Background: an optimization exercise with open tools, aiming at small area and few clock cycles. Do not read the settings as production practice. The RTL was checked by simulation tests, not by an equivalence proof against the original design. Not every run is shown, and edits may drop behaviour that the tests do not exercise. No activity file was given, so power comes from the tool's default toggle rates.

**flow/config.mk**
```make
export PLATFORM = sky130hd
export DESIGN_NAME = rwt_sample_pack
export DESIGN_NICKNAME = rwt_sample_pack
export VERILOG_FILES = /design/flow/design.v
export SDC_FILE = /design/flow/constraint.sdc
export NUM_CORES = 4
export LEC_CHECK = 0
export CAP_MARGIN = 20
export CORE_MARGIN = 2
export CORE_UTILIZATION = 40
export PLACE_DENSITY = 0.6
export SLEW_MARGIN = 20
```
**flow/constraint.sdc**
```tcl
create_clock -name core_clock -period 4.0 [get_ports {clk}]
set_input_delay 0.8000 -clock core_clock [delete_from_list [all_inputs] [get_ports {clk}]]
set_output_delay 0.8000 -clock core_clock [all_outputs]
set_load 0.01 [all_outputs]
```
**flow/design.v**
```verilog
`timescale 1ns/100ps
module util_axis_fifo #(
  parameter DATA_WIDTH = 64,
  parameter ASYNC_CLK = 0,
  parameter ADDRESS_WIDTH = 4,
  parameter M_AXIS_REGISTERED = 1
)(
  input                       m_axis_aclk,
  input                       m_axis_aresetn,
  input                       m_axis_ready,
  output                      m_axis_valid,
  output [DATA_WIDTH-1:0]     m_axis_data,
  output                      m_axis_empty,
  output [ADDRESS_WIDTH:0]    m_axis_level,
  input                       s_axis_aclk,
  input                       s_axis_aresetn,
  output                      s_axis_ready,
  input                       s_axis_valid,
  input [DATA_WIDTH-1:0]      s_axis_data,
  output                      s_axis_full,
  output [ADDRESS_WIDTH:0]    s_axis_room);
  localparam DEPTH = 1 << ADDRESS_WIDTH;
  reg [DATA_WIDTH-1:0]  mem [0:DEPTH-1];
  reg [ADDRESS_WIDTH:0] waddr;
  reg [ADDRESS_WIDTH:0] raddr;
  wire [ADDRESS_WIDTH:0] count;
  wire                  mem_full;
  wire                  mem_empty;
  wire                  wr;
  wire                  rd;
  assign count = waddr - raddr;
  assign mem_full = (count == DEPTH);
  assign mem_empty = (count == 0);
  assign s_axis_ready = ~mem_full;
  assign s_axis_full = mem_full;
  assign s_axis_room = DEPTH - count;
  assign wr = s_axis_valid & ~mem_full;
  always @(posedge s_axis_aclk)
    if (wr)
      mem[waddr[ADDRESS_WIDTH-1:0]] <= s_axis_data;
  generate
    if (M_AXIS_REGISTERED == 1) begin : g_reg
      reg                  out_valid;
      reg [DATA_WIDTH-1:0] out_data;
      assign rd = ~mem_empty & (~out_valid | m_axis_ready);
      always @(posedge m_axis_aclk) begin
        if (m_axis_aresetn == 1'b0) begin
          out_valid <= 1'b0;
        end else if (~out_valid | m_axis_ready) begin
          out_valid <= ~mem_empty;
        end
      end
      always @(posedge m_axis_aclk)
        if (rd)
          out_data <= mem[raddr[ADDRESS_WIDTH-1:0]];
      assign m_axis_valid = out_valid;
      assign m_axis_data = out_data;
      assign m_axis_empty = ~out_valid;
      assign m_axis_level = count + out_valid;
    end else begin : g_noreg
      assign rd = ~mem_empty & m_axis_ready;
      assign m_axis_valid = ~mem_empty;
      assign m_axis_data = mem[raddr[ADDRESS_WIDTH-1:0]];
      assign m_axis_empty = mem_empty;
      assign m_axis_level = count;
    end
  endgenerate
  always @(posedge s_axis_aclk) begin
    if (s_axis_aresetn == 1'b0) begin
      waddr <= 'd0;
      raddr <= 'd0;
    end else begin
      if (wr)
        waddr <= waddr + 1'b1;
      if (rd)
        raddr <= raddr + 1'b1;
    end
  end
endmodule
module rwt_sample_pack #(
  parameter UWIDTH = 56
)(
  input               clk,
  input               aresetn,
  output              s_axi_ready,
  input               s_axi_valid,
  input [3:0]         s_axi_enables,
  input [63:0]        s_axi_data,
  input [UWIDTH-1:0]  s_axi_user,
  input               s_axi_last,
  input               m_axi_ready,
  output              m_axi_valid,
  output [63:0]       m_axi_data,
  output [UWIDTH-1:0] m_axi_user,
  output              m_axi_last
);
  wire        en_a = |s_axi_enables[1:0];
  wire        en_b = |s_axi_enables[3:2];
  wire        both = en_a & en_b;
  wire [31:0] half = en_a ? s_axi_data[31:0] : s_axi_data[63:32];
  reg         out_valid;
  reg         hold_valid;
  reg [31:0]  out_hi;       
  reg [31:0]  out_lo;
  reg [UWIDTH-1:0] out_user;
  reg         out_last;     
  wire        free = ~out_valid | m_axi_ready;
  assign s_axi_ready = free;
  assign m_axi_valid = out_valid;
  assign m_axi_data  = {out_hi, out_lo};
  assign m_axi_user  = out_user;
  assign m_axi_last  = out_last;
  always @(posedge clk)
  begin
    if (aresetn == 1'b0) begin
      out_valid <= 1'b0;
      hold_valid <= 1'b0;
    end else if (free) begin
      out_valid <= s_axi_valid & (hold_valid | both);
      if (s_axi_valid)
        hold_valid <= ~hold_valid & ~both;
    end
  end
  always @(posedge clk)
  begin
    if (free) begin
      out_lo <= half;
      out_user <= s_axi_user;
      out_last <= s_axi_last | (hold_valid & out_last);
      if (~hold_valid)
        out_hi <= (en_a & ~en_b) ? s_axi_data[31:0] : s_axi_data[63:32];
    end
  end
endmodule
```
**flow/run.sh**
```bash
#!/bin/bash
# synth_recipe.tcl (not shown) runs the flow's synth.tcl, then flattens the netlist and writes it again
# the make line also repeats each setting of config.mk as NAME=value (left out here)
make -C /OpenROAD-flow-scripts/flow DESIGN_CONFIG=/design/flow/config.mk WORK_HOME=/design/flow/orfs CLKGATE_MAP_FILE= SYNTH_SCRIPT=/design/flow/synth_recipe.tcl finish
```
Run 1, signal metal coverage by tile:
(3 px per um) 22 x 22 tiles, from dark purple (low) to yellow (high), scaled to the fullest tile. Values are wire area over tile area, all layers added.
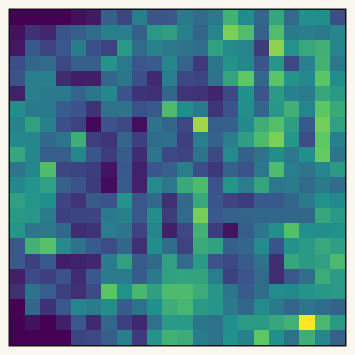
mean over tiles: 0.17
tiles over half the peak: 24%
nearly empty tiles: 2.3%
fullest tile: 0.44
Via Count: 2976
DR WL/cell: 20.1 um
Routed WL: 12600 um
GRT Total Usage: 0.205

Run 1, placed cells, one color a class:
(4 px per um)
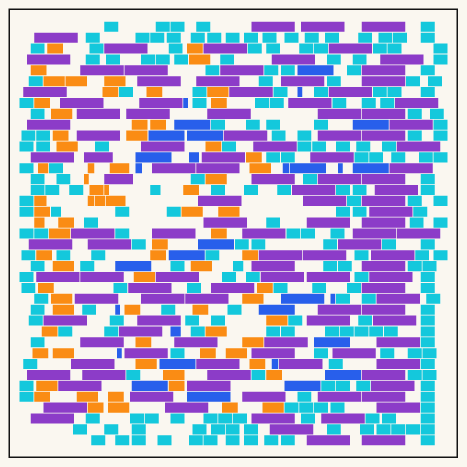
legend:
  remaining logic cells:
    color: orange
    cells: 76
  registers:
    color: purple
    cells: 123
  remaining buffers and delay cells:
    color: cyan
    cells: 254
  clock drivers and dummy loads:
    color: blue
    cells: 30

==> metrics.md, run 1 <==
| Metric | Value |
|---|---|
| CTS root buf | clkbuf_16 |
| Worst path required time | between 3000 and 4000 ps |
| Mux contribution to synthesized area | 0.180 |
| Power, Total | around 3.5 mW |
| Drt pass-1 iters | 5 |
| Post-DP HPWL | 9330 um |
| Slew Limit Fails | 0 |
| Clock Sink Count | ~120 |
| Final worst clock skew | roughly 7.4 ps |
| RSZ-0062 raised after global routing | false |
| Hold Worst Slack | around 550 ps |
| Net switching power | 731 uW |
| Remaining antenna violation count | 0 |
| Post-detailed-route via-to-cell ratio | ~4.8 |
| Crit-path max cell delay | roughly 640 ps |
| Multi-input combinational cell area | about 930 sq um |
| Unique masters post-synth | 17 |
| Post-synth EDFFs | 121 |
| TritonCTS clock tree | done |
| Nonclk buf count | ~250 |
| Util after Layout | 0.691 |
| Setup TNS | 0 ps |
| Top power group | registers |
| Inverters | 0 |
| Sequential share of the synthesized area | 0.793 |
| GRT met3 Usage | 0.0817 |
| Met1 GRT Util | 0.250 |
| Buf/Inv on CP | 2 |
| Setup violations, final | 0 |
| Crit path DAT | between 2000 and 2500 ps |
| Crit path capture | s_axi_ready |
| Element type at the critical path start | input port |
| Pin count of the biggest net entering global routing | 50 |
| Worst reg2reg path endpoint | out_lo[17] |
| Core area | roughly 11000 sq um |
| Gate Count Post-Synth | 206 |
| Die Y | about 110 um |
| Largest family of logic cells by synthesized area | multiplexers |
| Die ar. | about 12000 sq um |
| Pleak | roughly 3 nW |
| CP Max Fanout | 3 |
| List of most frequent post-synthesis cells | edfxtp_1 (121), mux2_2 (34), mux2_4 (30) |
| Fmax achieved | between 0.3 and 0.4 GHz |
| Fraction of area in multi-input gates | 0.118 |
| Fin area | about 7900 sq um |
| Row count | 39 |
| Num CTS Buffers | 17 |
| Max Used Layer | met4 |
| First-pass GRT wire length | approximately 19000 um |
| Clock power share | 0.396 |
| Reg power frac | 0.449 |
| DRC Markers | 0 |
| Outcome | timing/DRC/antenna clean |
| Layout clock area frac | 0.0685 |
| Final hold vios | 0 |
| Post-cts resize count | 0 |
| Internal power | around 2.8 mW |
| Comb_multi_in | between 70 and 80 |
Testbench counts for the RTL of run 1, summed over its fixed seeds: cycles 26,703.
Run 1, zoomed window:
Region (36, 36) to (76, 76) um. Cells in gray, sequential cells in the stronger gray; small squares are vias.
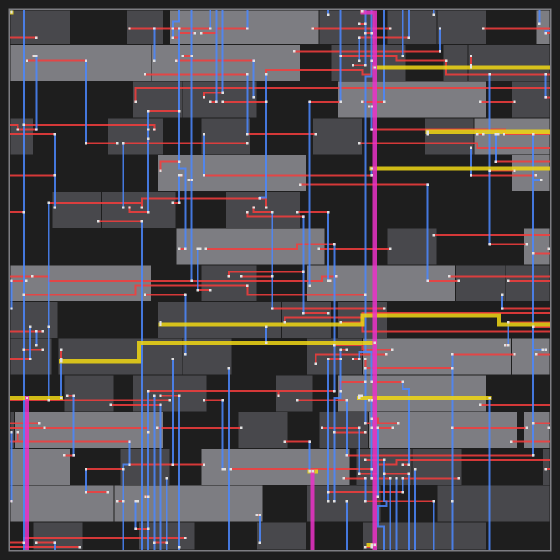
legend:
  M4:
    color: magenta
  M1:
    color: red
  M2:
    color: blue
  M3:
    color: yellow
netlist names of flops here include: out_hi (8), out_lo (6), out_user (2)
cells with their middle in the window: 60
sequential cells in the window: 16
most frequent: clkdlybuf4s50_1 (21), edfxtp_1 (16), mux2_2 (8)

Run 1, the routed nets:
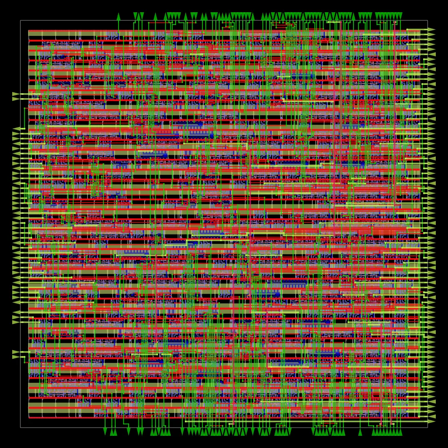

## Run 2: what changed since run 1
==> flow/flow/run.sh (new file) <==
#!/bin/bash
# The standard layout, with every port buffered by the smallest buffer
# (sky130_fd_sc_hd__buf_1) instead of the one buffer_ports picks by default.
set -euo pipefail
bash standard.sh "BUFFER_PORTS_ARGS=-buffer_cell sky130_fd_sc_hd__buf_1" finish > make_finish.log 2>&1
==> flow/standard.sh (new file) <==
#!/bin/bash
# synth_recipe.tcl (not shown) runs the flow's synth.tcl, then flattens the netlist and writes it again
# the make line also repeats each setting of config.mk as NAME=value (left out here)
make -C /OpenROAD-flow-scripts/flow DESIGN_CONFIG=/design/flow/config.mk WORK_HOME=/design/flow/orfs CLKGATE_MAP_FILE= SYNTH_SCRIPT=/design/flow/synth_recipe.tcl "${@:-finish}"
--- a/flow/config.mk
+++ b/flow/config.mk
@@ -6,7 +6,9 @@
 export NUM_CORES = 4
 export LEC_CHECK = 0
+export ABC_AREA = 1
 export CAP_MARGIN = 20
 export CORE_MARGIN = 2
-export CORE_UTILIZATION = 40
+export CORE_UTILIZATION = 35
+export CTS_BUF_LIST = sky130_fd_sc_hd__clkbuf_4
 export PLACE_DENSITY = 0.6
 export SLEW_MARGIN = 20
removed: flow/run.sh
Run 2, the routed nets:
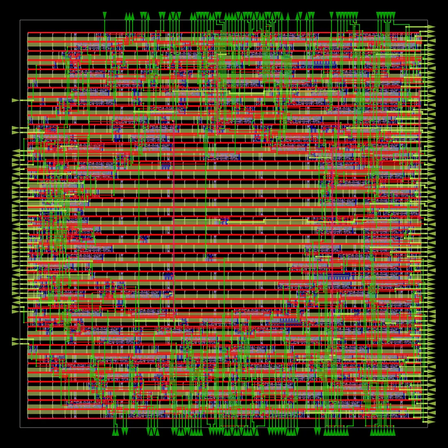
M1 WL: 4300 um
met3 WL: 959 um
Max Used Layer: met4
Routed WL: 11100 um

Run 2, path with the least slack:
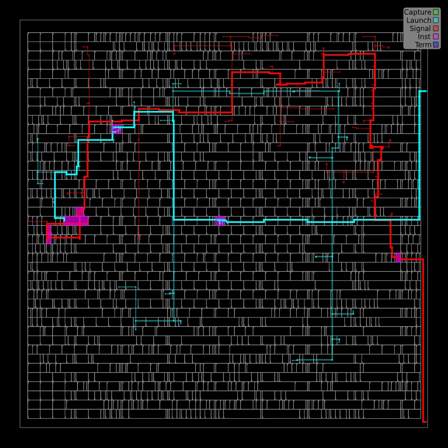
Util after Layout: 0.463
setup TNS: 0 ps
Final Non-Filler Cells: 769
minimum clock period: 2660 ps

Run 2, placed cells, one color a class:
(4 px per um)
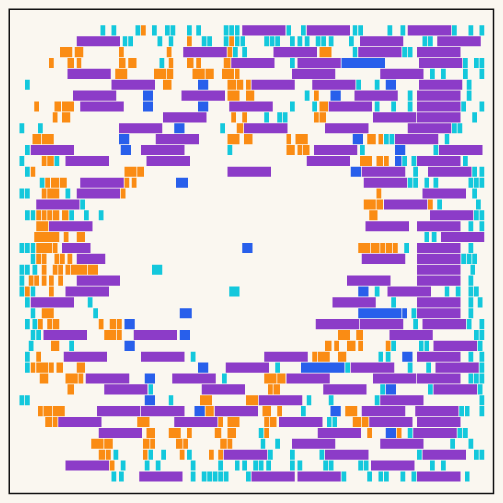
legend:
  registers:
    color: purple
    cells: 123
  clock drivers and dummy loads:
    color: blue
    cells: 32
  remaining buffers and delay cells:
    color: cyan
    cells: 253
  remaining logic cells:
    color: orange
    cells: 184

==> run 2 against run 1 <==
Against the previous run: sequential cell count is the same; first-iteration DRC count grew 27%; non-clock buffer count shrank 1; clock power shrank 34%.
==> metrics.md, run 2 <==
| Metric | Value |
|---|---|
| Core area | 13300 sq um (+17%) |
| Post-DP HPWL | 8050 um (-14%) |
| List of most frequent post-synthesis cells | edfxtp_1 (121), nand2_1 (41), inv_1 (38) |
| RSZ-0062 raised after global routing | false |
| Post-detailed-route via-to-cell ratio | 4.32 (-9.1%) |
| Crit path capture | s_axi_ready |
| Clock power share | 0.323 (-0.073) |
| Clock Sink Count | 123 (unchanged) |
| Reg power frac | 0.558 (+0.109) |
| TritonCTS clock tree | done |
| Async S/R FF share, synth | 0 |
| Fmax achieved | 0.375 GHz (+6.4%) |
| Fraction of area in multi-input gates | 0.136 (+0.0175) |
| Worst path required time | 3200 ps (about the same) |
| Slew Limit Fails | 0 (unchanged) |
| Final hold vios | 0 (unchanged) |
| Post-Synthesis Cell Area | 4770 sq um |
| Crit path DAT | 1860 ps (-180 ps) |
| Outcome | timing/DRC/antenna clean |
| Cell class with the largest area share | registers |
| Die Y | 121 um (+8.1%) |
| Final worst clock skew | 13.6 ps (+6.13 ps) |
| Internal power | 2.10 mW (-25%) |
| Buf/Inv on CP | 3 (+1) |
| Mux contribution to synthesized area | 0 (-0.180) |
| GRT met3 Usage | 0.0575 (-0.0241) |
| Inverters | 42 (+42) |
| CTS root buf | clkbuf_4 |
| Net switching power | 742 uW (+1.5%) |
| Remaining antenna violation count | 0 (unchanged) |
| Pleak | 2.26 nW (-24%) |
| Hold Worst Slack | 436 ps (-117 ps) |
| Fin area | 6150 sq um (-22%) |
| Tap cells | 176 |
| Switching share of total power | 0.261 |
| Power, Total | 2.85 mW (-19%) |
| Unique masters post-synth | 16 (-1) |
| Post-synth EDFFs | 121 (unchanged) |
| Multi-input combinational cell area | 837 sq um (-10%) |
| Layout clock area frac | 0.0494 (-0.0191) |
| Element type at the critical path start | flip-flop |
| Post-cts resize count | 0 (unchanged) |
| DR WL/cell | 14.4 um (-28%) |
| First-pass GRT wire length | 16200 um (-14%) |
| Reg2reg setup slack | 2070 ps |
| Setup violations, final | 0 (unchanged) |
| Post-placement cell count | around 740 |
| Crit-path max cell delay | 360 ps (-280 ps) |
| Met1 GRT Util | 0.165 (-0.0853) |
| Sequential share of the synthesized area | 0.771 (-0.0219) |
| Row count | 42 (+7.7%) |
| Gate Count Post-Synth | 319 (+55%) |
| Top power group | registers |
| Via Count | 3324 (+12%) |
| Largest family of logic cells by synthesized area | compound AO/OA/AOI/OAI gates |
| DRC Markers | 0 (unchanged) |
| Num CTS Buffers | 17 (unchanged) |
| GRT Total Usage | 0.151 (-0.0547) |
| Drt pass-1 iters | 4 (-1) |
| Post-synth top flop | edfxtp_1 |
Run 2, signal wires on met2:
(3 px per um)
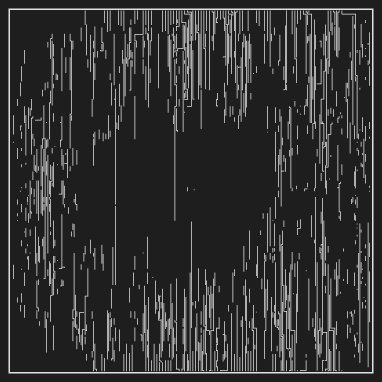

## Run 3: what changed since run 2
--- a/flow/config.mk
+++ b/flow/config.mk
@@ -9,5 +9,5 @@
 export CAP_MARGIN = 20
 export CORE_MARGIN = 2
-export CORE_UTILIZATION = 35
+export CORE_UTILIZATION = 50
 export CTS_BUF_LIST = sky130_fd_sc_hd__clkbuf_4
 export PLACE_DENSITY = 0.6
Run 3, signal wires on met2:
(4 px per um)
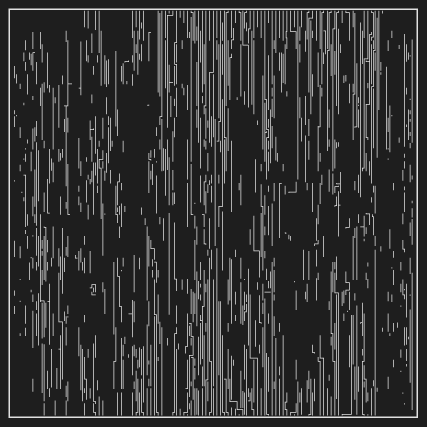
wire length on this layer: 5640 um
longest straight run: 43.5 um
share of all routed wire: 52%
Via Count: 3294
met2 Use GR: 0.358
Routed WL: 10800 um

Run 3, zoomed window:
Region (31, 31) to (71, 71) um. Cells in gray, sequential cells in the stronger gray; small squares are vias.
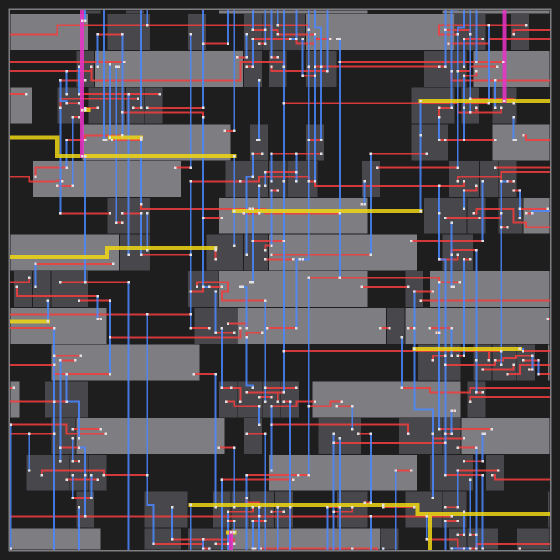
legend:
  M4:
    color: magenta
  M3:
    color: yellow
  M1:
    color: red
  M2:
    color: blue
sequential cells in the window: 21
netlist names of flops here include: out_hi (14), out_lo (7)
most frequent: edfxtp_1 (21), buf_1 (20)
cells with their middle in the window: 99

Run 3, signal metal coverage by tile:
(4 px per um) 20 x 20 tiles, from dark purple (low) to yellow (high), scaled to the fullest tile. Values are wire area over tile area, all layers added.
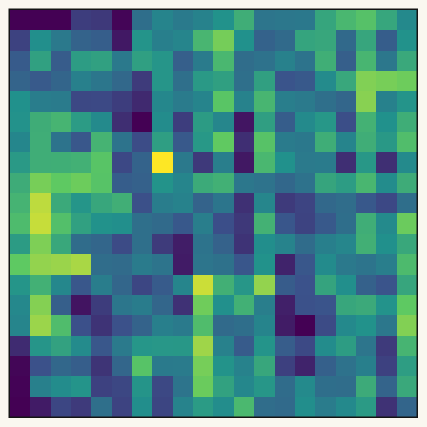
densest ninth of the die: west
tiles over half the peak: 36%
nearly empty tiles: 2.2%
fullest tile: 0.39
mean over tiles: 0.17
GRT Total Usage: 0.208
DR WL/cell: 15.0 um

==> run 3 against run 2 <==
Against the previous run: core utilization rose by 20 points; die area decreased by 29%; final area is 0.65% lower; global-route usage is 5.7 points higher; synthesized cell count did not move; first-iteration DRC count is 28% lower; non-clock buffer count unchanged; fmax decreased by 2.7%.
==> metrics.md, run 3 <==
| Metric | Value |
|---|---|
| Outcome | timing/DRC/antenna clean |
| Row count | 35 (-17%) |
| Power, Total | 2.84 mW (about the same) |
| Setup violations, final | 0 (unchanged) |
| First-pass GRT wire length | 15700 um (-2.9%) |
| Fin area | 6110 sq um (-0.65%) |
| Unique masters post-synth | 16 (unchanged) |
| Die Y | 102 um (-16%) |
| Post-synth top flop | edfxtp_1 |
| Async S/R FF share, synth | 0 (unchanged) |
| Util after Layout | 0.662 (+0.199) |
| Cell class with the largest area share | registers |
| Inverters | 42 (unchanged) |
| Num CTS Buffers | 17 (unchanged) |
| Met1 GRT Util | 0.232 (+0.0671) |
| Post-placement cell count | 688 (-6.5%) |
| Reg power frac | 0.557 (about the same) |
| Element type at the critical path start | flip-flop |
| Multi-input combinational cell area | 837 sq um (unchanged) |
| Crit path DAT | 1940 ps (+80 ps) |
| Final Non-Filler Cells | 721 (-6.2%) |
| Setup TNS | 0 ps (unchanged) |
| Drt pass-1 iters | 4 (unchanged) |
| Sequential share of the synthesized area | 0.771 (unchanged) |
| Post-cts resize count | 0 (unchanged) |
| Met3 WL | 952 um (-0.73%) |
| Clock power share | 0.323 (about the same) |
| Crit path capture | s_axi_ready |
| CTS root buf | clkbuf_4 |
| Top power group | registers |
| Buf/Inv on CP | 3 (unchanged) |
| Reg2reg setup slack | 1840 ps (-230 ps) |
| Post-detailed-route via-to-cell ratio | 4.57 (+5.7%) |
| Mux contribution to synthesized area | 0 (unchanged) |
| TritonCTS clock tree | done |
| Pleak | 2.29 nW (+1.2%) |
| Hold Worst Slack | 464 ps (+27.1 ps) |
| Largest family of logic cells by synthesized area | compound AO/OA/AOI/OAI gates |
| Fraction of area in multi-input gates | 0.137 (+0.000891) |
| Max Used Layer | met4 |
| Layout clock area frac | 0.0501 (+0.000733) |
| Crit-path max cell delay | 500 ps (+140 ps) |
| M1 WL | 4130 um (-4.0%) |
| Switching share of total power | 0.258 (-0.00266) |
| Fmax achieved | 0.365 GHz (-2.7%) |
| Remaining antenna violation count | 0 (unchanged) |
Run 3, the routed nets:
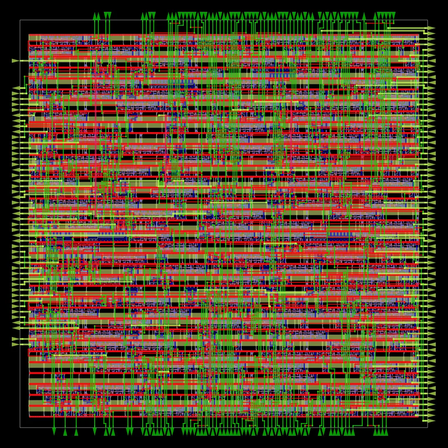

## Run 4: what changed since run 3
==> flow/flow/run.sh (replaced) <==
#!/bin/bash
# The standard layout, with two changes: every port is buffered by the
# smallest buffer (sky130_fd_sc_hd__buf_1) instead of the one buffer_ports
# picks by default, and after global routing cells off the critical paths are
# downsized (repair_timing -recover_power).
set -euo pipefail
bash standard.sh "BUFFER_PORTS_ARGS=-buffer_cell sky130_fd_sc_hd__buf_1" RECOVER_POWER=100 finish > make_finish.log 2>&1
--- a/flow/config.mk
+++ b/flow/config.mk
@@ -6,9 +6,9 @@
 export NUM_CORES = 4
 export LEC_CHECK = 0
-export ABC_AREA = 1
 export CAP_MARGIN = 20
 export CORE_MARGIN = 2
-export CORE_UTILIZATION = 50
+export CORE_UTILIZATION = 35
 export CTS_BUF_LIST = sky130_fd_sc_hd__clkbuf_4
+export CTS_CLUSTER_SIZE = 12
 export PLACE_DENSITY = 0.6
 export SLEW_MARGIN = 20
Run 4, the routed nets:
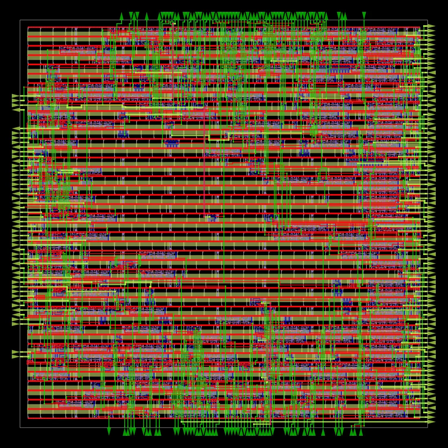
Routed WL: 10200 um
GRT Total Usage: 0.142
met3 WL: 1020 um

Run 4, signal metal coverage by tile:
(3 px per um) 24 x 24 tiles, from dark purple (low) to yellow (high), scaled to the fullest tile. Values are wire area over tile area, all layers added.
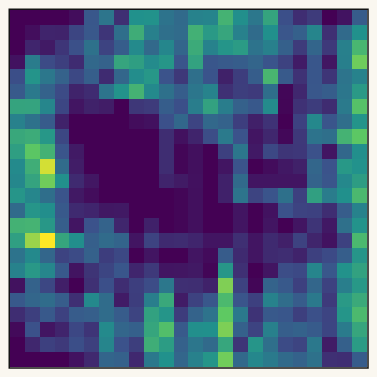
emptiest ninth of the die: center
densest ninth of the die: north
tiles over half the peak: 15%
fullest tile: 0.45
mean over tiles: 0.12
nearly empty tiles: 13%

==> run 4 against run 3 <==
Against the previous run: the layout now fails its checks (capacitance limit, slew limit); cell count is 8.5% lower; clock power is 4.4% lower; sequential power hardly changed; global-route usage is 6.6 points lower; register-to-register slack worse by 400 ps; fmax is 4.9% higher; routed wire length is 5.3% lower; power is 3.2% lower; critical endpoint is now out_lo[20]; non-clock buffer count stayed put; critical path type is now input port to flip-flop.
==> metrics.md, run 4 <==
| Metric | Value |
|---|---|
| Outcome | failed layout checks |
| Failing Checks | capacitance limit, slew limit |
| Setup TNS | 0 ps (unchanged) |
| Reg power frac | 0.573 (+0.016) |
| Multi-input combinational cell area | 812 sq um (-3.0%) |
| Async S/R FF share, synth | 0 (unchanged) |
| Crit-path max cell delay | 1380 ps (+880 ps) |
| Power Clock | approximately 900 uW |
| Mux contribution to synthesized area | 0.180 (+0.180) |
| Via Count | 2906 (-12%) |
| Crit path DAT | 2870 ps (+930 ps) |
| Setup violations, final | 0 (unchanged) |
| Post-detailed-route via-to-cell ratio | 4.40 (-3.6%) |
| Fraction of area in multi-input gates | 0.136 (-0.000435) |
| Seq area share | 0.617 |
| First-pass GRT wire length | 14800 um (-5.9%) |
| Drt pass-1 iters | 4 (unchanged) |
| Element type at the critical path start | input port |
| Power, Total | 2.75 mW (-3.2%) |
| Die Y | 119 um (+17%) |
| Unique masters post-synth | 17 (+1) |
| Buf/Inv on CP | 2 (-1) |
| Row count | 42 (+20%) |
| TritonCTS clock tree | done |
| M1 WL | 3900 um (-5.6%) |
| Slew Limit Fails | 66 |
| Reg2reg setup slack | 1440 ps (-400 ps) |
| Max-Cap Viols | 2 |
| Remaining antenna violation count | 0 (unchanged) |
| Initial antenna violation count | 0 |
| Hold Worst Slack | 452 ps (-11.6 ps) |
| Post-synth top flop | edfxtp_1 |
| Util after Layout | 0.455 (-0.207) |
| DR WL/cell | 15.5 um (+3.5%) |
| Post-cts resize count | 0 (unchanged) |
| Met2 Use GR | 0.242 (-0.116) |
| Fin area | 5950 sq um (-2.7%) |
| Post-placement cell count | 628 (-8.7%) |
| Cell class with the largest area share | registers |
| Top power group | registers |
| Met1 GRT Util | 0.148 (-0.0841) |
| Largest family of logic cells by synthesized area | multiplexers |
| CTS root buf | clkbuf_4 |
| Tap cells | between 150 and 200 |
| Pleak | 2.01 nW (-12%) |
| Layout clock area frac | 0.0494 (-0.000722) |
| Clock power share | 0.319 (-0.004) |
| Switching share of total power | 0.258 (about the same) |
| Inverters | 0 (-100%) |
Run 4, signal wires on met2:
(3 px per um)
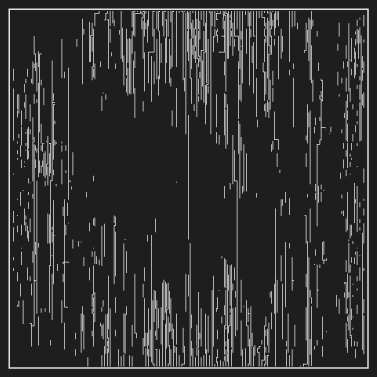
wire length on this layer: 5230 um
longest straight run: 60.5 um
share of all routed wire: 51%
main direction: vertical

## Run 5: what changed since run 4
--- a/flow/config.mk
+++ b/flow/config.mk
@@ -10,5 +10,4 @@
 export CORE_UTILIZATION = 35
 export CTS_BUF_LIST = sky130_fd_sc_hd__clkbuf_4
-export CTS_CLUSTER_SIZE = 12
 export PLACE_DENSITY = 0.6
 export SLEW_MARGIN = 20
Run 5, placed cells, one color a class:
(4 px per um)
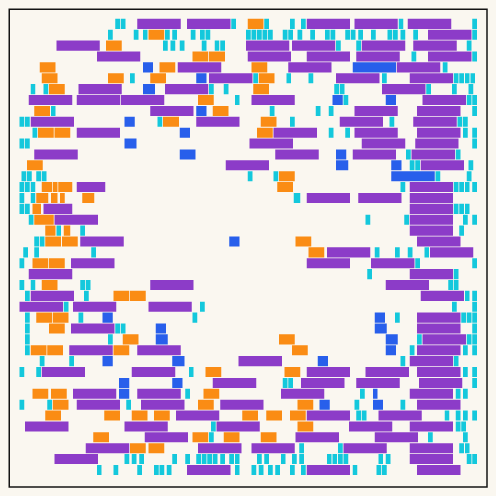
legend:
  registers:
    color: purple
    cells: 123
  remaining buffers and delay cells:
    color: cyan
    cells: 253
  remaining logic cells:
    color: orange
    cells: 76
  clock drivers and dummy loads:
    color: blue
    cells: 32

Run 5, zoomed window:
Region (40, 40) to (80, 80) um. Cells in gray, sequential cells in the stronger gray; small squares are vias.
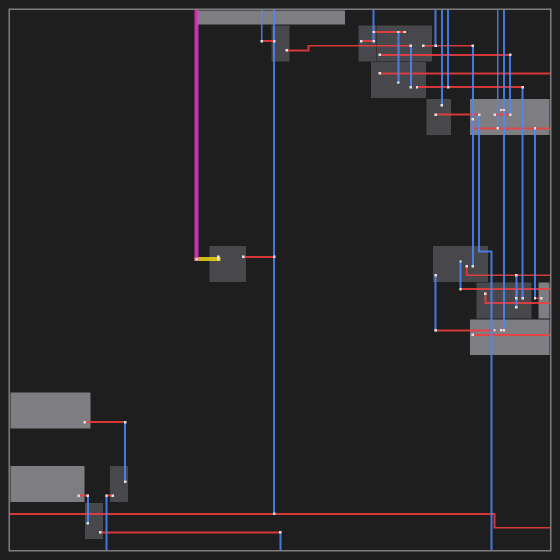
legend:
  M2:
    color: blue
  M3:
    color: yellow
  M1:
    color: red
  M4:
    color: magenta
sequential cells in the window: 4
cells with their middle in the window: 14
most frequent: edfxtp_1 (4), buf_1 (3)
netlist names of flops here include: out_hi (3), out_lo (1)

Run 5, path with the least slack:
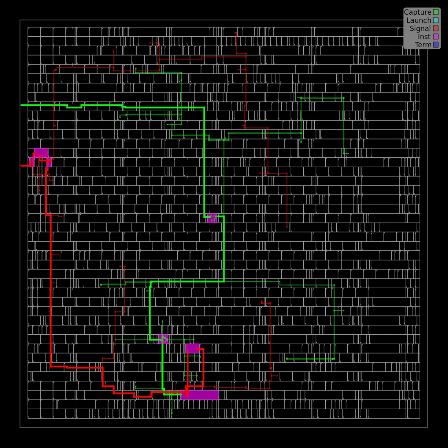
worst setup margin: 1390 ps
minimum clock period: 2610 ps
Util after Layout: 0.455
Final Non-Filler Cells: 660

==> run 5 against run 4 <==
Against the previous run: critical path depth unchanged; via count did not move; global-route usage stayed put; the layout still fails its checks (capacitance limit, slew limit); power unchanged; sequential power about the same; hold slack did not move; synthesized area stayed put; synthesized cell count is the same; setup slack stayed put; routed wire length unchanged; sequential cell count stayed put; final area unchanged.
==> metrics.md, run 5 <==
| Metric | Value |
|---|---|
| Power, Total | 2.75 mW (unchanged) |
| Max Used Layer | met4 |
| Multi-input combinational cell area | 812 sq um (unchanged) |
| Clock power share | 0.319 (about the same) |
| Cell class with the largest area share | registers |
| Via Count | 2906 (unchanged) |
| Post-placement cell count | 628 (unchanged) |
| Element type at the critical path start | input port |
| Hold Worst Slack | 452 ps (unchanged) |
| Async S/R FF share, synth | 0 (unchanged) |
| Outcome | failed layout checks |
| Post-detailed-route via-to-cell ratio | 4.40 (unchanged) |
| GRT Total Usage | 0.142 (unchanged) |
| Switching share of total power | 0.258 (unchanged) |
| Crit-path max cell delay | 1380 ps (about the same) |
| Slew Limit Fails | 66 (unchanged) |
| DR WL/cell | 15.5 um (unchanged) |
| Met3 WL | 1020 um (unchanged) |
| Top power group | registers |
| Power Clock | 878 uW (about the same) |
| Post-synth top flop | edfxtp_1 |
| Mux contribution to synthesized area | 0.180 (unchanged) |
| Fraction of area in multi-input gates | 0.136 (unchanged) |
| Largest family of logic cells by synthesized area | multiplexers |
| Routed WL | 10200 um (unchanged) |
| Setup violations, final | 0 (unchanged) |
| Inverters | 0 (unchanged) |
| Tap cells | 176 (unchanged) |
| Post-cts resize count | 0 (unchanged) |
| TritonCTS clock tree | done |
| Die Y | 119 um (unchanged) |
| Remaining antenna violation count | 0 (unchanged) |
| Setup TNS | 0 ps (unchanged) |
| Buf/Inv on CP | 2 (unchanged) |
| Met1 GRT Util | 0.148 (unchanged) |
| Pleak | 2.01 nW (unchanged) |
| Seq area share | 0.617 (unchanged) |
| Failing Checks | capacitance limit, slew limit |
| Max clock buf depth | 2 |
| Reg power frac | 0.573 (about the same) |
| Max-Cap Viols | 2 (unchanged) |
| Drt pass-1 iters | 4 (unchanged) |
| Reg2reg setup slack | 1440 ps (about the same) |
| CTS root buf | clkbuf_4 |
| M1 WL | 3900 um (unchanged) |
| Met2 Use GR | 0.242 (unchanged) |
## Run 6: what changed since run 5
==> flow/flow/run.sh (replaced) <==
#!/bin/bash
# The standard layout, with two changes: every port is buffered by the
# smallest buffer (sky130_fd_sc_hd__buf_1) instead of the one buffer_ports
# picks by default, and before the placement's repair_design, cells off the
# critical paths are downsized (repair_timing -recover_power, in
# flow/pre_resize.tcl); repair_design then fixes any slew or load the
# downsizing broke.
set -euo pipefail
bash standard.sh "BUFFER_PORTS_ARGS=-buffer_cell sky130_fd_sc_hd__buf_1" \
  "PRE_RESIZE_TCL=$(pwd)/flow/pre_resize.tcl" finish > make_finish.log 2>&1
==> flow/flow/pre_resize.tcl (new file) <==
# Downsize cells off the critical paths before repair_design.
set_dont_use $::env(DONT_USE_CELLS)
estimate_parasitics -placement
repair_timing -verbose -recover_power 100
--- a/flow/config.mk
+++ b/flow/config.mk
@@ -9,5 +9,5 @@
 export CORE_MARGIN = 2
 export CORE_UTILIZATION = 35
-export CTS_BUF_LIST = sky130_fd_sc_hd__clkbuf_4
+export CTS_BUF_LIST = sky130_fd_sc_hd__clkbuf_4 sky130_fd_sc_hd__clkbuf_8
 export PLACE_DENSITY = 0.6
 export SLEW_MARGIN = 20
Run 6, signal metal coverage by tile:
(3 px per um) 24 x 24 tiles, from dark purple (low) to yellow (high), scaled to the fullest tile. Values are wire area over tile area, all layers added.
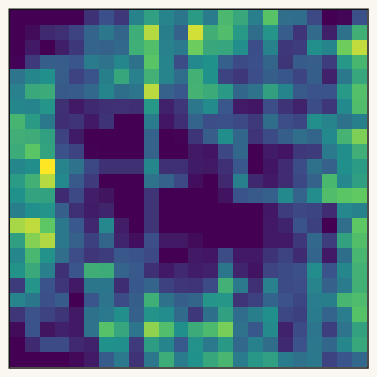
fullest tile: 0.39
densest ninth of the die: north
emptiest ninth of the die: center
nearly empty tiles: 12%
mean over tiles: 0.12
GRT Total Usage: 0.145
Via Count: 2927

Run 6, the routed nets:
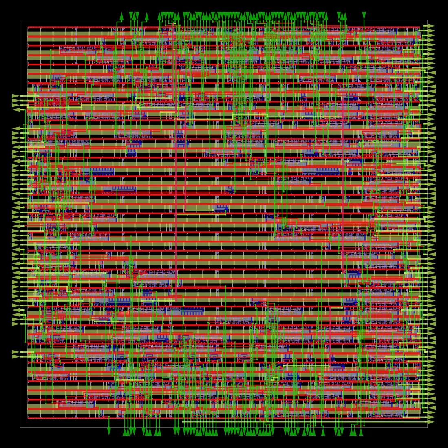
M1 WL: 3830 um
DR WL/cell: 15.5 um
met2 wire len: 5180 um
met3 WL: 1040 um

==> run 6 against run 5 <==
Against the previous run: combinational power increased by 3%; cell count increased by 0.30%; core utilization increased by 1.4 points; hold slack improved by 87 ps; fmax increased by 11%; die area unchanged; register-to-register slack improved by 620 ps; critical path depth decreased by 1; critical endpoint is now s_axi_ready; setup slack improved by 260 ps; via count increased by 0.72%; the run now finishes clean; routed wire length about the same; global-route usage increased by 0.37 points; largest power group unchanged.
==> metrics.md, run 6 <==
| Metric | Value |
|---|---|
| Outcome | timing/DRC/antenna clean |
| Pleak | 2.10 nW (+4.4%) |
| Die Y | 119 um (unchanged) |
| Max-Cap Viols | 0 (-2) |
| Post-placement cell count | 630 (+0.32%) |
| Met1 GRT Util | 0.159 (+0.0105) |
| Max Used Layer | met4 |
| Switching share of total power | 0.238 (-0.0203) |
| Power, Total | 3.00 mW (+8.9%) |
| Slew Limit Fails | 0 (-100%) |
| Routed WL | 10200 um (about the same) |
| Multi-input combinational cell area | 818 sq um (+0.77%) |
| Seq area share | 0.599 (-0.0180) |
| Largest family of logic cells by synthesized area | multiplexers |
| Mux contribution to synthesized area | 0.180 (unchanged) |
| Setup violations, final | 0 (unchanged) |
| Drt pass-1 iters | 4 (unchanged) |
| Reg power frac | 0.527 (-0.046) |
| Fraction of area in multi-input gates | 0.133 (-0.00296) |
| Hold Worst Slack | 539 ps (+87.1 ps) |
| Power Clock | 1.11 mW (+26%) |
| Max clock buf depth | 2 (unchanged) |
| Clock power share | 0.371 (+0.052) |
| Crit-path max cell delay | 460 ps (-920 ps) |
| Top delay family on crit path | simple AND/OR/NAND/NOR gates |
| Inverters | 0 (unchanged) |
| Buf/Inv on CP | 2 (unchanged) |
| TritonCTS clock tree | done |
| Post-detailed-route via-to-cell ratio | 4.42 (+0.42%) |
| Remaining antenna violation count | 0 (unchanged) |
| Tap cells | 176 (unchanged) |
| Cell class with the largest area share | registers |
| Post-synth top flop | edfxtp_1 |
| Met2 Use GR | 0.243 (+0.00108) |
Run 6, path with the least slack:
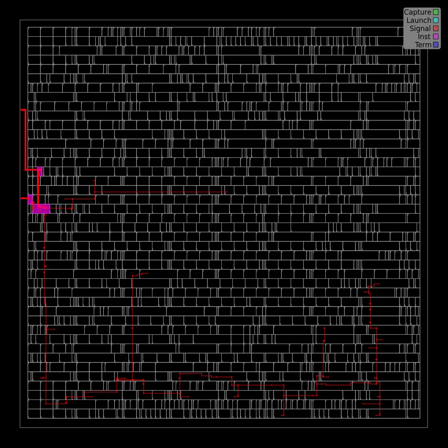
Final Non-Filler Cells: 662
worst setup margin: 1650 ps
minimum clock period: 2350 ps
Util after Layout: 0.468

Run 6, zoomed window:
Region (40, 40) to (80, 80) um. Cells in gray, sequential cells in the stronger gray; small squares are vias.
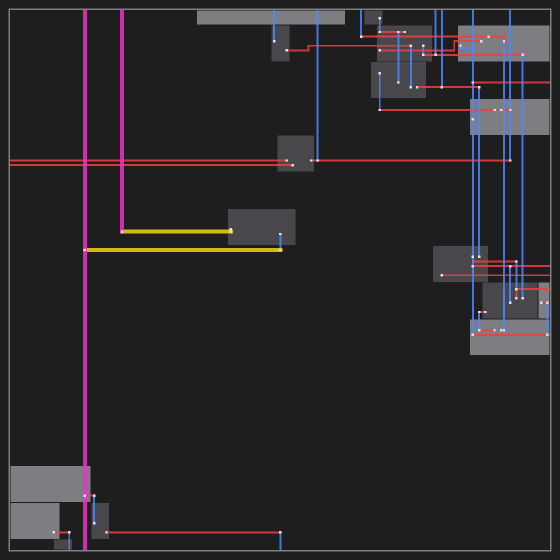

## Run 7: what changed since run 6
--- a/flow/config.mk
+++ b/flow/config.mk
@@ -9,5 +9,5 @@
 export CORE_MARGIN = 2
 export CORE_UTILIZATION = 35
-export CTS_BUF_LIST = sky130_fd_sc_hd__clkbuf_4 sky130_fd_sc_hd__clkbuf_8
+export CTS_BUF_LIST = sky130_fd_sc_hd__clkbuf_4
 export PLACE_DENSITY = 0.6
 export SLEW_MARGIN = 20
Run 7, zoomed window:
Region (40, 40) to (80, 80) um. Cells in gray, sequential cells in the stronger gray; small squares are vias.
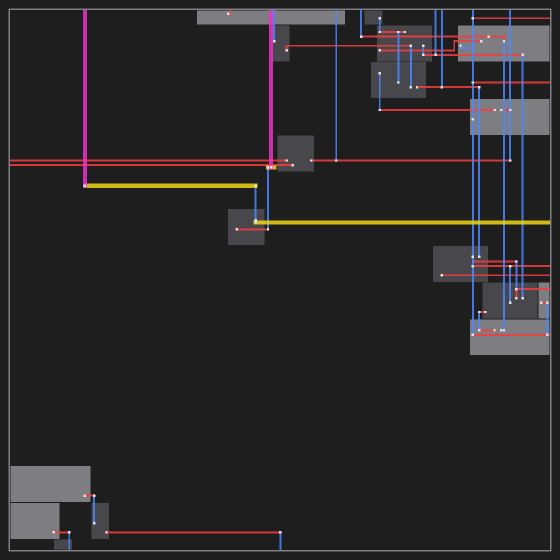
legend:
  M3:
    color: yellow
  M1:
    color: red
  M2:
    color: blue
  M4:
    color: magenta
most frequent: edfxtp_1 (4)
netlist names of flops here include: out_hi (2), out_lo (2)
sequential cells in the window: 4
cells with their middle in the window: 12

Run 7, the routed nets:
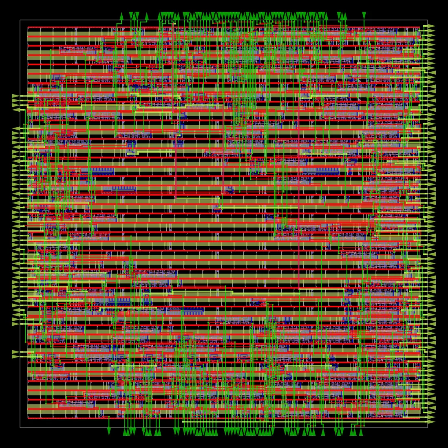
GRT Total Usage: 0.146
met2 wire len: 5110 um
Via Count: 2922
M1 WL: 3930 um

Run 7, placed cells, one color a class:
(4 px per um)
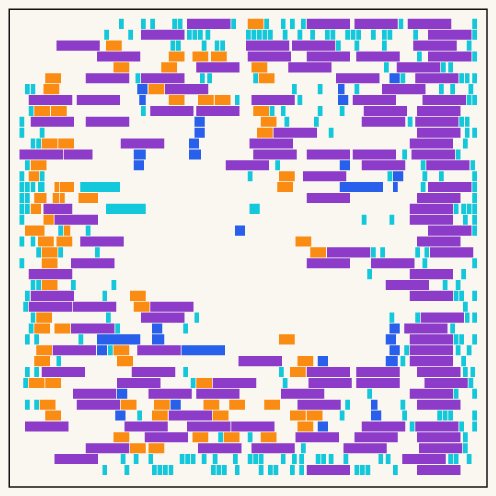
legend:
  remaining buffers and delay cells:
    color: cyan
    cells: 255
  clock drivers and dummy loads:
    color: blue
    cells: 32
  remaining logic cells:
    color: orange
    cells: 76
  registers:
    color: purple
    cells: 123
row count: 42
Util after Layout: 0.460
core area: 13100 sq um

==> run 7 against run 6 <==
Against the previous run: still clean; synthesized area unchanged; core utilization shrank 0.81 points; fmax up 0.15%; clock-buffer cell count stayed put; clock skew is 3.1 ps higher; non-clock buffer count is the same; clock power is 18% lower; hold slack worse by 98 ps; power down 6.9%; sequential power hardly changed; combinational power is essentially flat; critical path type unchanged; critical endpoint unchanged.
==> metrics.md, run 7 <==
| Metric | Value |
|---|---|
| List of most frequent post-synthesis cells | edfxtp_1 (121), mux2_2 (34), mux2_4 (30) |
| Outcome | timing/DRC/antenna clean |
| Tap cells | 176 (unchanged) |
| Placement Cell Area | ~5700 sq um |
| Switching share of total power | 0.248 (+0.00996) |
| Reg area | approximately 3700 sq um |
| Mux contribution to synthesized area | 0.180 (unchanged) |
| Crit path capture | s_axi_ready |
| Worst hold path class | input port to flip-flop |
| Worst r2r src | out_valid |
| Setup WS pre-CTS | 1460 ps |
| Clock power share | 0.325 (-0.046) |
| Reg2reg setup slack | 2050 ps |
| Crit path depth | 3 |
| Synth area leaders | edfxtp_1 (78%), mux2_4 (9.7%), mux2_2 (8.3%) |
| Post-detailed-route via-to-cell ratio | 4.41 (-0.17%) |
| Drt pass-1 iters | 4 (unchanged) |
| Cell class with the largest area share | registers |
| Synth warn | 1 |
| Pleak | 2.06 nW (-2.1%) |
| Die Y | 119 um (unchanged) |
| Reg power frac | 0.565 (+0.038) |
| Slowest-stage cell, CP | nand2b_4 |
| Largest registers | out_user x56, out_hi x32, out_lo x32 |
| Met1 GRT Util | 0.161 (+0.00200) |
| Inverters | 0 (unchanged) |
| Max-Cap Viols | 0 (unchanged) |
| Num CTS Buffers | 17 |
| Met2 Use GR | 0.240 (-0.00359) |
| Largest area contributor in the netlist | edfxtp_1 |
| Routed WL | 10300 um (+0.29%) |
| Final Non-Filler Cells | 662 (unchanged) |
| Hold-fix buffers, CTS | 0 |
| Top delay family on crit path | simple AND/OR/NAND/NOR gates |
| Remaining antenna violation count | 0 (unchanged) |
| Slew Limit Fails | 0 (unchanged) |
| Crit path DAT | between 1500 and 2000 ps |
| Minimum clock period | 2350 ps (-3.54 ps) |
| Seq area share | 0.610 (+0.0106) |
| Max clock buf depth | 2 (unchanged) |
| Met3 WL | 1100 um (+6.3%) |
| Worst setup margin | 1650 ps (+3.54 ps) |
| Power Clock | 907 uW (-18%) |
| Post-synth top flop | edfxtp_1 |
| TritonCTS clock tree | done |
| Buf/Inv on CP | 2 (unchanged) |
| Max Used Layer | met4 |
| Setup violations, final | 0 (unchanged) |
| Largest family of logic cells by synthesized area | multiplexers |
| Fraction of area in multi-input gates | 0.136 (+0.00236) |
| DR WL/cell | 15.5 um (+0.29%) |
| Post-placement cell count | 630 (unchanged) |
| Power, Total | 2.79 mW (-6.9%) |
| Non-clock buffer share | 0.168 |
Run 7, path with the least slack:
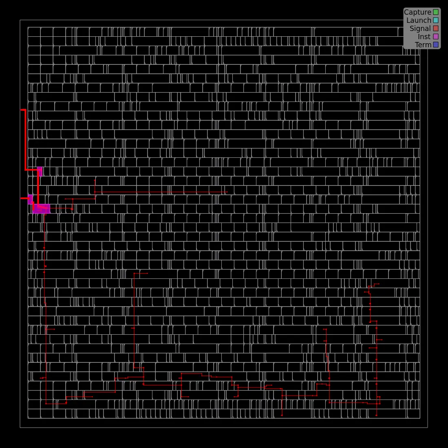

## Run 8: what changed since run 7
--- a/flow/config.mk
+++ b/flow/config.mk
@@ -6,8 +6,8 @@
 export NUM_CORES = 4
 export LEC_CHECK = 0
-export CAP_MARGIN = 20
+export CAP_MARGIN = 5
 export CORE_MARGIN = 2
 export CORE_UTILIZATION = 35
 export CTS_BUF_LIST = sky130_fd_sc_hd__clkbuf_4
 export PLACE_DENSITY = 0.6
-export SLEW_MARGIN = 20
+export SLEW_MARGIN = 5
Run 8, path with the least slack:
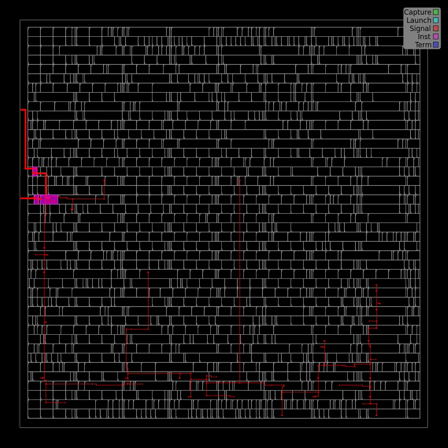
minimum clock period: 2360 ps
worst setup margin: 1640 ps
Util after Layout: 0.459

Run 8, placed cells, one color a class:
(4 px per um)
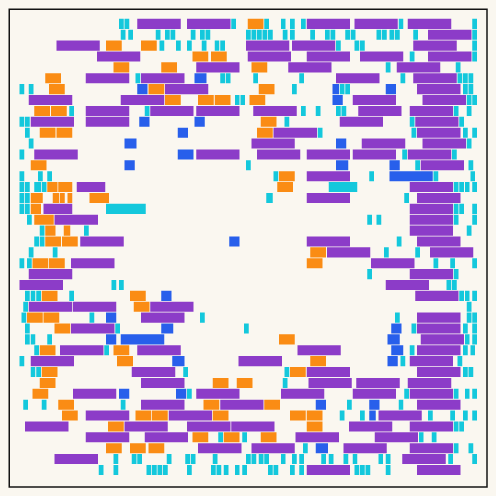
legend:
  registers:
    color: purple
    cells: 123
  remaining logic cells:
    color: orange
    cells: 76
  remaining buffers and delay cells:
    color: cyan
    cells: 255
  clock drivers and dummy loads:
    color: blue
    cells: 32

Run 8, signal wires on met2:
(3 px per um)
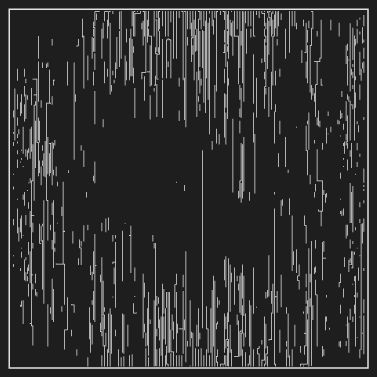
wire length on this layer: 5130 um
nets with wire on the layer: 547
longest straight run: 59.2 um

==> run 8 against run 7 <==
Against the previous run: still clean; clock-buffer cell count unchanged; cell count stayed put; clock skew up 3.7 ps; hold slack worse by 11 ps; via count shrank 1.3%; first-iteration DRC count rose by 21%; die area unchanged; global-route usage about the same; power fell by 0.74%; critical path depth did not move; combinational power hardly changed; highest routed layer unchanged.
==> metrics.md, run 8 <==
| Metric | Value |
|---|---|
| Outcome | timing/DRC/antenna clean |
| Met3 WL | 905 um (-18%) |
| Mux contribution to synthesized area | 0.180 (unchanged) |
| Placement Cell Area | 5690 sq um (-0.52%) |
| Crit path depth | 3 (unchanged) |
| Met2 Use GR | 0.243 (+0.00323) |
| Remaining antenna violation count | 0 (unchanged) |
| Max-Cap Viols | 0 (unchanged) |
| Max clock buf depth | 2 (unchanged) |
| Row count | 42 (unchanged) |
| TritonCTS clock tree | done |
| Num CTS Buffers | 17 (unchanged) |
| Max Used Layer | met4 |
| Final Non-Filler Cells | 662 (unchanged) |
| Setup violations, final | 0 (unchanged) |
| Non-clock buffer share | 0.166 (-0.00118) |
| Synth area leaders | edfxtp_1 (78%), mux2_4 (9.7%), mux2_2 (8.3%) |
| Setup WS pre-CTS | 1060 ps (-404 ps) |
| Largest registers | out_user x56, out_hi x32, out_lo x32 |
| Top delay family on crit path | simple AND/OR/NAND/NOR gates |
| Crit path DAT | 1560 ps (about the same) |
| Seq area share | 0.612 (+0.00178) |
| List of most frequent post-synthesis cells | edfxtp_1 (121), mux2_2 (34), mux2_4 (30) |
| DR WL/cell | 15.6 um (+0.39%) |
| Worst hold path class | input port to flip-flop |
| Reg area | 3670 sq um (unchanged) |
| Largest area contributor in the netlist | edfxtp_1 |
| Slowest-stage cell, CP | nand2b_4 |
| Worst r2r src | out_valid |
| Core area | 13100 sq um (unchanged) |
Run 8, the routed nets:
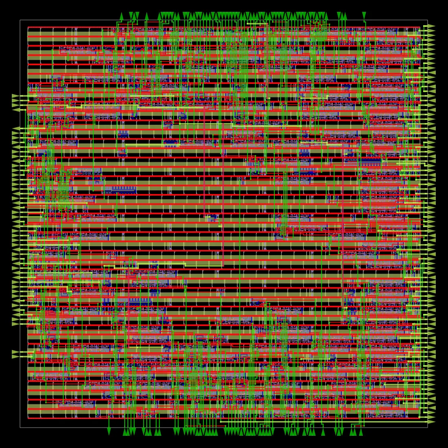

## Run 9: what changed since run 8
--- a/flow/config.mk
+++ b/flow/config.mk
@@ -6,8 +6,8 @@
 export NUM_CORES = 4
 export LEC_CHECK = 0
-export CAP_MARGIN = 5
+export CAP_MARGIN = 20
 export CORE_MARGIN = 2
-export CORE_UTILIZATION = 35
+export CORE_UTILIZATION = 50
 export CTS_BUF_LIST = sky130_fd_sc_hd__clkbuf_4
-export PLACE_DENSITY = 0.6
-export SLEW_MARGIN = 5
+export PLACE_DENSITY = 0.8
+export SLEW_MARGIN = 20
Run 9, the routed nets:
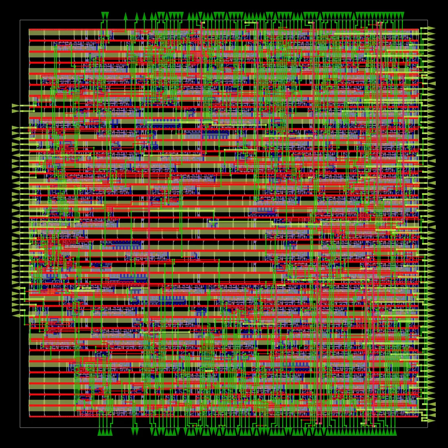
DR WL/cell: 17.4 um
Via Count: 2956
Routed WL: 10400 um

Run 9, signal metal coverage by tile:
(4 px per um) 20 x 20 tiles, from dark purple (low) to yellow (high), scaled to the fullest tile. Values are wire area over tile area, all layers added.
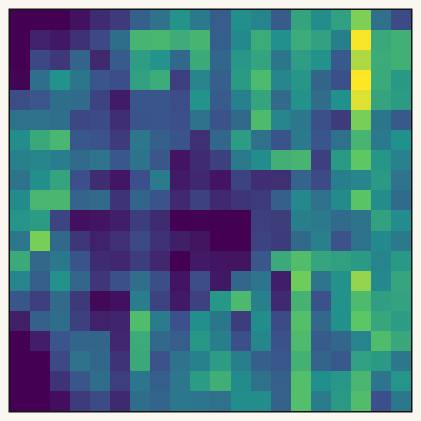
fullest tile: 0.48
mean over tiles: 0.17
nearly empty tiles: 5.0%
tiles over half the peak: 26%
emptiest ninth of the die: center
GRT Total Usage: 0.207

==> run 9 against run 8 <==
Against the previous run: final area shrank 0.42%; critical path type unchanged; first-iteration DRC count shrank 44%; setup slack lost 110 ps; power grew 2.8%; sequential cell count is the same.
==> metrics.md, run 9 <==
| Metric | Value |
|---|---|
| Vias in the first global route | roughly 3000 |
| Num CTS Buffers | 17 (unchanged) |
| Minimum clock period | 2470 ps (+110 ps) |
| Fillers | 666 |
| GRT met3 Usage | 0.0745 |
| TritonCTS clock tree | done |
| Crit path depth | 3 (unchanged) |
| Placement Cell Area | 5660 sq um (-0.59%) |
| Met2 Use GR | 0.364 (+0.122) |
| Outcome | timing/DRC/antenna clean |
| Met3 WL | 794 um (-12%) |
| Worst setup margin | 1530 ps (-110 ps) |
| Row count | 35 (-17%) |
| List of most frequent post-synthesis cells | edfxtp_1 (121), mux2_2 (34), mux2_4 (30) |
| Reg area | 3670 sq um (unchanged) |
| Remaining antenna violation count | 0 (unchanged) |
| Biggest register | out_user |
| Final Non-Filler Cells | 597 (-9.8%) |
| Worst r2r src | out_valid |
| M1 WL | between 3000 and 4000 um |
| Crit path DAT | 1670 ps (+110 ps) |
| Largest area contributor in the netlist | edfxtp_1 |
| Setup WS pre-CTS | 1450 ps (+389 ps) |
| H-Tree Depth | 4 |
| Pwr dens | 476 nW/um^2 |
| Synth area leaders | edfxtp_1 (78%), mux2_4 (9.7%), mux2_2 (8.3%) |
| Worst reg2reg path depth | 3 |
| Worst hold path class | input port to flip-flop |
| CP startpoint | m_axi_ready |
| Max clock buf depth | 2 (unchanged) |
| Area share of the largest cell type after synthesis | 0.784 |
| Final Net Count | 603 |
| Max-Cap Viols | 0 (unchanged) |
| Adder-cell share of the synthesized area | 0 |
Run 9, placed cells, one color a class:
(4 px per um)
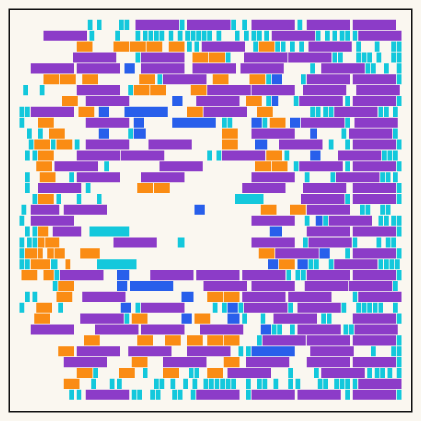
legend:
  registers:
    color: purple
    cells: 123
  remaining buffers and delay cells:
    color: cyan
    cells: 256
  remaining logic cells:
    color: orange
    cells: 76
  clock drivers and dummy loads:
    color: blue
    cells: 31
fin area: 5980 sq um
Seq area share: 0.614

Run 9, zoomed window:
Region (30, 30) to (70, 70) um. Cells in gray, sequential cells in the stronger gray; small squares are vias.
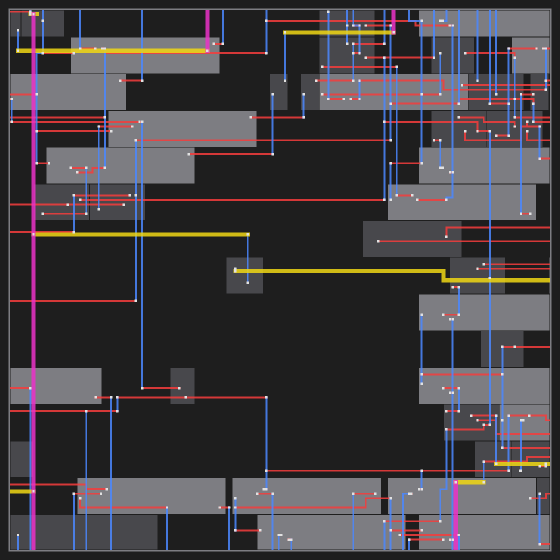

## Run 10: what changed since run 9
--- a/flow/design.v
+++ b/flow/design.v
@@ -98,5 +98,4 @@
   wire        en_b = |s_axi_enables[3:2];
   wire        both = en_a & en_b;
-  wire [31:0] half = en_a ? s_axi_data[31:0] : s_axi_data[63:32];
   reg         out_valid;
   reg         hold_valid;
@@ -111,4 +110,11 @@
   assign m_axi_user  = out_user;
   assign m_axi_last  = out_last;
+  wire        lo_keep = ~free;
+  wire        lo_a    = free & en_a;           
+  wire        lo_b    = free & ~en_a;          
+  wire        hi_load = free & ~hold_valid;
+  wire        hi_keep = ~hi_load;
+  wire        hi_a    = hi_load & en_a & ~en_b;
+  wire        hi_b    = hi_load & ~(en_a & ~en_b);
   always @(posedge clk)
   begin
@@ -124,10 +130,13 @@
   always @(posedge clk)
   begin
+    out_lo <= ({32{lo_keep}} & out_lo) |
+              ({32{lo_a}} & s_axi_data[31:0]) |
+              ({32{lo_b}} & s_axi_data[63:32]);
+    out_hi <= ({32{hi_keep}} & out_hi) |
+              ({32{hi_a}} & s_axi_data[31:0]) |
+              ({32{hi_b}} & s_axi_data[63:32]);
     if (free) begin
-      out_lo <= half;
       out_user <= s_axi_user;
       out_last <= s_axi_last | (hold_valid & out_last);
-      if (~hold_valid)
-        out_hi <= (en_a & ~en_b) ? s_axi_data[31:0] : s_axi_data[63:32];
     end
   end
--- a/flow/config.mk
+++ b/flow/config.mk
@@ -6,8 +6,9 @@
 export NUM_CORES = 4
 export LEC_CHECK = 0
+export ABC_AREA = 1
 export CAP_MARGIN = 20
 export CORE_MARGIN = 2
-export CORE_UTILIZATION = 50
+export CORE_UTILIZATION = 35
 export CTS_BUF_LIST = sky130_fd_sc_hd__clkbuf_4
-export PLACE_DENSITY = 0.8
+export PLACE_DENSITY = 0.6
 export SLEW_MARGIN = 20
Run 10, zoomed window:
Region (38, 38) to (78, 78) um. Cells in gray, sequential cells in the stronger gray; small squares are vias.
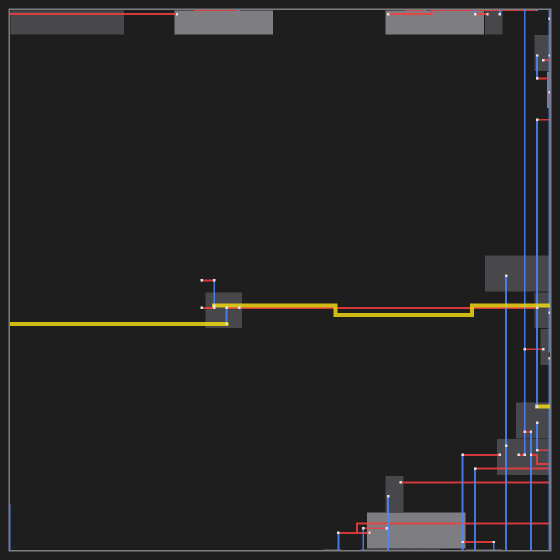
legend:
  M3:
    color: yellow
  M2:
    color: blue
  M1:
    color: red
sequential cells in the window: 3
cells with their middle in the window: 10
most frequent: dfxtp_1 (3), nor2_4 (2), nand2_1 (2)

Run 10, path with the least slack:
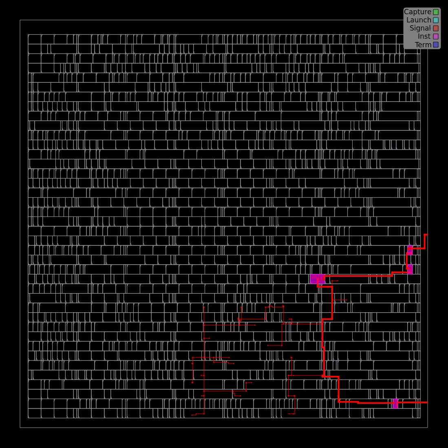
worst setup margin: 1720 ps
Util after Layout: 0.475
Final Non-Filler Cells: 864
minimum clock period: 2280 ps

Run 10, the routed nets:
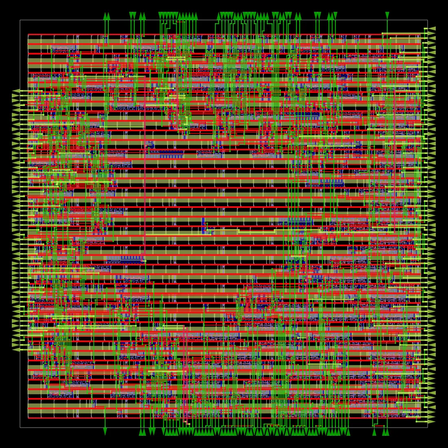
met2 wire len: 6110 um
Via Count: 3943
met3 WL: 1100 um

==> run 10 against run 9 <==
Against the previous run: clock-buffer cell count increased by 5; global-route usage is 2.8 points lower; sequential share of layout area fell by 8.7 points; sequential cell count unchanged; largest power group unchanged; synthesized area decreased by 5.9%; hold slack worse by 17 ps; largest cell class unchanged; routed wire length up 19%; non-clock buffer count fell by 3; cell count up 45%; fmax up 8.4%; via count increased by 33%; final area down 3.8%.
==> metrics.md, run 10 <==
| Metric | Value |
|---|---|
| Outcome | timing/DRC/antenna clean |
| Net Count, Synth | 556 |
| Clock latency on the worst-skew pair | approximately 510 ps |
| Worst hold path class | input port to flip-flop |
| Pwr dens | 500 nW/um^2 (+5.0%) |
| Worst reg2reg path depth | 5 (+2) |
| Syn-to-layout area delta | 31.8% |
| Slew HR | 0.399 |
| Core area | ~12000 sq um |
| Remaining antenna violation count | 0 (unchanged) |
| GRT Total Usage | 0.179 (-0.0278) |
| Placement Cell Area | 5430 sq um (-4.0%) |
| Fillers | 1192 (+79%) |
| Area share of the largest cell type after synthesis | 0.392 (-0.392) |
| Largest family of logic cells by synthesized area | simple AND/OR/NAND/NOR gates |
| IO Pins | between 200 and 300 |
| Num CTS Buffers | 17 (unchanged) |
| Net switching power | between 700 and 800 uW |
| GRT met3 Usage | 0.0612 (-0.0133) |
| Worst r2r src | out_valid |
| DRC Markers | 0 |
| Fin area | 5750 sq um (-3.8%) |
| Die Y | around 120 um |
| Synth Area in XOR/XNOR | 0 |
| Seq area share | 0.527 (-0.0868) |
| Max clock buf depth | 2 (unchanged) |
| Largest area contributor in the netlist | edfxtp_1 |
| Adder-cell share of the synthesized area | 0 (unchanged) |
| Cell chain of the critical path | buf_1, inv_1, nand2_4, buf_1 |
| H-Tree Depth | 4 (unchanged) |
| Crit path depth | 4 (+1) |
| Post-Synthesis Cell Area | around 4400 sq um |
| Cell class with the largest area share | registers |
| Setup violations, final | 0 |
| Biggest register | out_user |
| Clock power share | 0.334 |
| Crit path DAT | 1480 ps (-190 ps) |
| Slew Limit Fails | 0 |
| DR WL/cell | 14.2 um (-18%) |
| Routed WL | 12300 um (+19%) |
| Met2 Use GR | 0.299 (-0.0651) |
| TritonCTS clock tree | done |
| Max-Cap Viols | 0 (unchanged) |
| Vias in the first global route | 3607 (+22%) |
| Hold Worst Slack | 447 ps |
| CP startpoint | m_axi_ready |
| Setup WS pre-CTS | 1160 ps (-288 ps) |
| List of most frequent post-synthesis cells | nand2_1 (199), dfxtp_1 (66), nand3_1 (64) |
| M1 WL | 4900 um (+38%) |
| Synth area leaders | edfxtp_1 (39%), dfxtp_1 (30%), nand2_1 (17%) |
| Row count | 40 (+14%) |
| Reg area | 3030 sq um (-17%) |
Testbench counts for the RTL of run 10, summed over its fixed seeds: cycles 26,703.
Run 10, placed cells, one color a class:
(4 px per um)
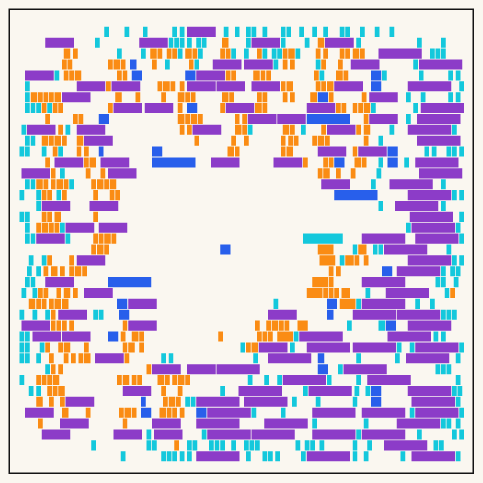

## Run 11: what changed since run 10
--- a/flow/design.v
+++ b/flow/design.v
@@ -98,4 +98,5 @@
   wire        en_b = |s_axi_enables[3:2];
   wire        both = en_a & en_b;
+  wire [31:0] half = en_a ? s_axi_data[31:0] : s_axi_data[63:32];
   reg         out_valid;
   reg         hold_valid;
@@ -110,11 +111,4 @@
   assign m_axi_user  = out_user;
   assign m_axi_last  = out_last;
-  wire        lo_keep = ~free;
-  wire        lo_a    = free & en_a;           
-  wire        lo_b    = free & ~en_a;          
-  wire        hi_load = free & ~hold_valid;
-  wire        hi_keep = ~hi_load;
-  wire        hi_a    = hi_load & en_a & ~en_b;
-  wire        hi_b    = hi_load & ~(en_a & ~en_b);
   always @(posedge clk)
   begin
@@ -130,13 +124,10 @@
   always @(posedge clk)
   begin
-    out_lo <= ({32{lo_keep}} & out_lo) |
-              ({32{lo_a}} & s_axi_data[31:0]) |
-              ({32{lo_b}} & s_axi_data[63:32]);
-    out_hi <= ({32{hi_keep}} & out_hi) |
-              ({32{hi_a}} & s_axi_data[31:0]) |
-              ({32{hi_b}} & s_axi_data[63:32]);
     if (free) begin
+      out_lo <= half;
       out_user <= s_axi_user;
       out_last <= s_axi_last | (hold_valid & out_last);
+      if (~hold_valid)
+        out_hi <= (en_a & ~en_b) ? s_axi_data[31:0] : s_axi_data[63:32];
     end
   end
==> flow/flow/run.sh (replaced) <==
#!/bin/bash
# The standard layout, with these changes: every port is buffered by the
# smallest buffer (sky130_fd_sc_hd__buf_1) instead of the one buffer_ports
# picks by default; before the placement's repair_design and again after
# global routing, cells off the critical paths are downsized
# (repair_timing -recover_power; flow/pre_resize.tcl and RECOVER_POWER), and
# after global routing repair_design fixes any slew or load the downsizing
# broke (flow/post_grt.tcl).
set -euo pipefail
bash standard.sh "BUFFER_PORTS_ARGS=-buffer_cell sky130_fd_sc_hd__buf_1" \
  "PRE_RESIZE_TCL=$(pwd)/flow/pre_resize.tcl" RECOVER_POWER=100 \
  "POST_GLOBAL_ROUTE_TCL=$(pwd)/flow/post_grt.tcl" finish > make_finish.log 2>&1
==> flow/flow/post_grt.tcl (new file) <==
# Fix any slew or load the power recovery broke, then legalise and reroute.
global_route -start_incremental
repair_design -verbose -slew_margin $::env(SLEW_MARGIN) -cap_margin $::env(CAP_MARGIN)
detailed_placement
global_route -end_incremental
estimate_parasitics -global_routing
--- a/flow/config.mk
+++ b/flow/config.mk
@@ -6,5 +6,4 @@
 export NUM_CORES = 4
 export LEC_CHECK = 0
-export ABC_AREA = 1
 export CAP_MARGIN = 20
 export CORE_MARGIN = 2
Run 11, placed cells, one color a class:
(4 px per um)
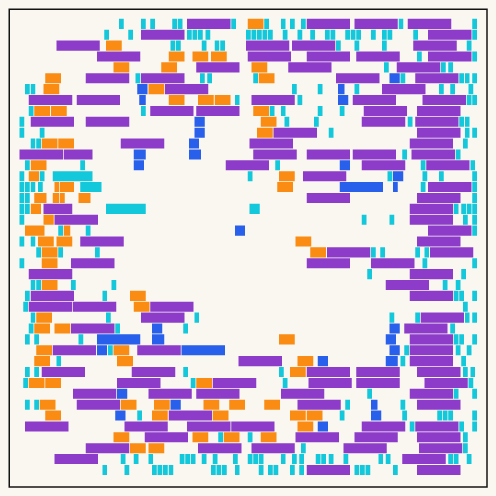
legend:
  remaining logic cells:
    color: orange
    cells: 76
  clock drivers and dummy loads:
    color: blue
    cells: 32
  registers:
    color: purple
    cells: 123
  remaining buffers and delay cells:
    color: cyan
    cells: 257
fin area: 6040 sq um
Seq area share: 0.609
Util after Layout: 0.461

Run 11, path with the least slack:
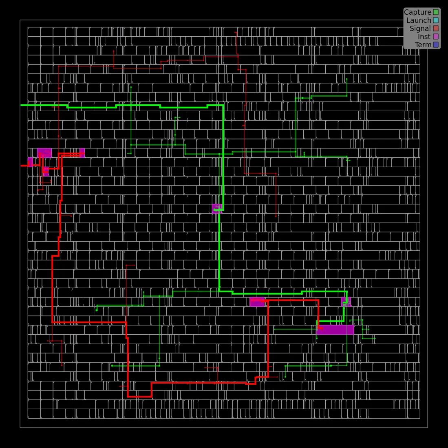
worst setup margin: 1260 ps
minimum clock period: 2740 ps
Final Non-Filler Cells: 664

==> run 11 against run 10 <==
Against the previous run: still clean on timing, DRC and antenna; synthesized area rose by 6.3%; clock skew rose by 3.1 ps; non-clock buffer count rose by 4; routed wire length fell by 17%; power fell by 3.0%; sequential cell count did not move; synthesized cell count fell by 52%; via count fell by 26%; sequential share of layout area rose by 8.1 points; hold slack improved by 7.3 ps; critical path depth rose by 1; largest cell class unchanged.
==> metrics.md, run 11 <==
| Metric | Value |
|---|---|
| Hold Worst Slack | 454 ps (+7.33 ps) |
| Worst r2r src | out_valid |
| IO Pins | 252 (unchanged) |
| H-Tree Depth | 4 (unchanged) |
| Post-cts resize count | 0 |
| Slew Limit Fails | 0 (unchanged) |
| TritonCTS clock tree | done |
| Commonest non-fill, non-tap cells in the layout | buf_1 (250), edfxtp_1 (121), mux2_2 (33), mux2_1 (31), clkbuf_4 (17) |
| DRC Markers | 0 (unchanged) |
| Max clock buf depth | 2 (unchanged) |
| Clock latency on the worst-skew pair | 500 ps (about the same) |
| Setup violations, final | 0 (unchanged) |
| Reg area | 3670 sq um (+21%) |
| Adder-cell share of the synthesized area | 0 (unchanged) |
| Row count | 42 (+5.0%) |
| Slew HR | 0.241 (-0.159) |
| Fin crit share | 0.684 |
| Syn-to-layout area delta | 30.2% |
| DR WL/cell | 15.4 um (+8.1%) |
| Biggest register | out_user |
| Outcome | timing/DRC/antenna clean |
| Vias in the first global route | 2929 (-19%) |
| Synth area leaders | edfxtp_1 (78%), mux2_4 (9.7%), mux2_2 (8.3%) |
| Setup WS pre-CTS | 1460 ps (+304 ps) |
| Largest family of logic cells by synthesized area | multiplexers |
| Fillers | 1242 (+4.2%) |
| Num CTS Buffers | 17 (unchanged) |
| Synth Area in XOR/XNOR | 0 (unchanged) |
| Clock power share | 0.324 (-0.010) |
| Area share of the largest cell type after synthesis | 0.784 (+0.392) |
| Placement Cell Area | 5720 sq um (+5.4%) |
| Final hold vios | 0 |
| Starting density of the core | 0.354 |
| Net Count, Synth | 335 (-40%) |
| Layout clock area frac | 0.0500 |
| M1 WL | 3900 um (-21%) |
| PortBufs | between 200 and 300 |
| Post-Synthesis Cell Area | 4630 sq um (+6.3%) |
| CP startpoint | s_axi_enables[1] |
| Remaining antenna violation count | 0 (unchanged) |
| Pwr dens | 462 nW/um^2 (-7.6%) |
| Core area | 13100 sq um (+8.0%) |
| Layout cells sized above 1 | 0.148 |
| Net switching power | 686 uW (-10%) |
| Largest area contributor in the netlist | edfxtp_1 |
| Cell class with the largest area share | registers |
| Worst hold path class | input port to flip-flop |
| Crit path DAT | 2980 ps (+1500 ps) |
| GRT Total Usage | 0.146 (-0.0329) |
| Met2 wire len | 5170 um (-15%) |
| List of most frequent post-synthesis cells | edfxtp_1 (121), mux2_2 (34), mux2_4 (30) |
| Nonclk buf count | 257 |
| GRT met3 Usage | 0.0747 (+0.0135) |
| Max-Cap Viols | 0 (unchanged) |
| FFs & Latches | roughly 120 |
| Crit path depth | 5 (+1) |
| Die Y | 119 um (+3.0%) |
| Worst reg2reg path depth | 2 (-3) |
| Met3 WL | 1090 um (-1.2%) |
| Cell chain of the critical path | buf_1, nor2_4, clkbuf_1, clkbuf_1, mux2_1 |
Testbench counts for the RTL of run 11, summed over its fixed seeds: cycles 26,703.
Run 11, signal wires on met2:
(3 px per um)
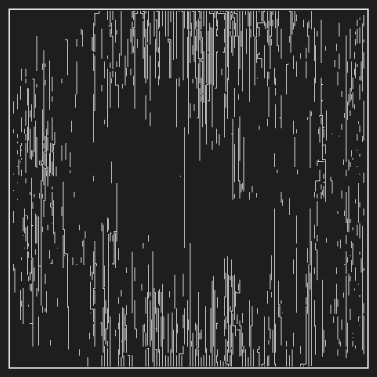
share of all routed wire: 51%
wire length on this layer: 5170 um
nets with wire on the layer: 556
met2 Use GR: 0.240
Via Count: 2907
Routed WL: 10200 um

Run 11, signal metal coverage by tile:
(3 px per um) 24 x 24 tiles, from dark purple (low) to yellow (high), scaled to the fullest tile. Values are wire area over tile area, all layers added.
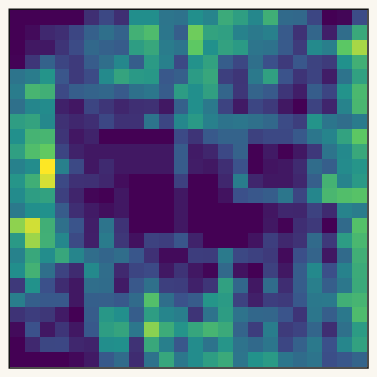

## Run 12: what changed since run 11
--- a/flow/design.v
+++ b/flow/design.v
@@ -101,12 +101,13 @@
   reg         out_valid;
   reg         hold_valid;
-  reg [31:0]  out_hi;       
-  reg [31:0]  out_lo;
+  reg [31:0]  hold_data;
+  reg         hold_last;
+  reg [63:0]  out_data;
   reg [UWIDTH-1:0] out_user;
-  reg         out_last;     
+  reg         out_last;
   wire        free = ~out_valid | m_axi_ready;
-  assign s_axi_ready = free;
+  assign s_axi_ready = free | (~hold_valid & ~both);
   assign m_axi_valid = out_valid;
-  assign m_axi_data  = {out_hi, out_lo};
+  assign m_axi_data  = out_data;
   assign m_axi_user  = out_user;
   assign m_axi_last  = out_last;
@@ -116,7 +117,8 @@
       out_valid <= 1'b0;
       hold_valid <= 1'b0;
-    end else if (free) begin
-      out_valid <= s_axi_valid & (hold_valid | both);
-      if (s_axi_valid)
+    end else begin
+      if (free)
+        out_valid <= s_axi_valid & (hold_valid | both);
+      if (s_axi_valid & s_axi_ready)
         hold_valid <= ~hold_valid & ~both;
     end
@@ -125,9 +127,11 @@
   begin
     if (free) begin
-      out_lo <= half;
+      out_data <= {hold_valid ? hold_data : s_axi_data[63:32], half};
       out_user <= s_axi_user;
-      out_last <= s_axi_last | (hold_valid & out_last);
-      if (~hold_valid)
-        out_hi <= (en_a & ~en_b) ? s_axi_data[31:0] : s_axi_data[63:32];
+      out_last <= s_axi_last | (hold_valid & hold_last);
+    end
+    if (~hold_valid) begin
+      hold_data <= half;
+      hold_last <= s_axi_last;
     end
   end
==> flow/run.sh (new file) <==
#!/bin/bash
# synth_recipe.tcl (not shown) runs the flow's synth.tcl, then flattens the netlist and writes it again
# the make line also repeats each setting of config.mk as NAME=value (left out here)
make -C /OpenROAD-flow-scripts/flow DESIGN_CONFIG=/design/flow/config.mk WORK_HOME=/design/flow/orfs CLKGATE_MAP_FILE= SYNTH_SCRIPT=/design/flow/synth_recipe.tcl finish
--- a/flow/config.mk
+++ b/flow/config.mk
@@ -8,6 +8,5 @@
 export CAP_MARGIN = 20
 export CORE_MARGIN = 2
-export CORE_UTILIZATION = 35
-export CTS_BUF_LIST = sky130_fd_sc_hd__clkbuf_4
+export CORE_UTILIZATION = 40
 export PLACE_DENSITY = 0.6
 export SLEW_MARGIN = 20
removed: flow/flow/run.sh
removed: flow/flow/post_grt.tcl
removed: flow/flow/pre_resize.tcl
removed: flow/standard.sh
Run 12, signal metal coverage by tile:
(3 px per um) 24 x 24 tiles, from dark purple (low) to yellow (high), scaled to the fullest tile. Values are wire area over tile area, all layers added.
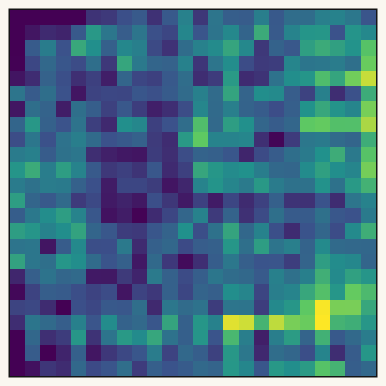
fullest tile: 0.45
nearly empty tiles: 2.6%
mean over tiles: 0.15
Via Count: 3313
Routed WL: 14000 um
DR WL/cell: 20.0 um
GRT Total Usage: 0.191

Run 12, path with the least slack:
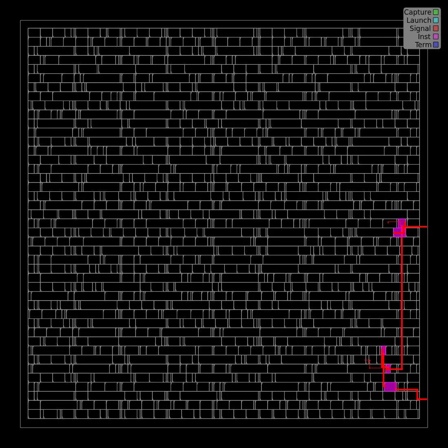
Util after Layout: 0.645
worst setup margin: 876 ps
minimum clock period: 3120 ps
Final Non-Filler Cells: 702

==> run 12 against run 11 <==
Against the previous run: routed wire length rose by 37%; still clean on timing, DRC and antenna; combinational power rose by 74%; sequential cell count rose by 33; die area rose by 5.0%; critical path type is now input port to output pin; non-clock buffer count did not move; critical path depth did not move; setup slack got worse by 390 ps; sequential share of layout area fell by 8.2 points; global-route usage rose by 4.5 points; final area rose by 47%; clock power rose by 67%.
==> metrics.md, run 12 <==
| Metric | Value |
|---|---|
| Seq area share | 0.527 (-0.0817) |
| Crit path DAT | 2320 ps (-660 ps) |
| Outcome | timing/DRC/antenna clean |
| Net Count, Synth | 369 (+10%) |
| Starting density of the core | 0.406 (+0.0519) |
| Cell chain of the critical path | clkdlybuf4s50_1, o22ai_1, nand2_1, nand2_1, clkdlybuf4s50_1 |
| Clock latency on the worst-skew pair | 410 ps (-90 ps) |
| Pwr dens | 457 nW/um^2 (-1.0%) |
| IO Pins | 252 (unchanged) |
| Crit path depth | 5 (unchanged) |
| H-Tree Depth | 4 (unchanged) |
| Clock power share | 0.372 (+0.048) |
| PortBufs | 251 (unchanged) |
| Slew HR | 0.632 (+0.391) |
| Met2 Use GR | 0.290 (+0.0506) |
| Fillers | 1045 (-16%) |
| M1 WL | 5860 um (+50%) |
| Die Y | 122 um (+2.5%) |
| Cell class with the largest area share | registers |
| GRT met3 Usage | 0.0824 (+0.00768) |
| Post-Synthesis Cell Area | 5570 sq um (+20%) |
| Synth Area in XOR/XNOR | 0 (unchanged) |
| Hold Worst Slack | 536 ps (+82.4 ps) |
| DRC Markers | 0 (unchanged) |
| Post-cts resize count | 0 (unchanged) |
| Fin crit share | 0.781 (+0.0971) |
| Net switching power | 843 uW (+23%) |
| TritonCTS clock tree | done |
| CP startpoint | s_axi_enables[1] |
| Worst r2r src | out_valid |
| Worst hold path class | flip-flop to flip-flop |
| Synth area leaders | edfxtp_1 (83%), mux2_2 (11%), mux2_4 (2.7%) |
| List of most frequent post-synthesis cells | edfxtp_1 (154), mux2_2 (54), mux2_4 (10) |
| FFs & Latches | 156 (+27%) |
| Max clock buf depth | 2 (unchanged) |
| Setup violations, final | 0 (unchanged) |
| Commonest non-fill, non-tap cells in the layout | clkdlybuf4s50_1 (251), edfxtp_1 (154), mux2_2 (54), clkbuf_16 (17), mux2_4 (10) |
| Setup WS pre-CTS | 848 ps (-616 ps) |
| Layout clock area frac | 0.0629 (+0.0129) |
| Placement Cell Area | 8300 sq um (+45%) |
| Reg area | 4670 sq um (+27%) |
| Num CTS Buffers | 17 (unchanged) |
| Largest family of logic cells by synthesized area | multiplexers |
| Nonclk buf count | 257 (unchanged) |
| Final hold vios | 0 (unchanged) |
| Largest area contributor in the netlist | edfxtp_1 |
| Syn-to-layout area delta | 58.9% |
| Row count | 43 (+2.4%) |
| Worst reg2reg path depth | 3 (+1) |
| Slew Limit Fails | 0 (unchanged) |
| Remaining antenna violation count | 0 (unchanged) |
Testbench counts for the RTL of run 12, summed over its fixed seeds: cycles 25,399.
Run 12, the routed nets:
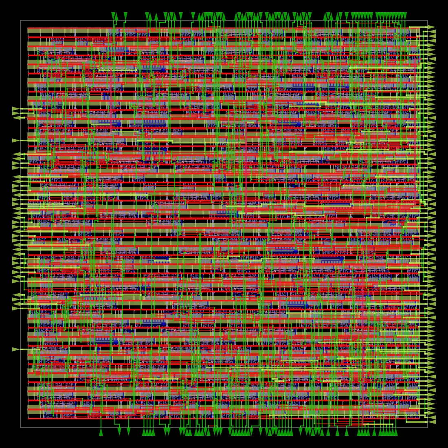
met3 WL: 1380 um
met2 wire len: 6630 um

Run 12, placed cells, one color a class:
(4 px per um)
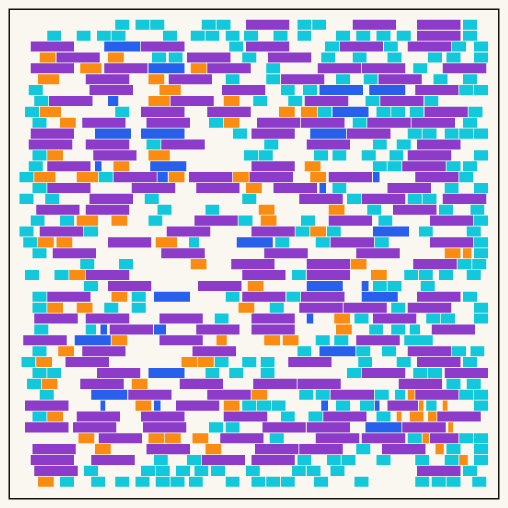

## Run 13: what changed since run 12
--- a/flow/design.v
+++ b/flow/design.v
@@ -98,18 +98,23 @@
   wire        en_b = |s_axi_enables[3:2];
   wire        both = en_a & en_b;
-  wire [31:0] half = en_a ? s_axi_data[31:0] : s_axi_data[63:32];
   reg         out_valid;
   reg         hold_valid;
-  reg [31:0]  hold_data;
-  reg         hold_last;
-  reg [63:0]  out_data;
+  reg [31:0]  out_hi;       
+  reg [31:0]  out_lo;
   reg [UWIDTH-1:0] out_user;
-  reg         out_last;
+  reg         out_last;     
   wire        free = ~out_valid | m_axi_ready;
-  assign s_axi_ready = free | (~hold_valid & ~both);
+  assign s_axi_ready = free;
   assign m_axi_valid = out_valid;
-  assign m_axi_data  = out_data;
+  assign m_axi_data  = {out_hi, out_lo};
   assign m_axi_user  = out_user;
   assign m_axi_last  = out_last;
+  wire        lo_keep = ~free;
+  wire        lo_a    = free & en_a;           
+  wire        lo_b    = free & ~en_a;          
+  wire        hi_load = free & ~hold_valid;
+  wire        hi_keep = ~hi_load;
+  wire        hi_a    = hi_load & en_a & ~en_b;
+  wire        hi_b    = hi_load & ~(en_a & ~en_b);
   always @(posedge clk)
   begin
@@ -117,8 +122,7 @@
       out_valid <= 1'b0;
       hold_valid <= 1'b0;
-    end else begin
-      if (free)
-        out_valid <= s_axi_valid & (hold_valid | both);
-      if (s_axi_valid & s_axi_ready)
+    end else if (free) begin
+      out_valid <= s_axi_valid & (hold_valid | both);
+      if (s_axi_valid)
         hold_valid <= ~hold_valid & ~both;
     end
@@ -126,12 +130,13 @@
   always @(posedge clk)
   begin
+    out_lo <= ({32{lo_keep}} & out_lo) |
+              ({32{lo_a}} & s_axi_data[31:0]) |
+              ({32{lo_b}} & s_axi_data[63:32]);
+    out_hi <= ({32{hi_keep}} & out_hi) |
+              ({32{hi_a}} & s_axi_data[31:0]) |
+              ({32{hi_b}} & s_axi_data[63:32]);
     if (free) begin
-      out_data <= {hold_valid ? hold_data : s_axi_data[63:32], half};
       out_user <= s_axi_user;
-      out_last <= s_axi_last | (hold_valid & hold_last);
-    end
-    if (~hold_valid) begin
-      hold_data <= half;
-      hold_last <= s_axi_last;
+      out_last <= s_axi_last | (hold_valid & out_last);
     end
   end
==> flow/flow/run.sh (new file) <==
#!/bin/bash
# The standard layout, with these changes:
# - synthesis is the standard one (synth_recipe.tcl, run by flow/synth.tcl)
#   except that ABC maps the combinational logic with flow/abc.script, an
#   area-oriented mapping (amap); the flip-flops are mapped before ABC runs,
#   so they are the standard synthesis's;
# - every port is buffered by the smallest buffer (sky130_fd_sc_hd__buf_1)
#   instead of the one buffer_ports picks by default;
# - the floorplan does not resize cells for timing estimated with wire-load
#   models (REMOVE_ABC_BUFFERS=1; ABC inserted no buffers to remove);
# - before the placement's repair_design, cells off the critical paths are
#   downsized (repair_timing -recover_power, flow/pre_resize.tcl).
set -euo pipefail
here=$(pwd)
bash standard.sh "SYNTH_SCRIPT=$here/flow/synth.tcl" \
  "FLOW_SYNTH_TCL=$here/synth_recipe.tcl" "MY_ABC_SCRIPT=$here/flow/abc.script" \
  "BUFFER_PORTS_ARGS=-buffer_cell sky130_fd_sc_hd__buf_1" \
  "PRE_RESIZE_TCL=$here/flow/pre_resize.tcl" REMOVE_ABC_BUFFERS=1 finish > make_finish.log 2>&1
==> flow/flow/abc.script (new file) <==
strash
dch -f
amap
topo
==> flow/flow/pre_resize.tcl (new file) <==
# Downsize cells off the critical paths before repair_design.
set_dont_use $::env(DONT_USE_CELLS)
estimate_parasitics -placement
repair_timing -verbose -recover_power 100
==> flow/flow/synth.tcl (new file) <==
# The standard synthesis (synth_recipe.tcl), with ABC's script replaced.
proc abc {args} {
  set i [lsearch -exact $args -script]
  if { $i >= 0 } {
    lset args [expr {$i + 1}] $::env(MY_ABC_SCRIPT)
  }
  puts "abc with script $::env(MY_ABC_SCRIPT)"
  yosys abc {*}$args
}
source $::env(FLOW_SYNTH_TCL)
==> flow/standard.sh (new file) <==
#!/bin/bash
# synth_recipe.tcl (not shown) runs the flow's synth.tcl, then flattens the netlist and writes it again
# the make line also repeats each setting of config.mk as NAME=value (left out here)
make -C /OpenROAD-flow-scripts/flow DESIGN_CONFIG=/design/flow/config.mk WORK_HOME=/design/flow/orfs CLKGATE_MAP_FILE= SYNTH_SCRIPT=/design/flow/synth_recipe.tcl "${@:-finish}"
--- a/flow/config.mk
+++ b/flow/config.mk
@@ -8,5 +8,6 @@
 export CAP_MARGIN = 20
 export CORE_MARGIN = 2
-export CORE_UTILIZATION = 40
+export CORE_UTILIZATION = 35
+export CTS_BUF_LIST = sky130_fd_sc_hd__clkbuf_4
 export PLACE_DENSITY = 0.6
 export SLEW_MARGIN = 20
removed: flow/run.sh
Run 13, placed cells, one color a class:
(4 px per um)
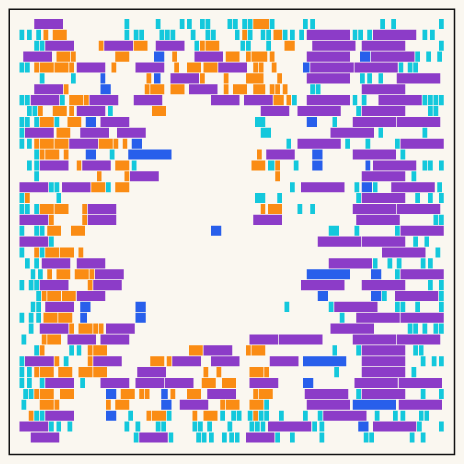
legend:
  remaining logic cells:
    color: orange
    cells: 148
  remaining buffers and delay cells:
    color: cyan
    cells: 256
  registers:
    color: purple
    cells: 123
  clock drivers and dummy loads:
    color: blue
    cells: 32
Util after Layout: 0.488
core area: 11300 sq um
Seq area share: 0.552
row count: 39
fin area: 5500 sq um

Run 13, signal wires on met2:
(3 px per um)
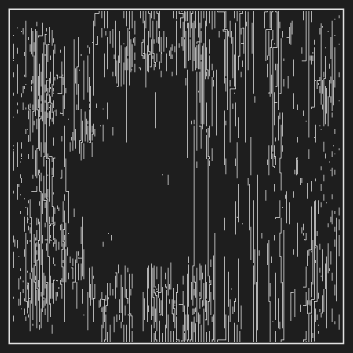
main direction: vertical
share of all routed wire: 47%
longest straight run: 51.7 um
nets with wire on the layer: 582
wire length on this layer: 5460 um

Run 13, the routed nets:
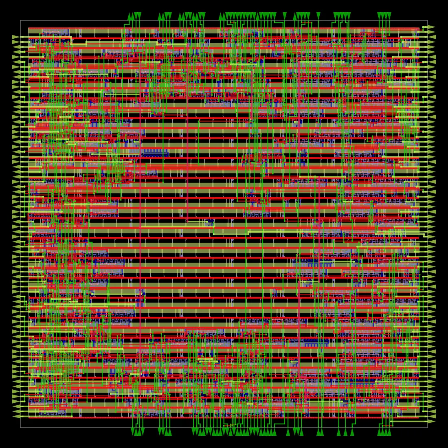
met2 wire len: 5460 um
Via Count: 3516
met3 WL: 1300 um

==> run 13 against run 12 <==
Against the previous run: power down 29%; hold slack worse by 100 ps; highest routed layer unchanged; sequential power decreased by 24%; sequential share of layout area up 2.5 points; die area shrank 17%; synthesized area fell by 28%; cell count is the same; setup slack gained 140 ps; clock skew is 7.3 ps higher; largest cell class unchanged.
==> metrics.md, run 13 <==
| Metric | Value |
|---|---|
| Outcome | timing/DRC/antenna clean |
| CP startpoint | out_valid |
| Routed WL | 11600 um (-17%) |
| Met2 Use GR | 0.313 (+0.0227) |
| Cell class with the largest area share | registers |
| H-Tree Depth | 4 (unchanged) |
| Setup WS pre-CTS | 442 ps (-406 ps) |
| GRT Total Usage | 0.191 (about the same) |
| Synth area leaders | edfxtp_1 (43%), dfxtp_1 (33%), a222oi_1 (16%) |
| List of most frequent post-synthesis cells | clkinv_1 (68), dfxtp_1 (66), a222oi_1 (64) |
| Slew HR | 0.447 (-0.185) |
| Hold Worst Slack | 433 ps (-103 ps) |
| TritonCTS clock tree | done |
| Slew Limit Fails | 0 (unchanged) |
| Pwr dens | 523 nW/um^2 (+14%) |
| Placement Cell Area | 5180 sq um (-38%) |
| Largest family of logic cells by synthesized area | compound AO/OA/AOI/OAI gates |
| Post-Synthesis Cell Area | 4000 sq um (-28%) |
| Remaining antenna violation count | 0 (unchanged) |
| Clock power share | 0.329 (-0.043) |
| M1 WL | 4640 um (-21%) |
| Crit path DAT | 3390 ps (+1070 ps) |
| Worst setup margin | 1020 ps (+142 ps) |
| Crit path depth | 8 (+3) |
| Final Non-Filler Cells | 702 (unchanged) |
| PortBufs | 251 (unchanged) |
| Commonest non-fill, non-tap cells in the layout | buf_1 (251), clkinv_1 (69), dfxtp_1 (66), a222oi_1 (64), edfxtp_1 (57) |
| DR WL/cell | 16.6 um (-17%) |
| Reg area | 3030 sq um (-35%) |
| Nonclk buf count | 256 (-0.39%) |
| Fin crit share | 0.745 (-0.0356) |
| Starting density of the core | 0.355 (-0.0510) |
| Fillers | 1064 (+1.8%) |
| Worst reg2reg path depth | 8 (+5) |
| Worst hold path class | input port to flip-flop |
| Largest area contributor in the netlist | edfxtp_1 |
| IO Pins | 252 (unchanged) |
| Setup violations, final | 0 (unchanged) |
| Syn-to-layout area delta | 37.3% |
Testbench counts for the RTL of run 13, summed over its fixed seeds: cycles 26,703.
Run 13, path with the least slack:
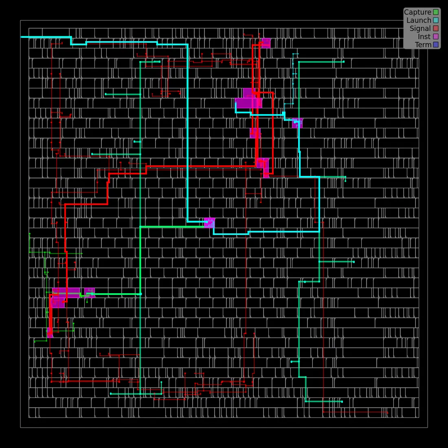

## Run 14: what changed since run 13
--- a/flow/flow/run.sh
+++ b/flow/flow/run.sh
@@ -7,6 +7,4 @@
 # - every port is buffered by the smallest buffer (sky130_fd_sc_hd__buf_1)
 #   instead of the one buffer_ports picks by default;
-# - the floorplan does not resize cells for timing estimated with wire-load
-#   models (REMOVE_ABC_BUFFERS=1; ABC inserted no buffers to remove);
 # - before the placement's repair_design, cells off the critical paths are
 #   downsized (repair_timing -recover_power, flow/pre_resize.tcl).
@@ -16,3 +14,3 @@
   "FLOW_SYNTH_TCL=$here/synth_recipe.tcl" "MY_ABC_SCRIPT=$here/flow/abc.script" \
   "BUFFER_PORTS_ARGS=-buffer_cell sky130_fd_sc_hd__buf_1" \
-  "PRE_RESIZE_TCL=$here/flow/pre_resize.tcl" REMOVE_ABC_BUFFERS=1 finish > make_finish.log 2>&1
+  "PRE_RESIZE_TCL=$here/flow/pre_resize.tcl" finish > make_finish.log 2>&1
Run 14, path with the least slack:
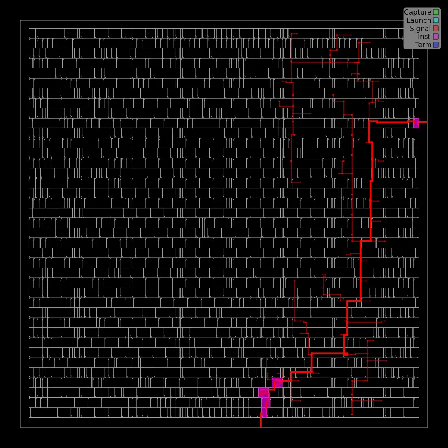
Util after Layout: 0.488
worst setup margin: 1210 ps
minimum clock period: 2790 ps

Run 14, the routed nets:
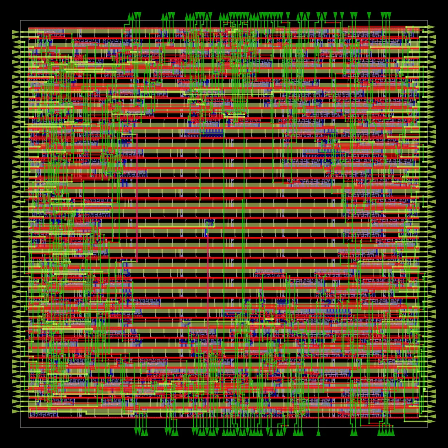
GRT Total Usage: 0.189
M1 WL: 4550 um
met3 WL: 1340 um
Via Count: 3547

Run 14, selected gate families:
(3 px per um)
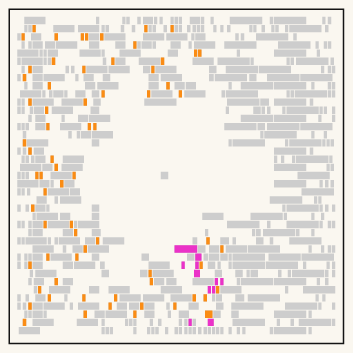
legend:
  inv cells:
    color: orange
    cells: 68
  nor cells:
    color: magenta
    cells: 11
    where: south
fraction of area in multi-input gates: 0.134
Final Non-Filler Cells: 704
commonest non-fill, non-tap cell in the layout: buf_1

==> run 14 against run 13 <==
Against the previous run: still clean; sequential power barely moved; synthesized cell count unchanged; die area is the same; setup slack better by 190 ps; routed wire length down 0.13%; core utilization about the same; clock-buffer cell count decreased by 1; fmax increased by 6.9%; clock power down 4.2%; final area about the same; critical endpoint is now s_axi_ready; highest routed layer unchanged.
==> metrics.md, run 14 <==
| Metric | Value |
|---|---|
| Outcome | timing/DRC/antenna clean |
| List of most frequent post-synthesis cells | clkinv_1 (68), dfxtp_1 (66), a222oi_1 (64) |
| Fin area | 5500 sq um (about the same) |
| Met2 Use GR | 0.324 (+0.0115) |
| Slew HR | 0.466 (+0.0189) |
| Reg area | 3030 sq um (unchanged) |
| Pwr dens | 516 nW/um^2 (-1.3%) |
| Worst hold path class | input port to flip-flop |
| Largest area contributor in the netlist | edfxtp_1 |
| Syn-to-layout area delta | 37.4% (about the same) |
| Setup violations, final | 0 (unchanged) |
| CP startpoint | m_axi_ready |
| DR WL/cell | 16.5 um (-0.41%) |
| Fin crit share | 0.697 (-0.0482) |
| H-Tree Depth | 4 (unchanged) |
| TritonCTS clock tree | done |
| Layout clock area frac | 0.0551 |
| Hold Worst Slack | 473 ps (+39.7 ps) |
| IO Pins | 252 (unchanged) |
| Nonclk buf count | 257 (+0.39%) |
| Fillers | 1054 (-0.94%) |
| PortBufs | 251 (unchanged) |
| Met2 wire len | 5650 um (+3.5%) |
| Remaining antenna violation count | 0 (unchanged) |
| Post-Synthesis Cell Area | 4000 sq um (unchanged) |
| Slew Limit Fails | 0 (unchanged) |
| Routed WL | 11600 um (-0.13%) |
| Worst reg2reg path depth | 7 (-1) |
| Crit path DAT | 1990 ps (-1400 ps) |
| Core area | 11300 sq um (unchanged) |
| Cell class with the largest area share | registers |
| Setup crit end kind | output pin |
| Row count | 39 (unchanged) |
| Clock power share | 0.319 (-0.010) |
| Placement Cell Area | 5190 sq um (+0.17%) |
| Synth area leaders | edfxtp_1 (43%), dfxtp_1 (33%), a222oi_1 (16%) |
| Largest family of logic cells by synthesized area | compound AO/OA/AOI/OAI gates |
| Hold_sp | s_axi_user[35] |
| Crit path depth | 5 (-3) |
| Crit path capture | s_axi_ready |
Run 14, placed cells, one color a class:
(4 px per um)
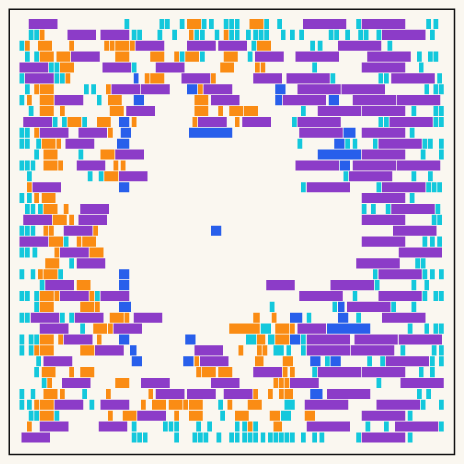

## Run 15: what changed since run 14
--- a/flow/flow/run.sh
+++ b/flow/flow/run.sh
@@ -7,4 +7,8 @@
 # - every port is buffered by the smallest buffer (sky130_fd_sc_hd__buf_1)
 #   instead of the one buffer_ports picks by default;
+# - the floorplan does not resize cells for timing estimated with wire-load
+#   models (REMOVE_ABC_BUFFERS=1; ABC inserted no buffers to remove);
+# - clock tree synthesis adds no dummy loads to balance the leaf buffers
+#   (CTS_ARGS: the standard arguments plus -dont_use_dummy_load);
 # - before the placement's repair_design, cells off the critical paths are
 #   downsized (repair_timing -recover_power, flow/pre_resize.tcl).
@@ -14,3 +18,5 @@
   "FLOW_SYNTH_TCL=$here/synth_recipe.tcl" "MY_ABC_SCRIPT=$here/flow/abc.script" \
   "BUFFER_PORTS_ARGS=-buffer_cell sky130_fd_sc_hd__buf_1" \
-  "PRE_RESIZE_TCL=$here/flow/pre_resize.tcl" finish > make_finish.log 2>&1
+  "PRE_RESIZE_TCL=$here/flow/pre_resize.tcl" REMOVE_ABC_BUFFERS=1 \
+  "CTS_ARGS=-sink_clustering_enable -repair_clock_nets -dont_use_dummy_load -buf_list sky130_fd_sc_hd__clkbuf_4 -sink_clustering_size 10 -sink_clustering_max_diameter 40 -sink_clustering_levels 0" \
+  finish > make_finish.log 2>&1
Run 15, placed cells, one color a class:
(4 px per um)
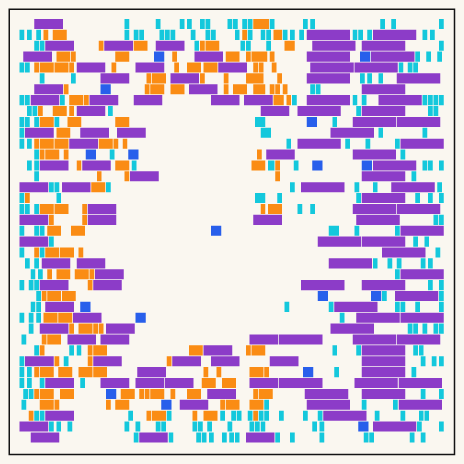
legend:
  clock-net drivers:
    color: blue
    cells: 17
  remaining logic cells:
    color: orange
    cells: 148
  registers:
    color: purple
    cells: 123
  remaining buffers and delay cells:
    color: cyan
    cells: 256
Util after Layout: 0.471
Seq area share: 0.571

Run 15, signal wires on met2:
(3 px per um)
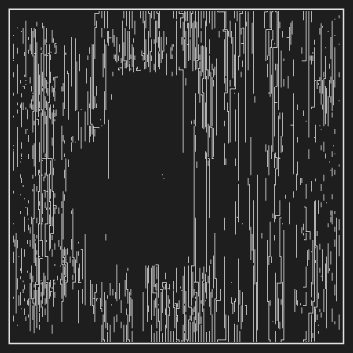
nets with wire on the layer: 584
main direction: vertical
wire length on this layer: 5460 um
share of all routed wire: 48%
longest straight run: 51.7 um
Via Count: 3491
met2 Use GR: 0.305
Routed WL: 11400 um

Run 15, path with the least slack:
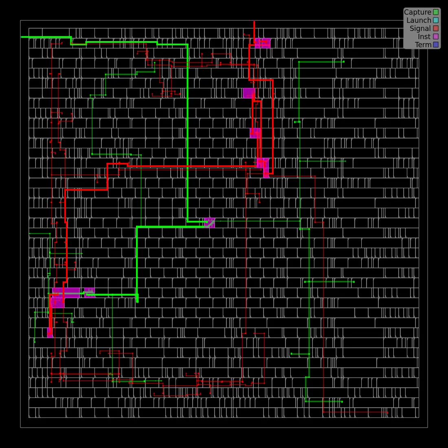
Final Non-Filler Cells: 687
minimum clock period: 2990 ps
worst setup margin: 1010 ps

==> run 15 against run 14 <==
Against the previous run: setup slack got worse by 200 ps; die area unchanged; power decreased by 12%; fmax decreased by 6.8%; hold slack got worse by 29 ps; synthesized cell count unchanged; largest cell class unchanged; highest routed layer unchanged; cell count decreased by 2.4%; sequential power about the same; synthesized area unchanged; sequential cell count unchanged; core utilization decreased by 1.7 points; via count decreased by 1.6%.
==> metrics.md, run 15 <==
| Metric | Value |
|---|---|
| Crit path depth | 9 (+4) |
| Largest area contributor in the netlist | edfxtp_1 |
| Fin area | 5310 sq um (-3.4%) |
| Hold_sp | s_axi_user[51] |
| Crit path DAT | 3370 ps (+1380 ps) |
| Met1 GRT Util | 0.215 |
| Cell class with the largest area share | registers |
| List of most frequent post-synthesis cells | clkinv_1 (68), dfxtp_1 (66), a222oi_1 (64) |
| Synth area leaders | edfxtp_1 (43%), dfxtp_1 (33%), a222oi_1 (16%) |
| M1 WL | 4520 um (-0.55%) |
| PortBufs | 251 (unchanged) |
| CP startpoint | m_axi_ready |
| GRT Total Usage | 0.187 (-0.00224) |
| Hold Worst Slack | 444 ps (-28.8 ps) |
| Commonest non-fill, non-tap cell in the layout | buf_1 |
| Crit path capture | out_hi[9] |
| Syn-to-layout area delta | 32.7% |
| Layout clock area frac | 0.0240 (-0.0310) |
| Setup violations, final | 0 (unchanged) |
| Row count | 39 (unchanged) |
| Placement Cell Area | 5180 sq um (-0.17%) |
| Slew HR | 0.456 (-0.00953) |
| Slew Limit Fails | 0 (unchanged) |
| Met2 wire len | 5460 um (-3.3%) |
| Met3 WL | 1290 um (-3.7%) |
| Reg area | 3030 sq um (unchanged) |
| Worst hold path class | input port to flip-flop |
| Chip width | approximately 110 um |
| Post-Synthesis Cell Area | 4000 sq um (unchanged) |
| Core area | 11300 sq um (unchanged) |
| Biggest register | out_user |
| Clock power share | 0.225 (-0.094) |
| Setup crit end kind | flip-flop |
| Nonclk buf count | 256 (-0.39%) |
| Die Y | 111 um |
| Pwr dens | 468 nW/um^2 (-9.3%) |
| Tap cells | roughly 140 |
| DR WL/cell | 16.7 um (+0.94%) |
| Outcome | timing/DRC/antenna clean |
| H-Tree Depth | 4 (unchanged) |
| TritonCTS clock tree | done |
| Hold Crit Depth | 1 |
| Remaining antenna violation count | 0 (unchanged) |
| Fraction of area in multi-input gates | 0.139 (+0.00518) |
| Fillers | 1081 (+2.6%) |
| Fin crit share | 0.748 (+0.0510) |
| Worst reg2reg path depth | 8 (+1) |
Run 15, signal metal coverage by tile:
(3 px per um) 22 x 22 tiles, from dark purple (low) to yellow (high), scaled to the fullest tile. Values are wire area over tile area, all layers added.
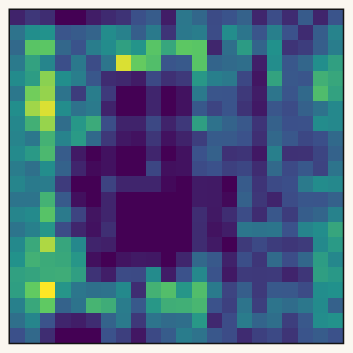

## Run 16: what changed since run 15
--- a/flow/flow/run.sh
+++ b/flow/flow/run.sh
@@ -19,4 +19,4 @@
   "BUFFER_PORTS_ARGS=-buffer_cell sky130_fd_sc_hd__buf_1" \
   "PRE_RESIZE_TCL=$here/flow/pre_resize.tcl" REMOVE_ABC_BUFFERS=1 \
-  "CTS_ARGS=-sink_clustering_enable -repair_clock_nets -dont_use_dummy_load -buf_list sky130_fd_sc_hd__clkbuf_4 -sink_clustering_size 10 -sink_clustering_max_diameter 40 -sink_clustering_levels 0" \
+  "CTS_ARGS=-sink_clustering_enable -repair_clock_nets -dont_use_dummy_load -buf_list sky130_fd_sc_hd__clkbuf_8 -sink_clustering_size 16 -sink_clustering_max_diameter 60" \
   finish > make_finish.log 2>&1
Run 16, signal metal coverage by tile:
(3 px per um) 22 x 22 tiles, from dark purple (low) to yellow (high), scaled to the fullest tile. Values are wire area over tile area, all layers added.
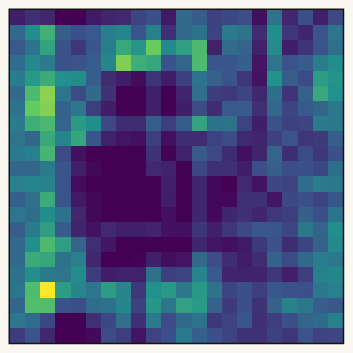
mean over tiles: 0.16
emptiest ninth of the die: center
tiles over half the peak: 9.5%
fullest tile: 0.61
nearly empty tiles: 9.5%

Run 16, signal wires on met2:
(3 px per um)
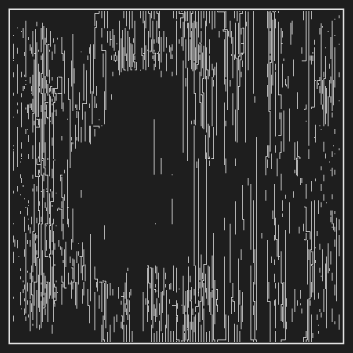
nets with wire on the layer: 585
share of all routed wire: 48%
wire length on this layer: 5540 um
Routed WL: 11500 um
Via Count: 3495

Run 16, the routed nets:
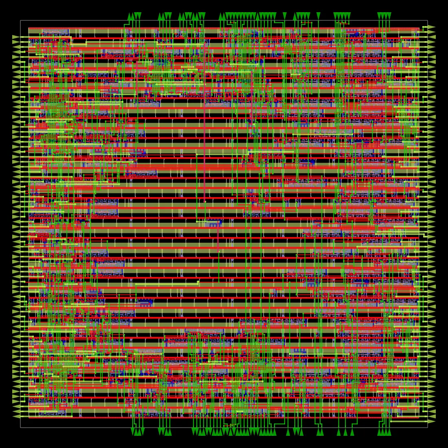
GRT Total Usage: 0.189
met2 wire len: 5540 um

==> run 16 against run 15 <==
Against the previous run: sequential share of layout area fell by 1.1 points; core utilization is 0.94 points higher; clock power increased by 36%; combinational power is essentially flat; via count increased by 0.11%; non-clock buffer count stayed put; synthesized cell count stayed put; clock-buffer cell count unchanged; register-to-register slack improved by 30 ps; critical path type unchanged.
==> metrics.md, run 16 <==
| Metric | Value |
|---|---|
| TritonCTS clock tree | done |
| Outcome | timing/DRC/antenna clean |
| Die Y | 111 um (unchanged) |
| Setup violations, final | 0 (unchanged) |
| Fin crit share | 0.763 (+0.0150) |
| PortBufs | 251 (unchanged) |
| Worst setup margin | 947 ps (-60.1 ps) |
| H-Tree Depth | 4 (unchanged) |
| Crit path depth | 9 (unchanged) |
| Tap cells | 143 (unchanged) |
| Met2 Use GR | 0.305 (unchanged) |
| Clock power share | 0.283 (+0.058) |
| Core area | 11300 sq um (unchanged) |
| Slew Limit Fails | 0 (unchanged) |
| Fraction of area in multi-input gates | 0.136 (-0.00273) |
| Reg area | 3030 sq um (unchanged) |
| Hold_sp | out_hi[5] |
| List of most frequent post-synthesis cells | clkinv_1 (68), dfxtp_1 (66), a222oi_1 (64) |
| Crit path DAT | 3340 ps (-30 ps) |
| Synth area leaders | edfxtp_1 (43%), dfxtp_1 (33%), a222oi_1 (16%) |
| Util after Layout | 0.481 (+0.00944) |
| Row count | 39 (unchanged) |
| Met3 WL | 1370 um (+6.0%) |
| Hold Worst Slack | 455 ps (+11.5 ps) |
| Syn-to-layout area delta | 35.4% |
| Pwr dens | 497 nW/um^2 (+6.2%) |
| Biggest register | out_user |
| Hold Crit Depth | 2 (+1) |
Run 16, placed cells, one color a class:
(4 px per um)
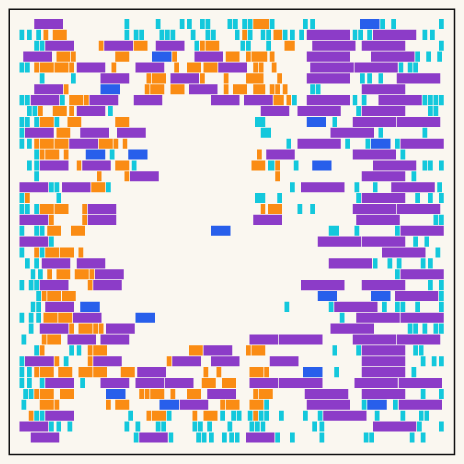

## Run 17: what changed since run 16
--- a/flow/flow/run.sh
+++ b/flow/flow/run.sh
@@ -19,4 +19,4 @@
   "BUFFER_PORTS_ARGS=-buffer_cell sky130_fd_sc_hd__buf_1" \
   "PRE_RESIZE_TCL=$here/flow/pre_resize.tcl" REMOVE_ABC_BUFFERS=1 \
-  "CTS_ARGS=-sink_clustering_enable -repair_clock_nets -dont_use_dummy_load -buf_list sky130_fd_sc_hd__clkbuf_8 -sink_clustering_size 16 -sink_clustering_max_diameter 60" \
+  "CTS_ARGS=-sink_clustering_enable -repair_clock_nets -dont_use_dummy_load -buf_list sky130_fd_sc_hd__clkbuf_16 -sink_clustering_size 32 -sink_clustering_max_diameter 120" \
   finish > make_finish.log 2>&1
Run 17, placed cells, one color a class:
(4 px per um)
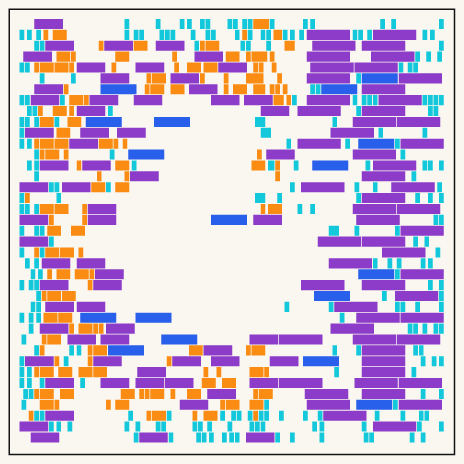
legend:
  registers:
    color: purple
    cells: 123
  remaining logic cells:
    color: orange
    cells: 148
  remaining buffers and delay cells:
    color: cyan
    cells: 256
  clock-net drivers:
    color: blue
    cells: 17
Util after Layout: 0.498
fin area: 5610 sq um

Run 17, signal metal coverage by tile:
(3 px per um) 22 x 22 tiles, from dark purple (low) to yellow (high), scaled to the fullest tile. Values are wire area over tile area, all layers added.
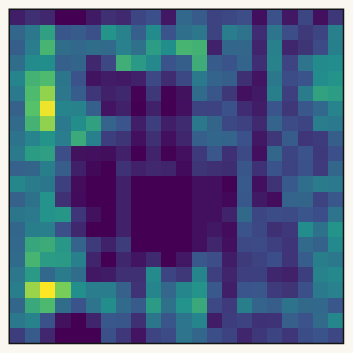
fullest tile: 0.61
mean over tiles: 0.16
emptiest ninth of the die: center
nearly empty tiles: 8.9%
tiles over half the peak: 9.3%
GRT Total Usage: 0.188
Routed WL: 11500 um
Via Count: 3491
DR WL/cell: 16.7 um

==> run 17 against run 16 <==
Against the previous run: still clean; die area unchanged; highest routed layer unchanged; largest power group unchanged; synthesized area unchanged; global-route usage fell by 0.12 points.
==> metrics.md, run 17 <==
| Metric | Value |
|---|---|
| Slew HR | 0.450 |
| Biggest register | out_user |
| Met2 Use GR | 0.312 (+0.00654) |
| Hold Worst Slack | 453 ps (-2.08 ps) |
| PortBufs | 251 (unchanged) |
| Setup violations, final | 0 (unchanged) |
| Core area | 11300 sq um (unchanged) |
| Tap cells | 143 (unchanged) |
| Sequential cell power | 1.52 mW |
| Hold_sp | out_hi[5] |
| Outcome | timing/DRC/antenna clean |
| Cell chain of the critical path | buf_1, nor2b_1, inv_1, nand2_1, clkbuf_2, a21oi_2, buf_4, a222oi_1, clkinv_1 |
| CP startpoint | m_axi_ready |
| Multi-input combinational cell area | roughly 740 sq um |
| Pwr dens | 554 nW/um^2 (+11%) |
| Crit path capture | out_hi[9] |
| Met2 wire len | 5470 um (-1.2%) |
| Synth area leaders | edfxtp_1 (43%), dfxtp_1 (33%), a222oi_1 (16%) |
| Post-DP HPWL | 8110 um |
| Post-synth EDFFs | 57 |
| TritonCTS clock tree | done |
| Net switching power | 762 uW |
| Syn-to-layout area delta | 40.1% |
| Post-detailed-route via-to-cell ratio | 5.08 |
| Fin crit share | 0.771 (+0.00791) |
| Reg power frac | 0.491 |
| H-Tree Depth | 4 (unchanged) |
| Row count | 39 (unchanged) |
| Met3 WL | 1270 um (-7.0%) |
| Reg area | 3030 sq um (unchanged) |
| Clock power share | 0.377 (+0.094) |
| Slew Limit Fails | 0 (unchanged) |
| List of most frequent post-synthesis cells | clkinv_1 (68), dfxtp_1 (66), a222oi_1 (64) |
| First-pass GRT wire length | approximately 18000 um |
| Fraction of area in multi-input gates | 0.132 (-0.00466) |
| Unique masters post-synth | 11 |
| DRC Markers | 0 |
| Num CTS Buffers | 17 |
| Hold-fix buffers, CTS | 0 |
| Crit path depth | 9 (unchanged) |
| Buf/Inv on CP | 5 |
| Die Y | 111 um (unchanged) |
Run 17, path with the least slack:
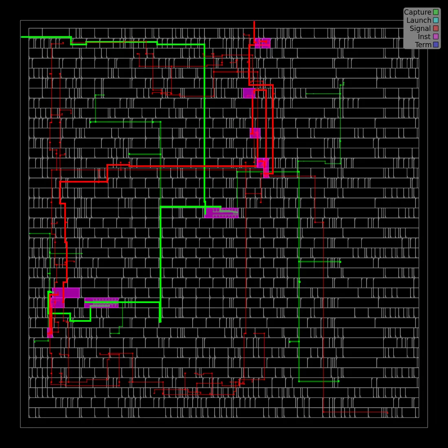
minimum clock period: 3080 ps
worst setup margin: 916 ps

Run 17, the routed nets:
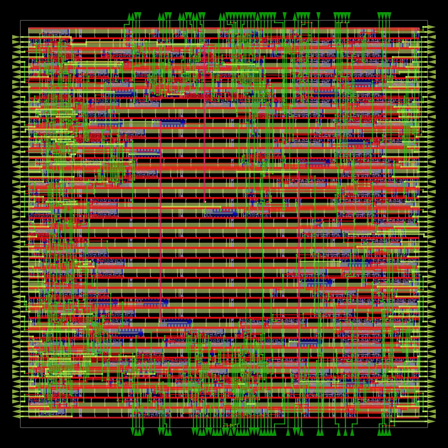

## Run 18: what changed since run 17
--- a/flow/flow/run.sh
+++ b/flow/flow/run.sh
@@ -19,4 +19,4 @@
   "BUFFER_PORTS_ARGS=-buffer_cell sky130_fd_sc_hd__buf_1" \
   "PRE_RESIZE_TCL=$here/flow/pre_resize.tcl" REMOVE_ABC_BUFFERS=1 \
-  "CTS_ARGS=-sink_clustering_enable -repair_clock_nets -dont_use_dummy_load -buf_list sky130_fd_sc_hd__clkbuf_16 -sink_clustering_size 32 -sink_clustering_max_diameter 120" \
+  "CTS_ARGS=-sink_clustering_enable -repair_clock_nets -dont_use_dummy_load -buf_list sky130_fd_sc_hd__clkbuf_4" \
   finish > make_finish.log 2>&1
Run 18, the routed nets:
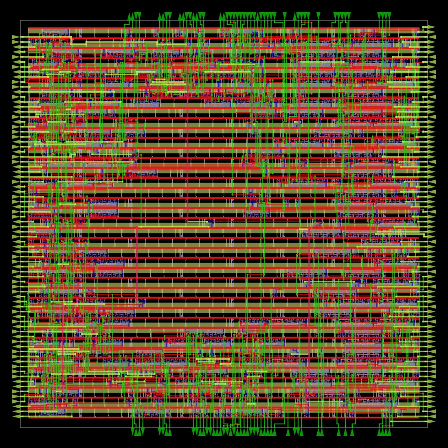
GRT Total Usage: 0.187
Routed WL: 11400 um
met2 wire len: 5460 um
DR WL/cell: 16.7 um

==> run 18 against run 17 <==
Against the previous run: first-iteration DRC count decreased by 2.8%; combinational power about the same; fmax increased by 3.1%; sequential power about the same; sequential share of layout area increased by 3.0 points; non-clock buffer count unchanged; sequential cell count unchanged; register-to-register slack got worse by 20 ps; routed wire length decreased by 0.38%; synthesized area unchanged; die area unchanged; critical path type unchanged; critical endpoint unchanged.
==> metrics.md, run 18 <==
| Metric | Value |
|---|---|
| Hold_sp | s_axi_user[51] |
| Synth area leaders | edfxtp_1 (43%), dfxtp_1 (33%), a222oi_1 (16%) |
| List of most frequent post-synthesis cells | clkinv_1 (68), dfxtp_1 (66), a222oi_1 (64) |
| CP startpoint | m_axi_ready |
| Buf/Inv on CP | 5 (unchanged) |
| Slew Limit Fails | 0 (unchanged) |
| Fin area | 5310 sq um (-5.3%) |
| Post-synth EDFFs | 57 (unchanged) |
| Crit path depth | 9 (unchanged) |
| Setup violations, final | 0 (unchanged) |
| Slew HR | 0.456 (+0.00617) |
| Syn-to-layout area delta | 32.7% |
| Minimum clock period | 2990 ps (-91.7 ps) |
| Outcome | timing/DRC/antenna clean |
| Crit path capture | out_hi[9] |
| Fin crit share | 0.748 (-0.0229) |
| Net switching power | 685 uW (-10%) |
| Pwr dens | 468 nW/um^2 (-15%) |
| Num CTS Buffers | 17 (unchanged) |
| Post-detailed-route via-to-cell ratio | 5.08 (unchanged) |
| Hold-fix buffers, CTS | 0 (unchanged) |
| Multi-input combinational cell area | 739 sq um (unchanged) |
| PortBufs | 251 (unchanged) |
| Tap cells | 143 (unchanged) |
| Cell chain of the critical path | buf_1, nor2b_1, inv_1, nand2_1, clkbuf_2, a21oi_2, buf_4, a222oi_1, clkinv_1 |
| Worst setup margin | 1010 ps (+91.7 ps) |
| Reg power frac | 0.610 (+0.119) |
| Met3 WL | 1290 um (+1.5%) |
| Post-DP HPWL | 8110 um (unchanged) |
| Reg area | 3030 sq um (unchanged) |
| Core area | 11300 sq um (unchanged) |
| TritonCTS clock tree | done |
| H-Tree Depth | 4 (unchanged) |
| Biggest register | out_user |
| First-pass GRT wire length | 17600 um (-1.5%) |
| Unique masters post-synth | 11 (unchanged) |
| Met2 Use GR | 0.305 (-0.00654) |
| Via Count | 3491 (unchanged) |
| DRC Markers | 0 (unchanged) |
Run 18, zoomed window:
Region (35, 35) to (75, 75) um. Cells in gray, sequential cells in the stronger gray; small squares are vias.
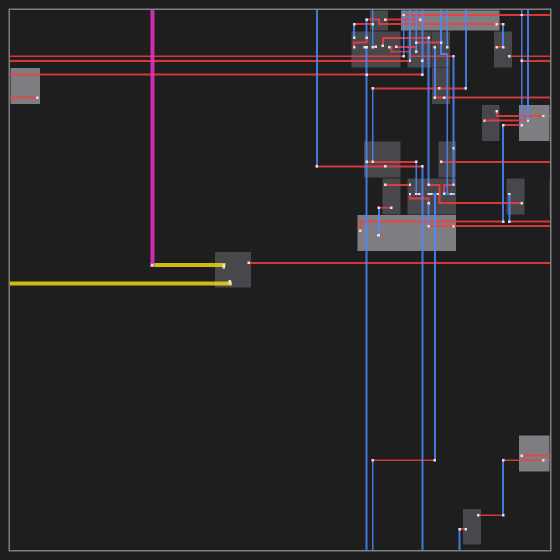
legend:
  M4:
    color: magenta
  M3:
    color: yellow
  M2:
    color: blue
  M1:
    color: red
sequential cells in the window: 2
netlist names of flops here include: out_hi (1), out_lo (1)
most frequent: buf_1 (5)
cells with their middle in the window: 16


==> gallery <==
Signal metal coverage by tile.
panel A
(3 px per um) 24 x 24 tiles, from dark purple (low) to yellow (high), scaled to the fullest tile. Values are wire area over tile area, all layers added.
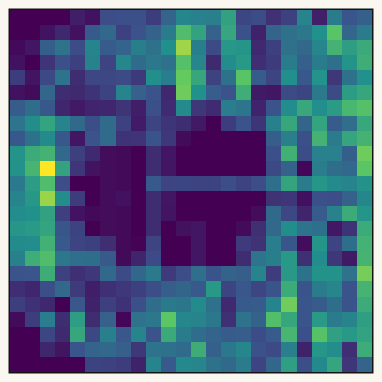
panel B
(3 px per um) 22 x 22 tiles, from dark purple (low) to yellow (high), scaled to the fullest tile. Values are wire area over tile area, all layers added.
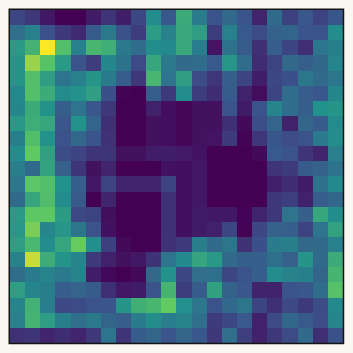
panel C
(3 px per um) 23 x 23 tiles, from dark purple (low) to yellow (high), scaled to the fullest tile. Values are wire area over tile area, all layers added.
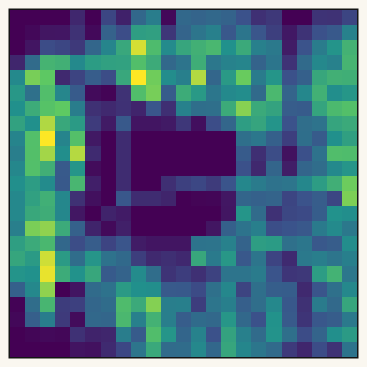
panel D
(3 px per um) 24 x 24 tiles, from dark purple (low) to yellow (high), scaled to the fullest tile. Values are wire area over tile area, all layers added.
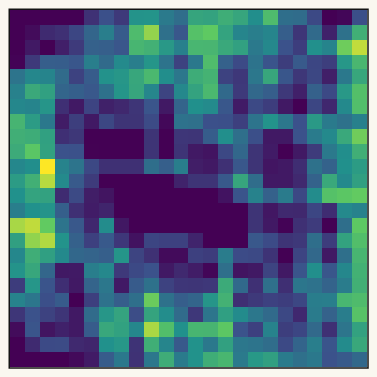
panel A -> run 2
panel C -> run 10
panel D -> run 7
panel B -> run 14


==> notes/layouts.md <==
Pictures saved along the way, in no particular order.

Signal wires on met2.
(3 px per um)
shot_01.png
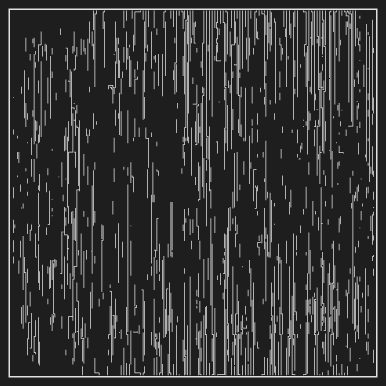
shot_02.png
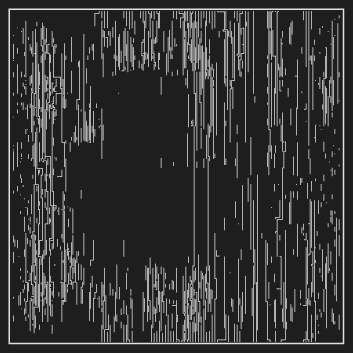
shot_03.png
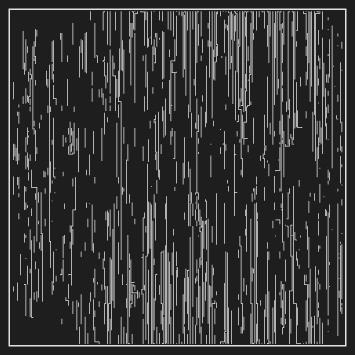
- run 12 = shot_01.png
- run 17 = shot_02.png
- run 1 = shot_03.png
Of these, largest die: shot_01.png

Key to shot_02.png:
wire length on this layer: 5470 um
longest straight run: 51.7 um

==> re-timing with driven ports <==
How much do the figures lean on ideal ports? The routed layouts below were timed once more, with nothing changed but the port constraints.
Step 1 assumes that a clkbuf_16 drives the clock port and a buf_2 every other input.
Step 2 adds t to the input delays and takes it off the output delays; t is the mean of the earliest and latest rising clock arrival at the registers after step 1. Input paths then give back, and output paths get back, about the clock's delay inside the block.
Three values: no drivers, after step 1, after step 2; two values: the first two.
| run | t, ns | setup WS [ns] | latest minus earliest clock arrival (ns) |
|---|---|---|---|
| run 1 | 0.443 | 1.165 / 1.132 / 0.996 | 0.013 / 0.013 |
| run 2 | 0.546 | 1.337 / 1.303 / 1.353 | 0.015 / 0.015 |
| run 3 | 0.519 | 1.263 / 1.234 / 1.247 | 0.019 / 0.018 |
| run 4 | 0.527 | 1.390 / 1.399 / 0.872 | 0.015 / 0.016 |
| run 5 | 0.527 | 1.390 / 1.399 / 0.872 | 0.015 / 0.016 |
| run 6 | 0.451 | 1.647 / 1.625 / 1.469 | 0.011 / 0.011 |
| run 7 | 0.544 | 1.650 / 1.629 / 1.484 | 0.019 / 0.019 |
| run 8 | 0.552 | 1.643 / 1.621 / 1.480 | 0.015 / 0.016 |
| run 9 | 0.514 | 1.533 / 1.512 / 1.454 | 0.019 / 0.018 |
| run 10 | 0.546 | 1.724 / 1.696 / 1.194 | 0.016 / 0.017 |
| run 11 | 0.533 | 1.265 / 1.277 / 0.744 | 0.018 / 0.018 |
| run 12 | 0.453 | 0.876 / 0.850 / 0.850 | 0.005 / 0.006 |
| run 13 | 0.550 | 1.019 / 1.019 / 0.506 | 0.015 / 0.015 |
| run 14 | 0.512 | 1.212 / 1.190 / 1.014 | 0.019 / 0.020 |
| run 15 | 0.531 | 1.008 / 1.010 / 0.488 | 0.032 / 0.032 |
| run 16 | 0.449 | 0.947 / 0.960 / 0.511 | 0.022 / 0.022 |
| run 17 | 0.430 | 0.916 / 0.932 / 0.502 | 0.014 / 0.014 |
| run 18 | 0.531 | 1.008 / 1.010 / 0.488 | 0.032 / 0.032 |
For run 10, which loses most, drivers alone change the setup slack by -0.028 ns; drivers and shift together by -0.530 ns.
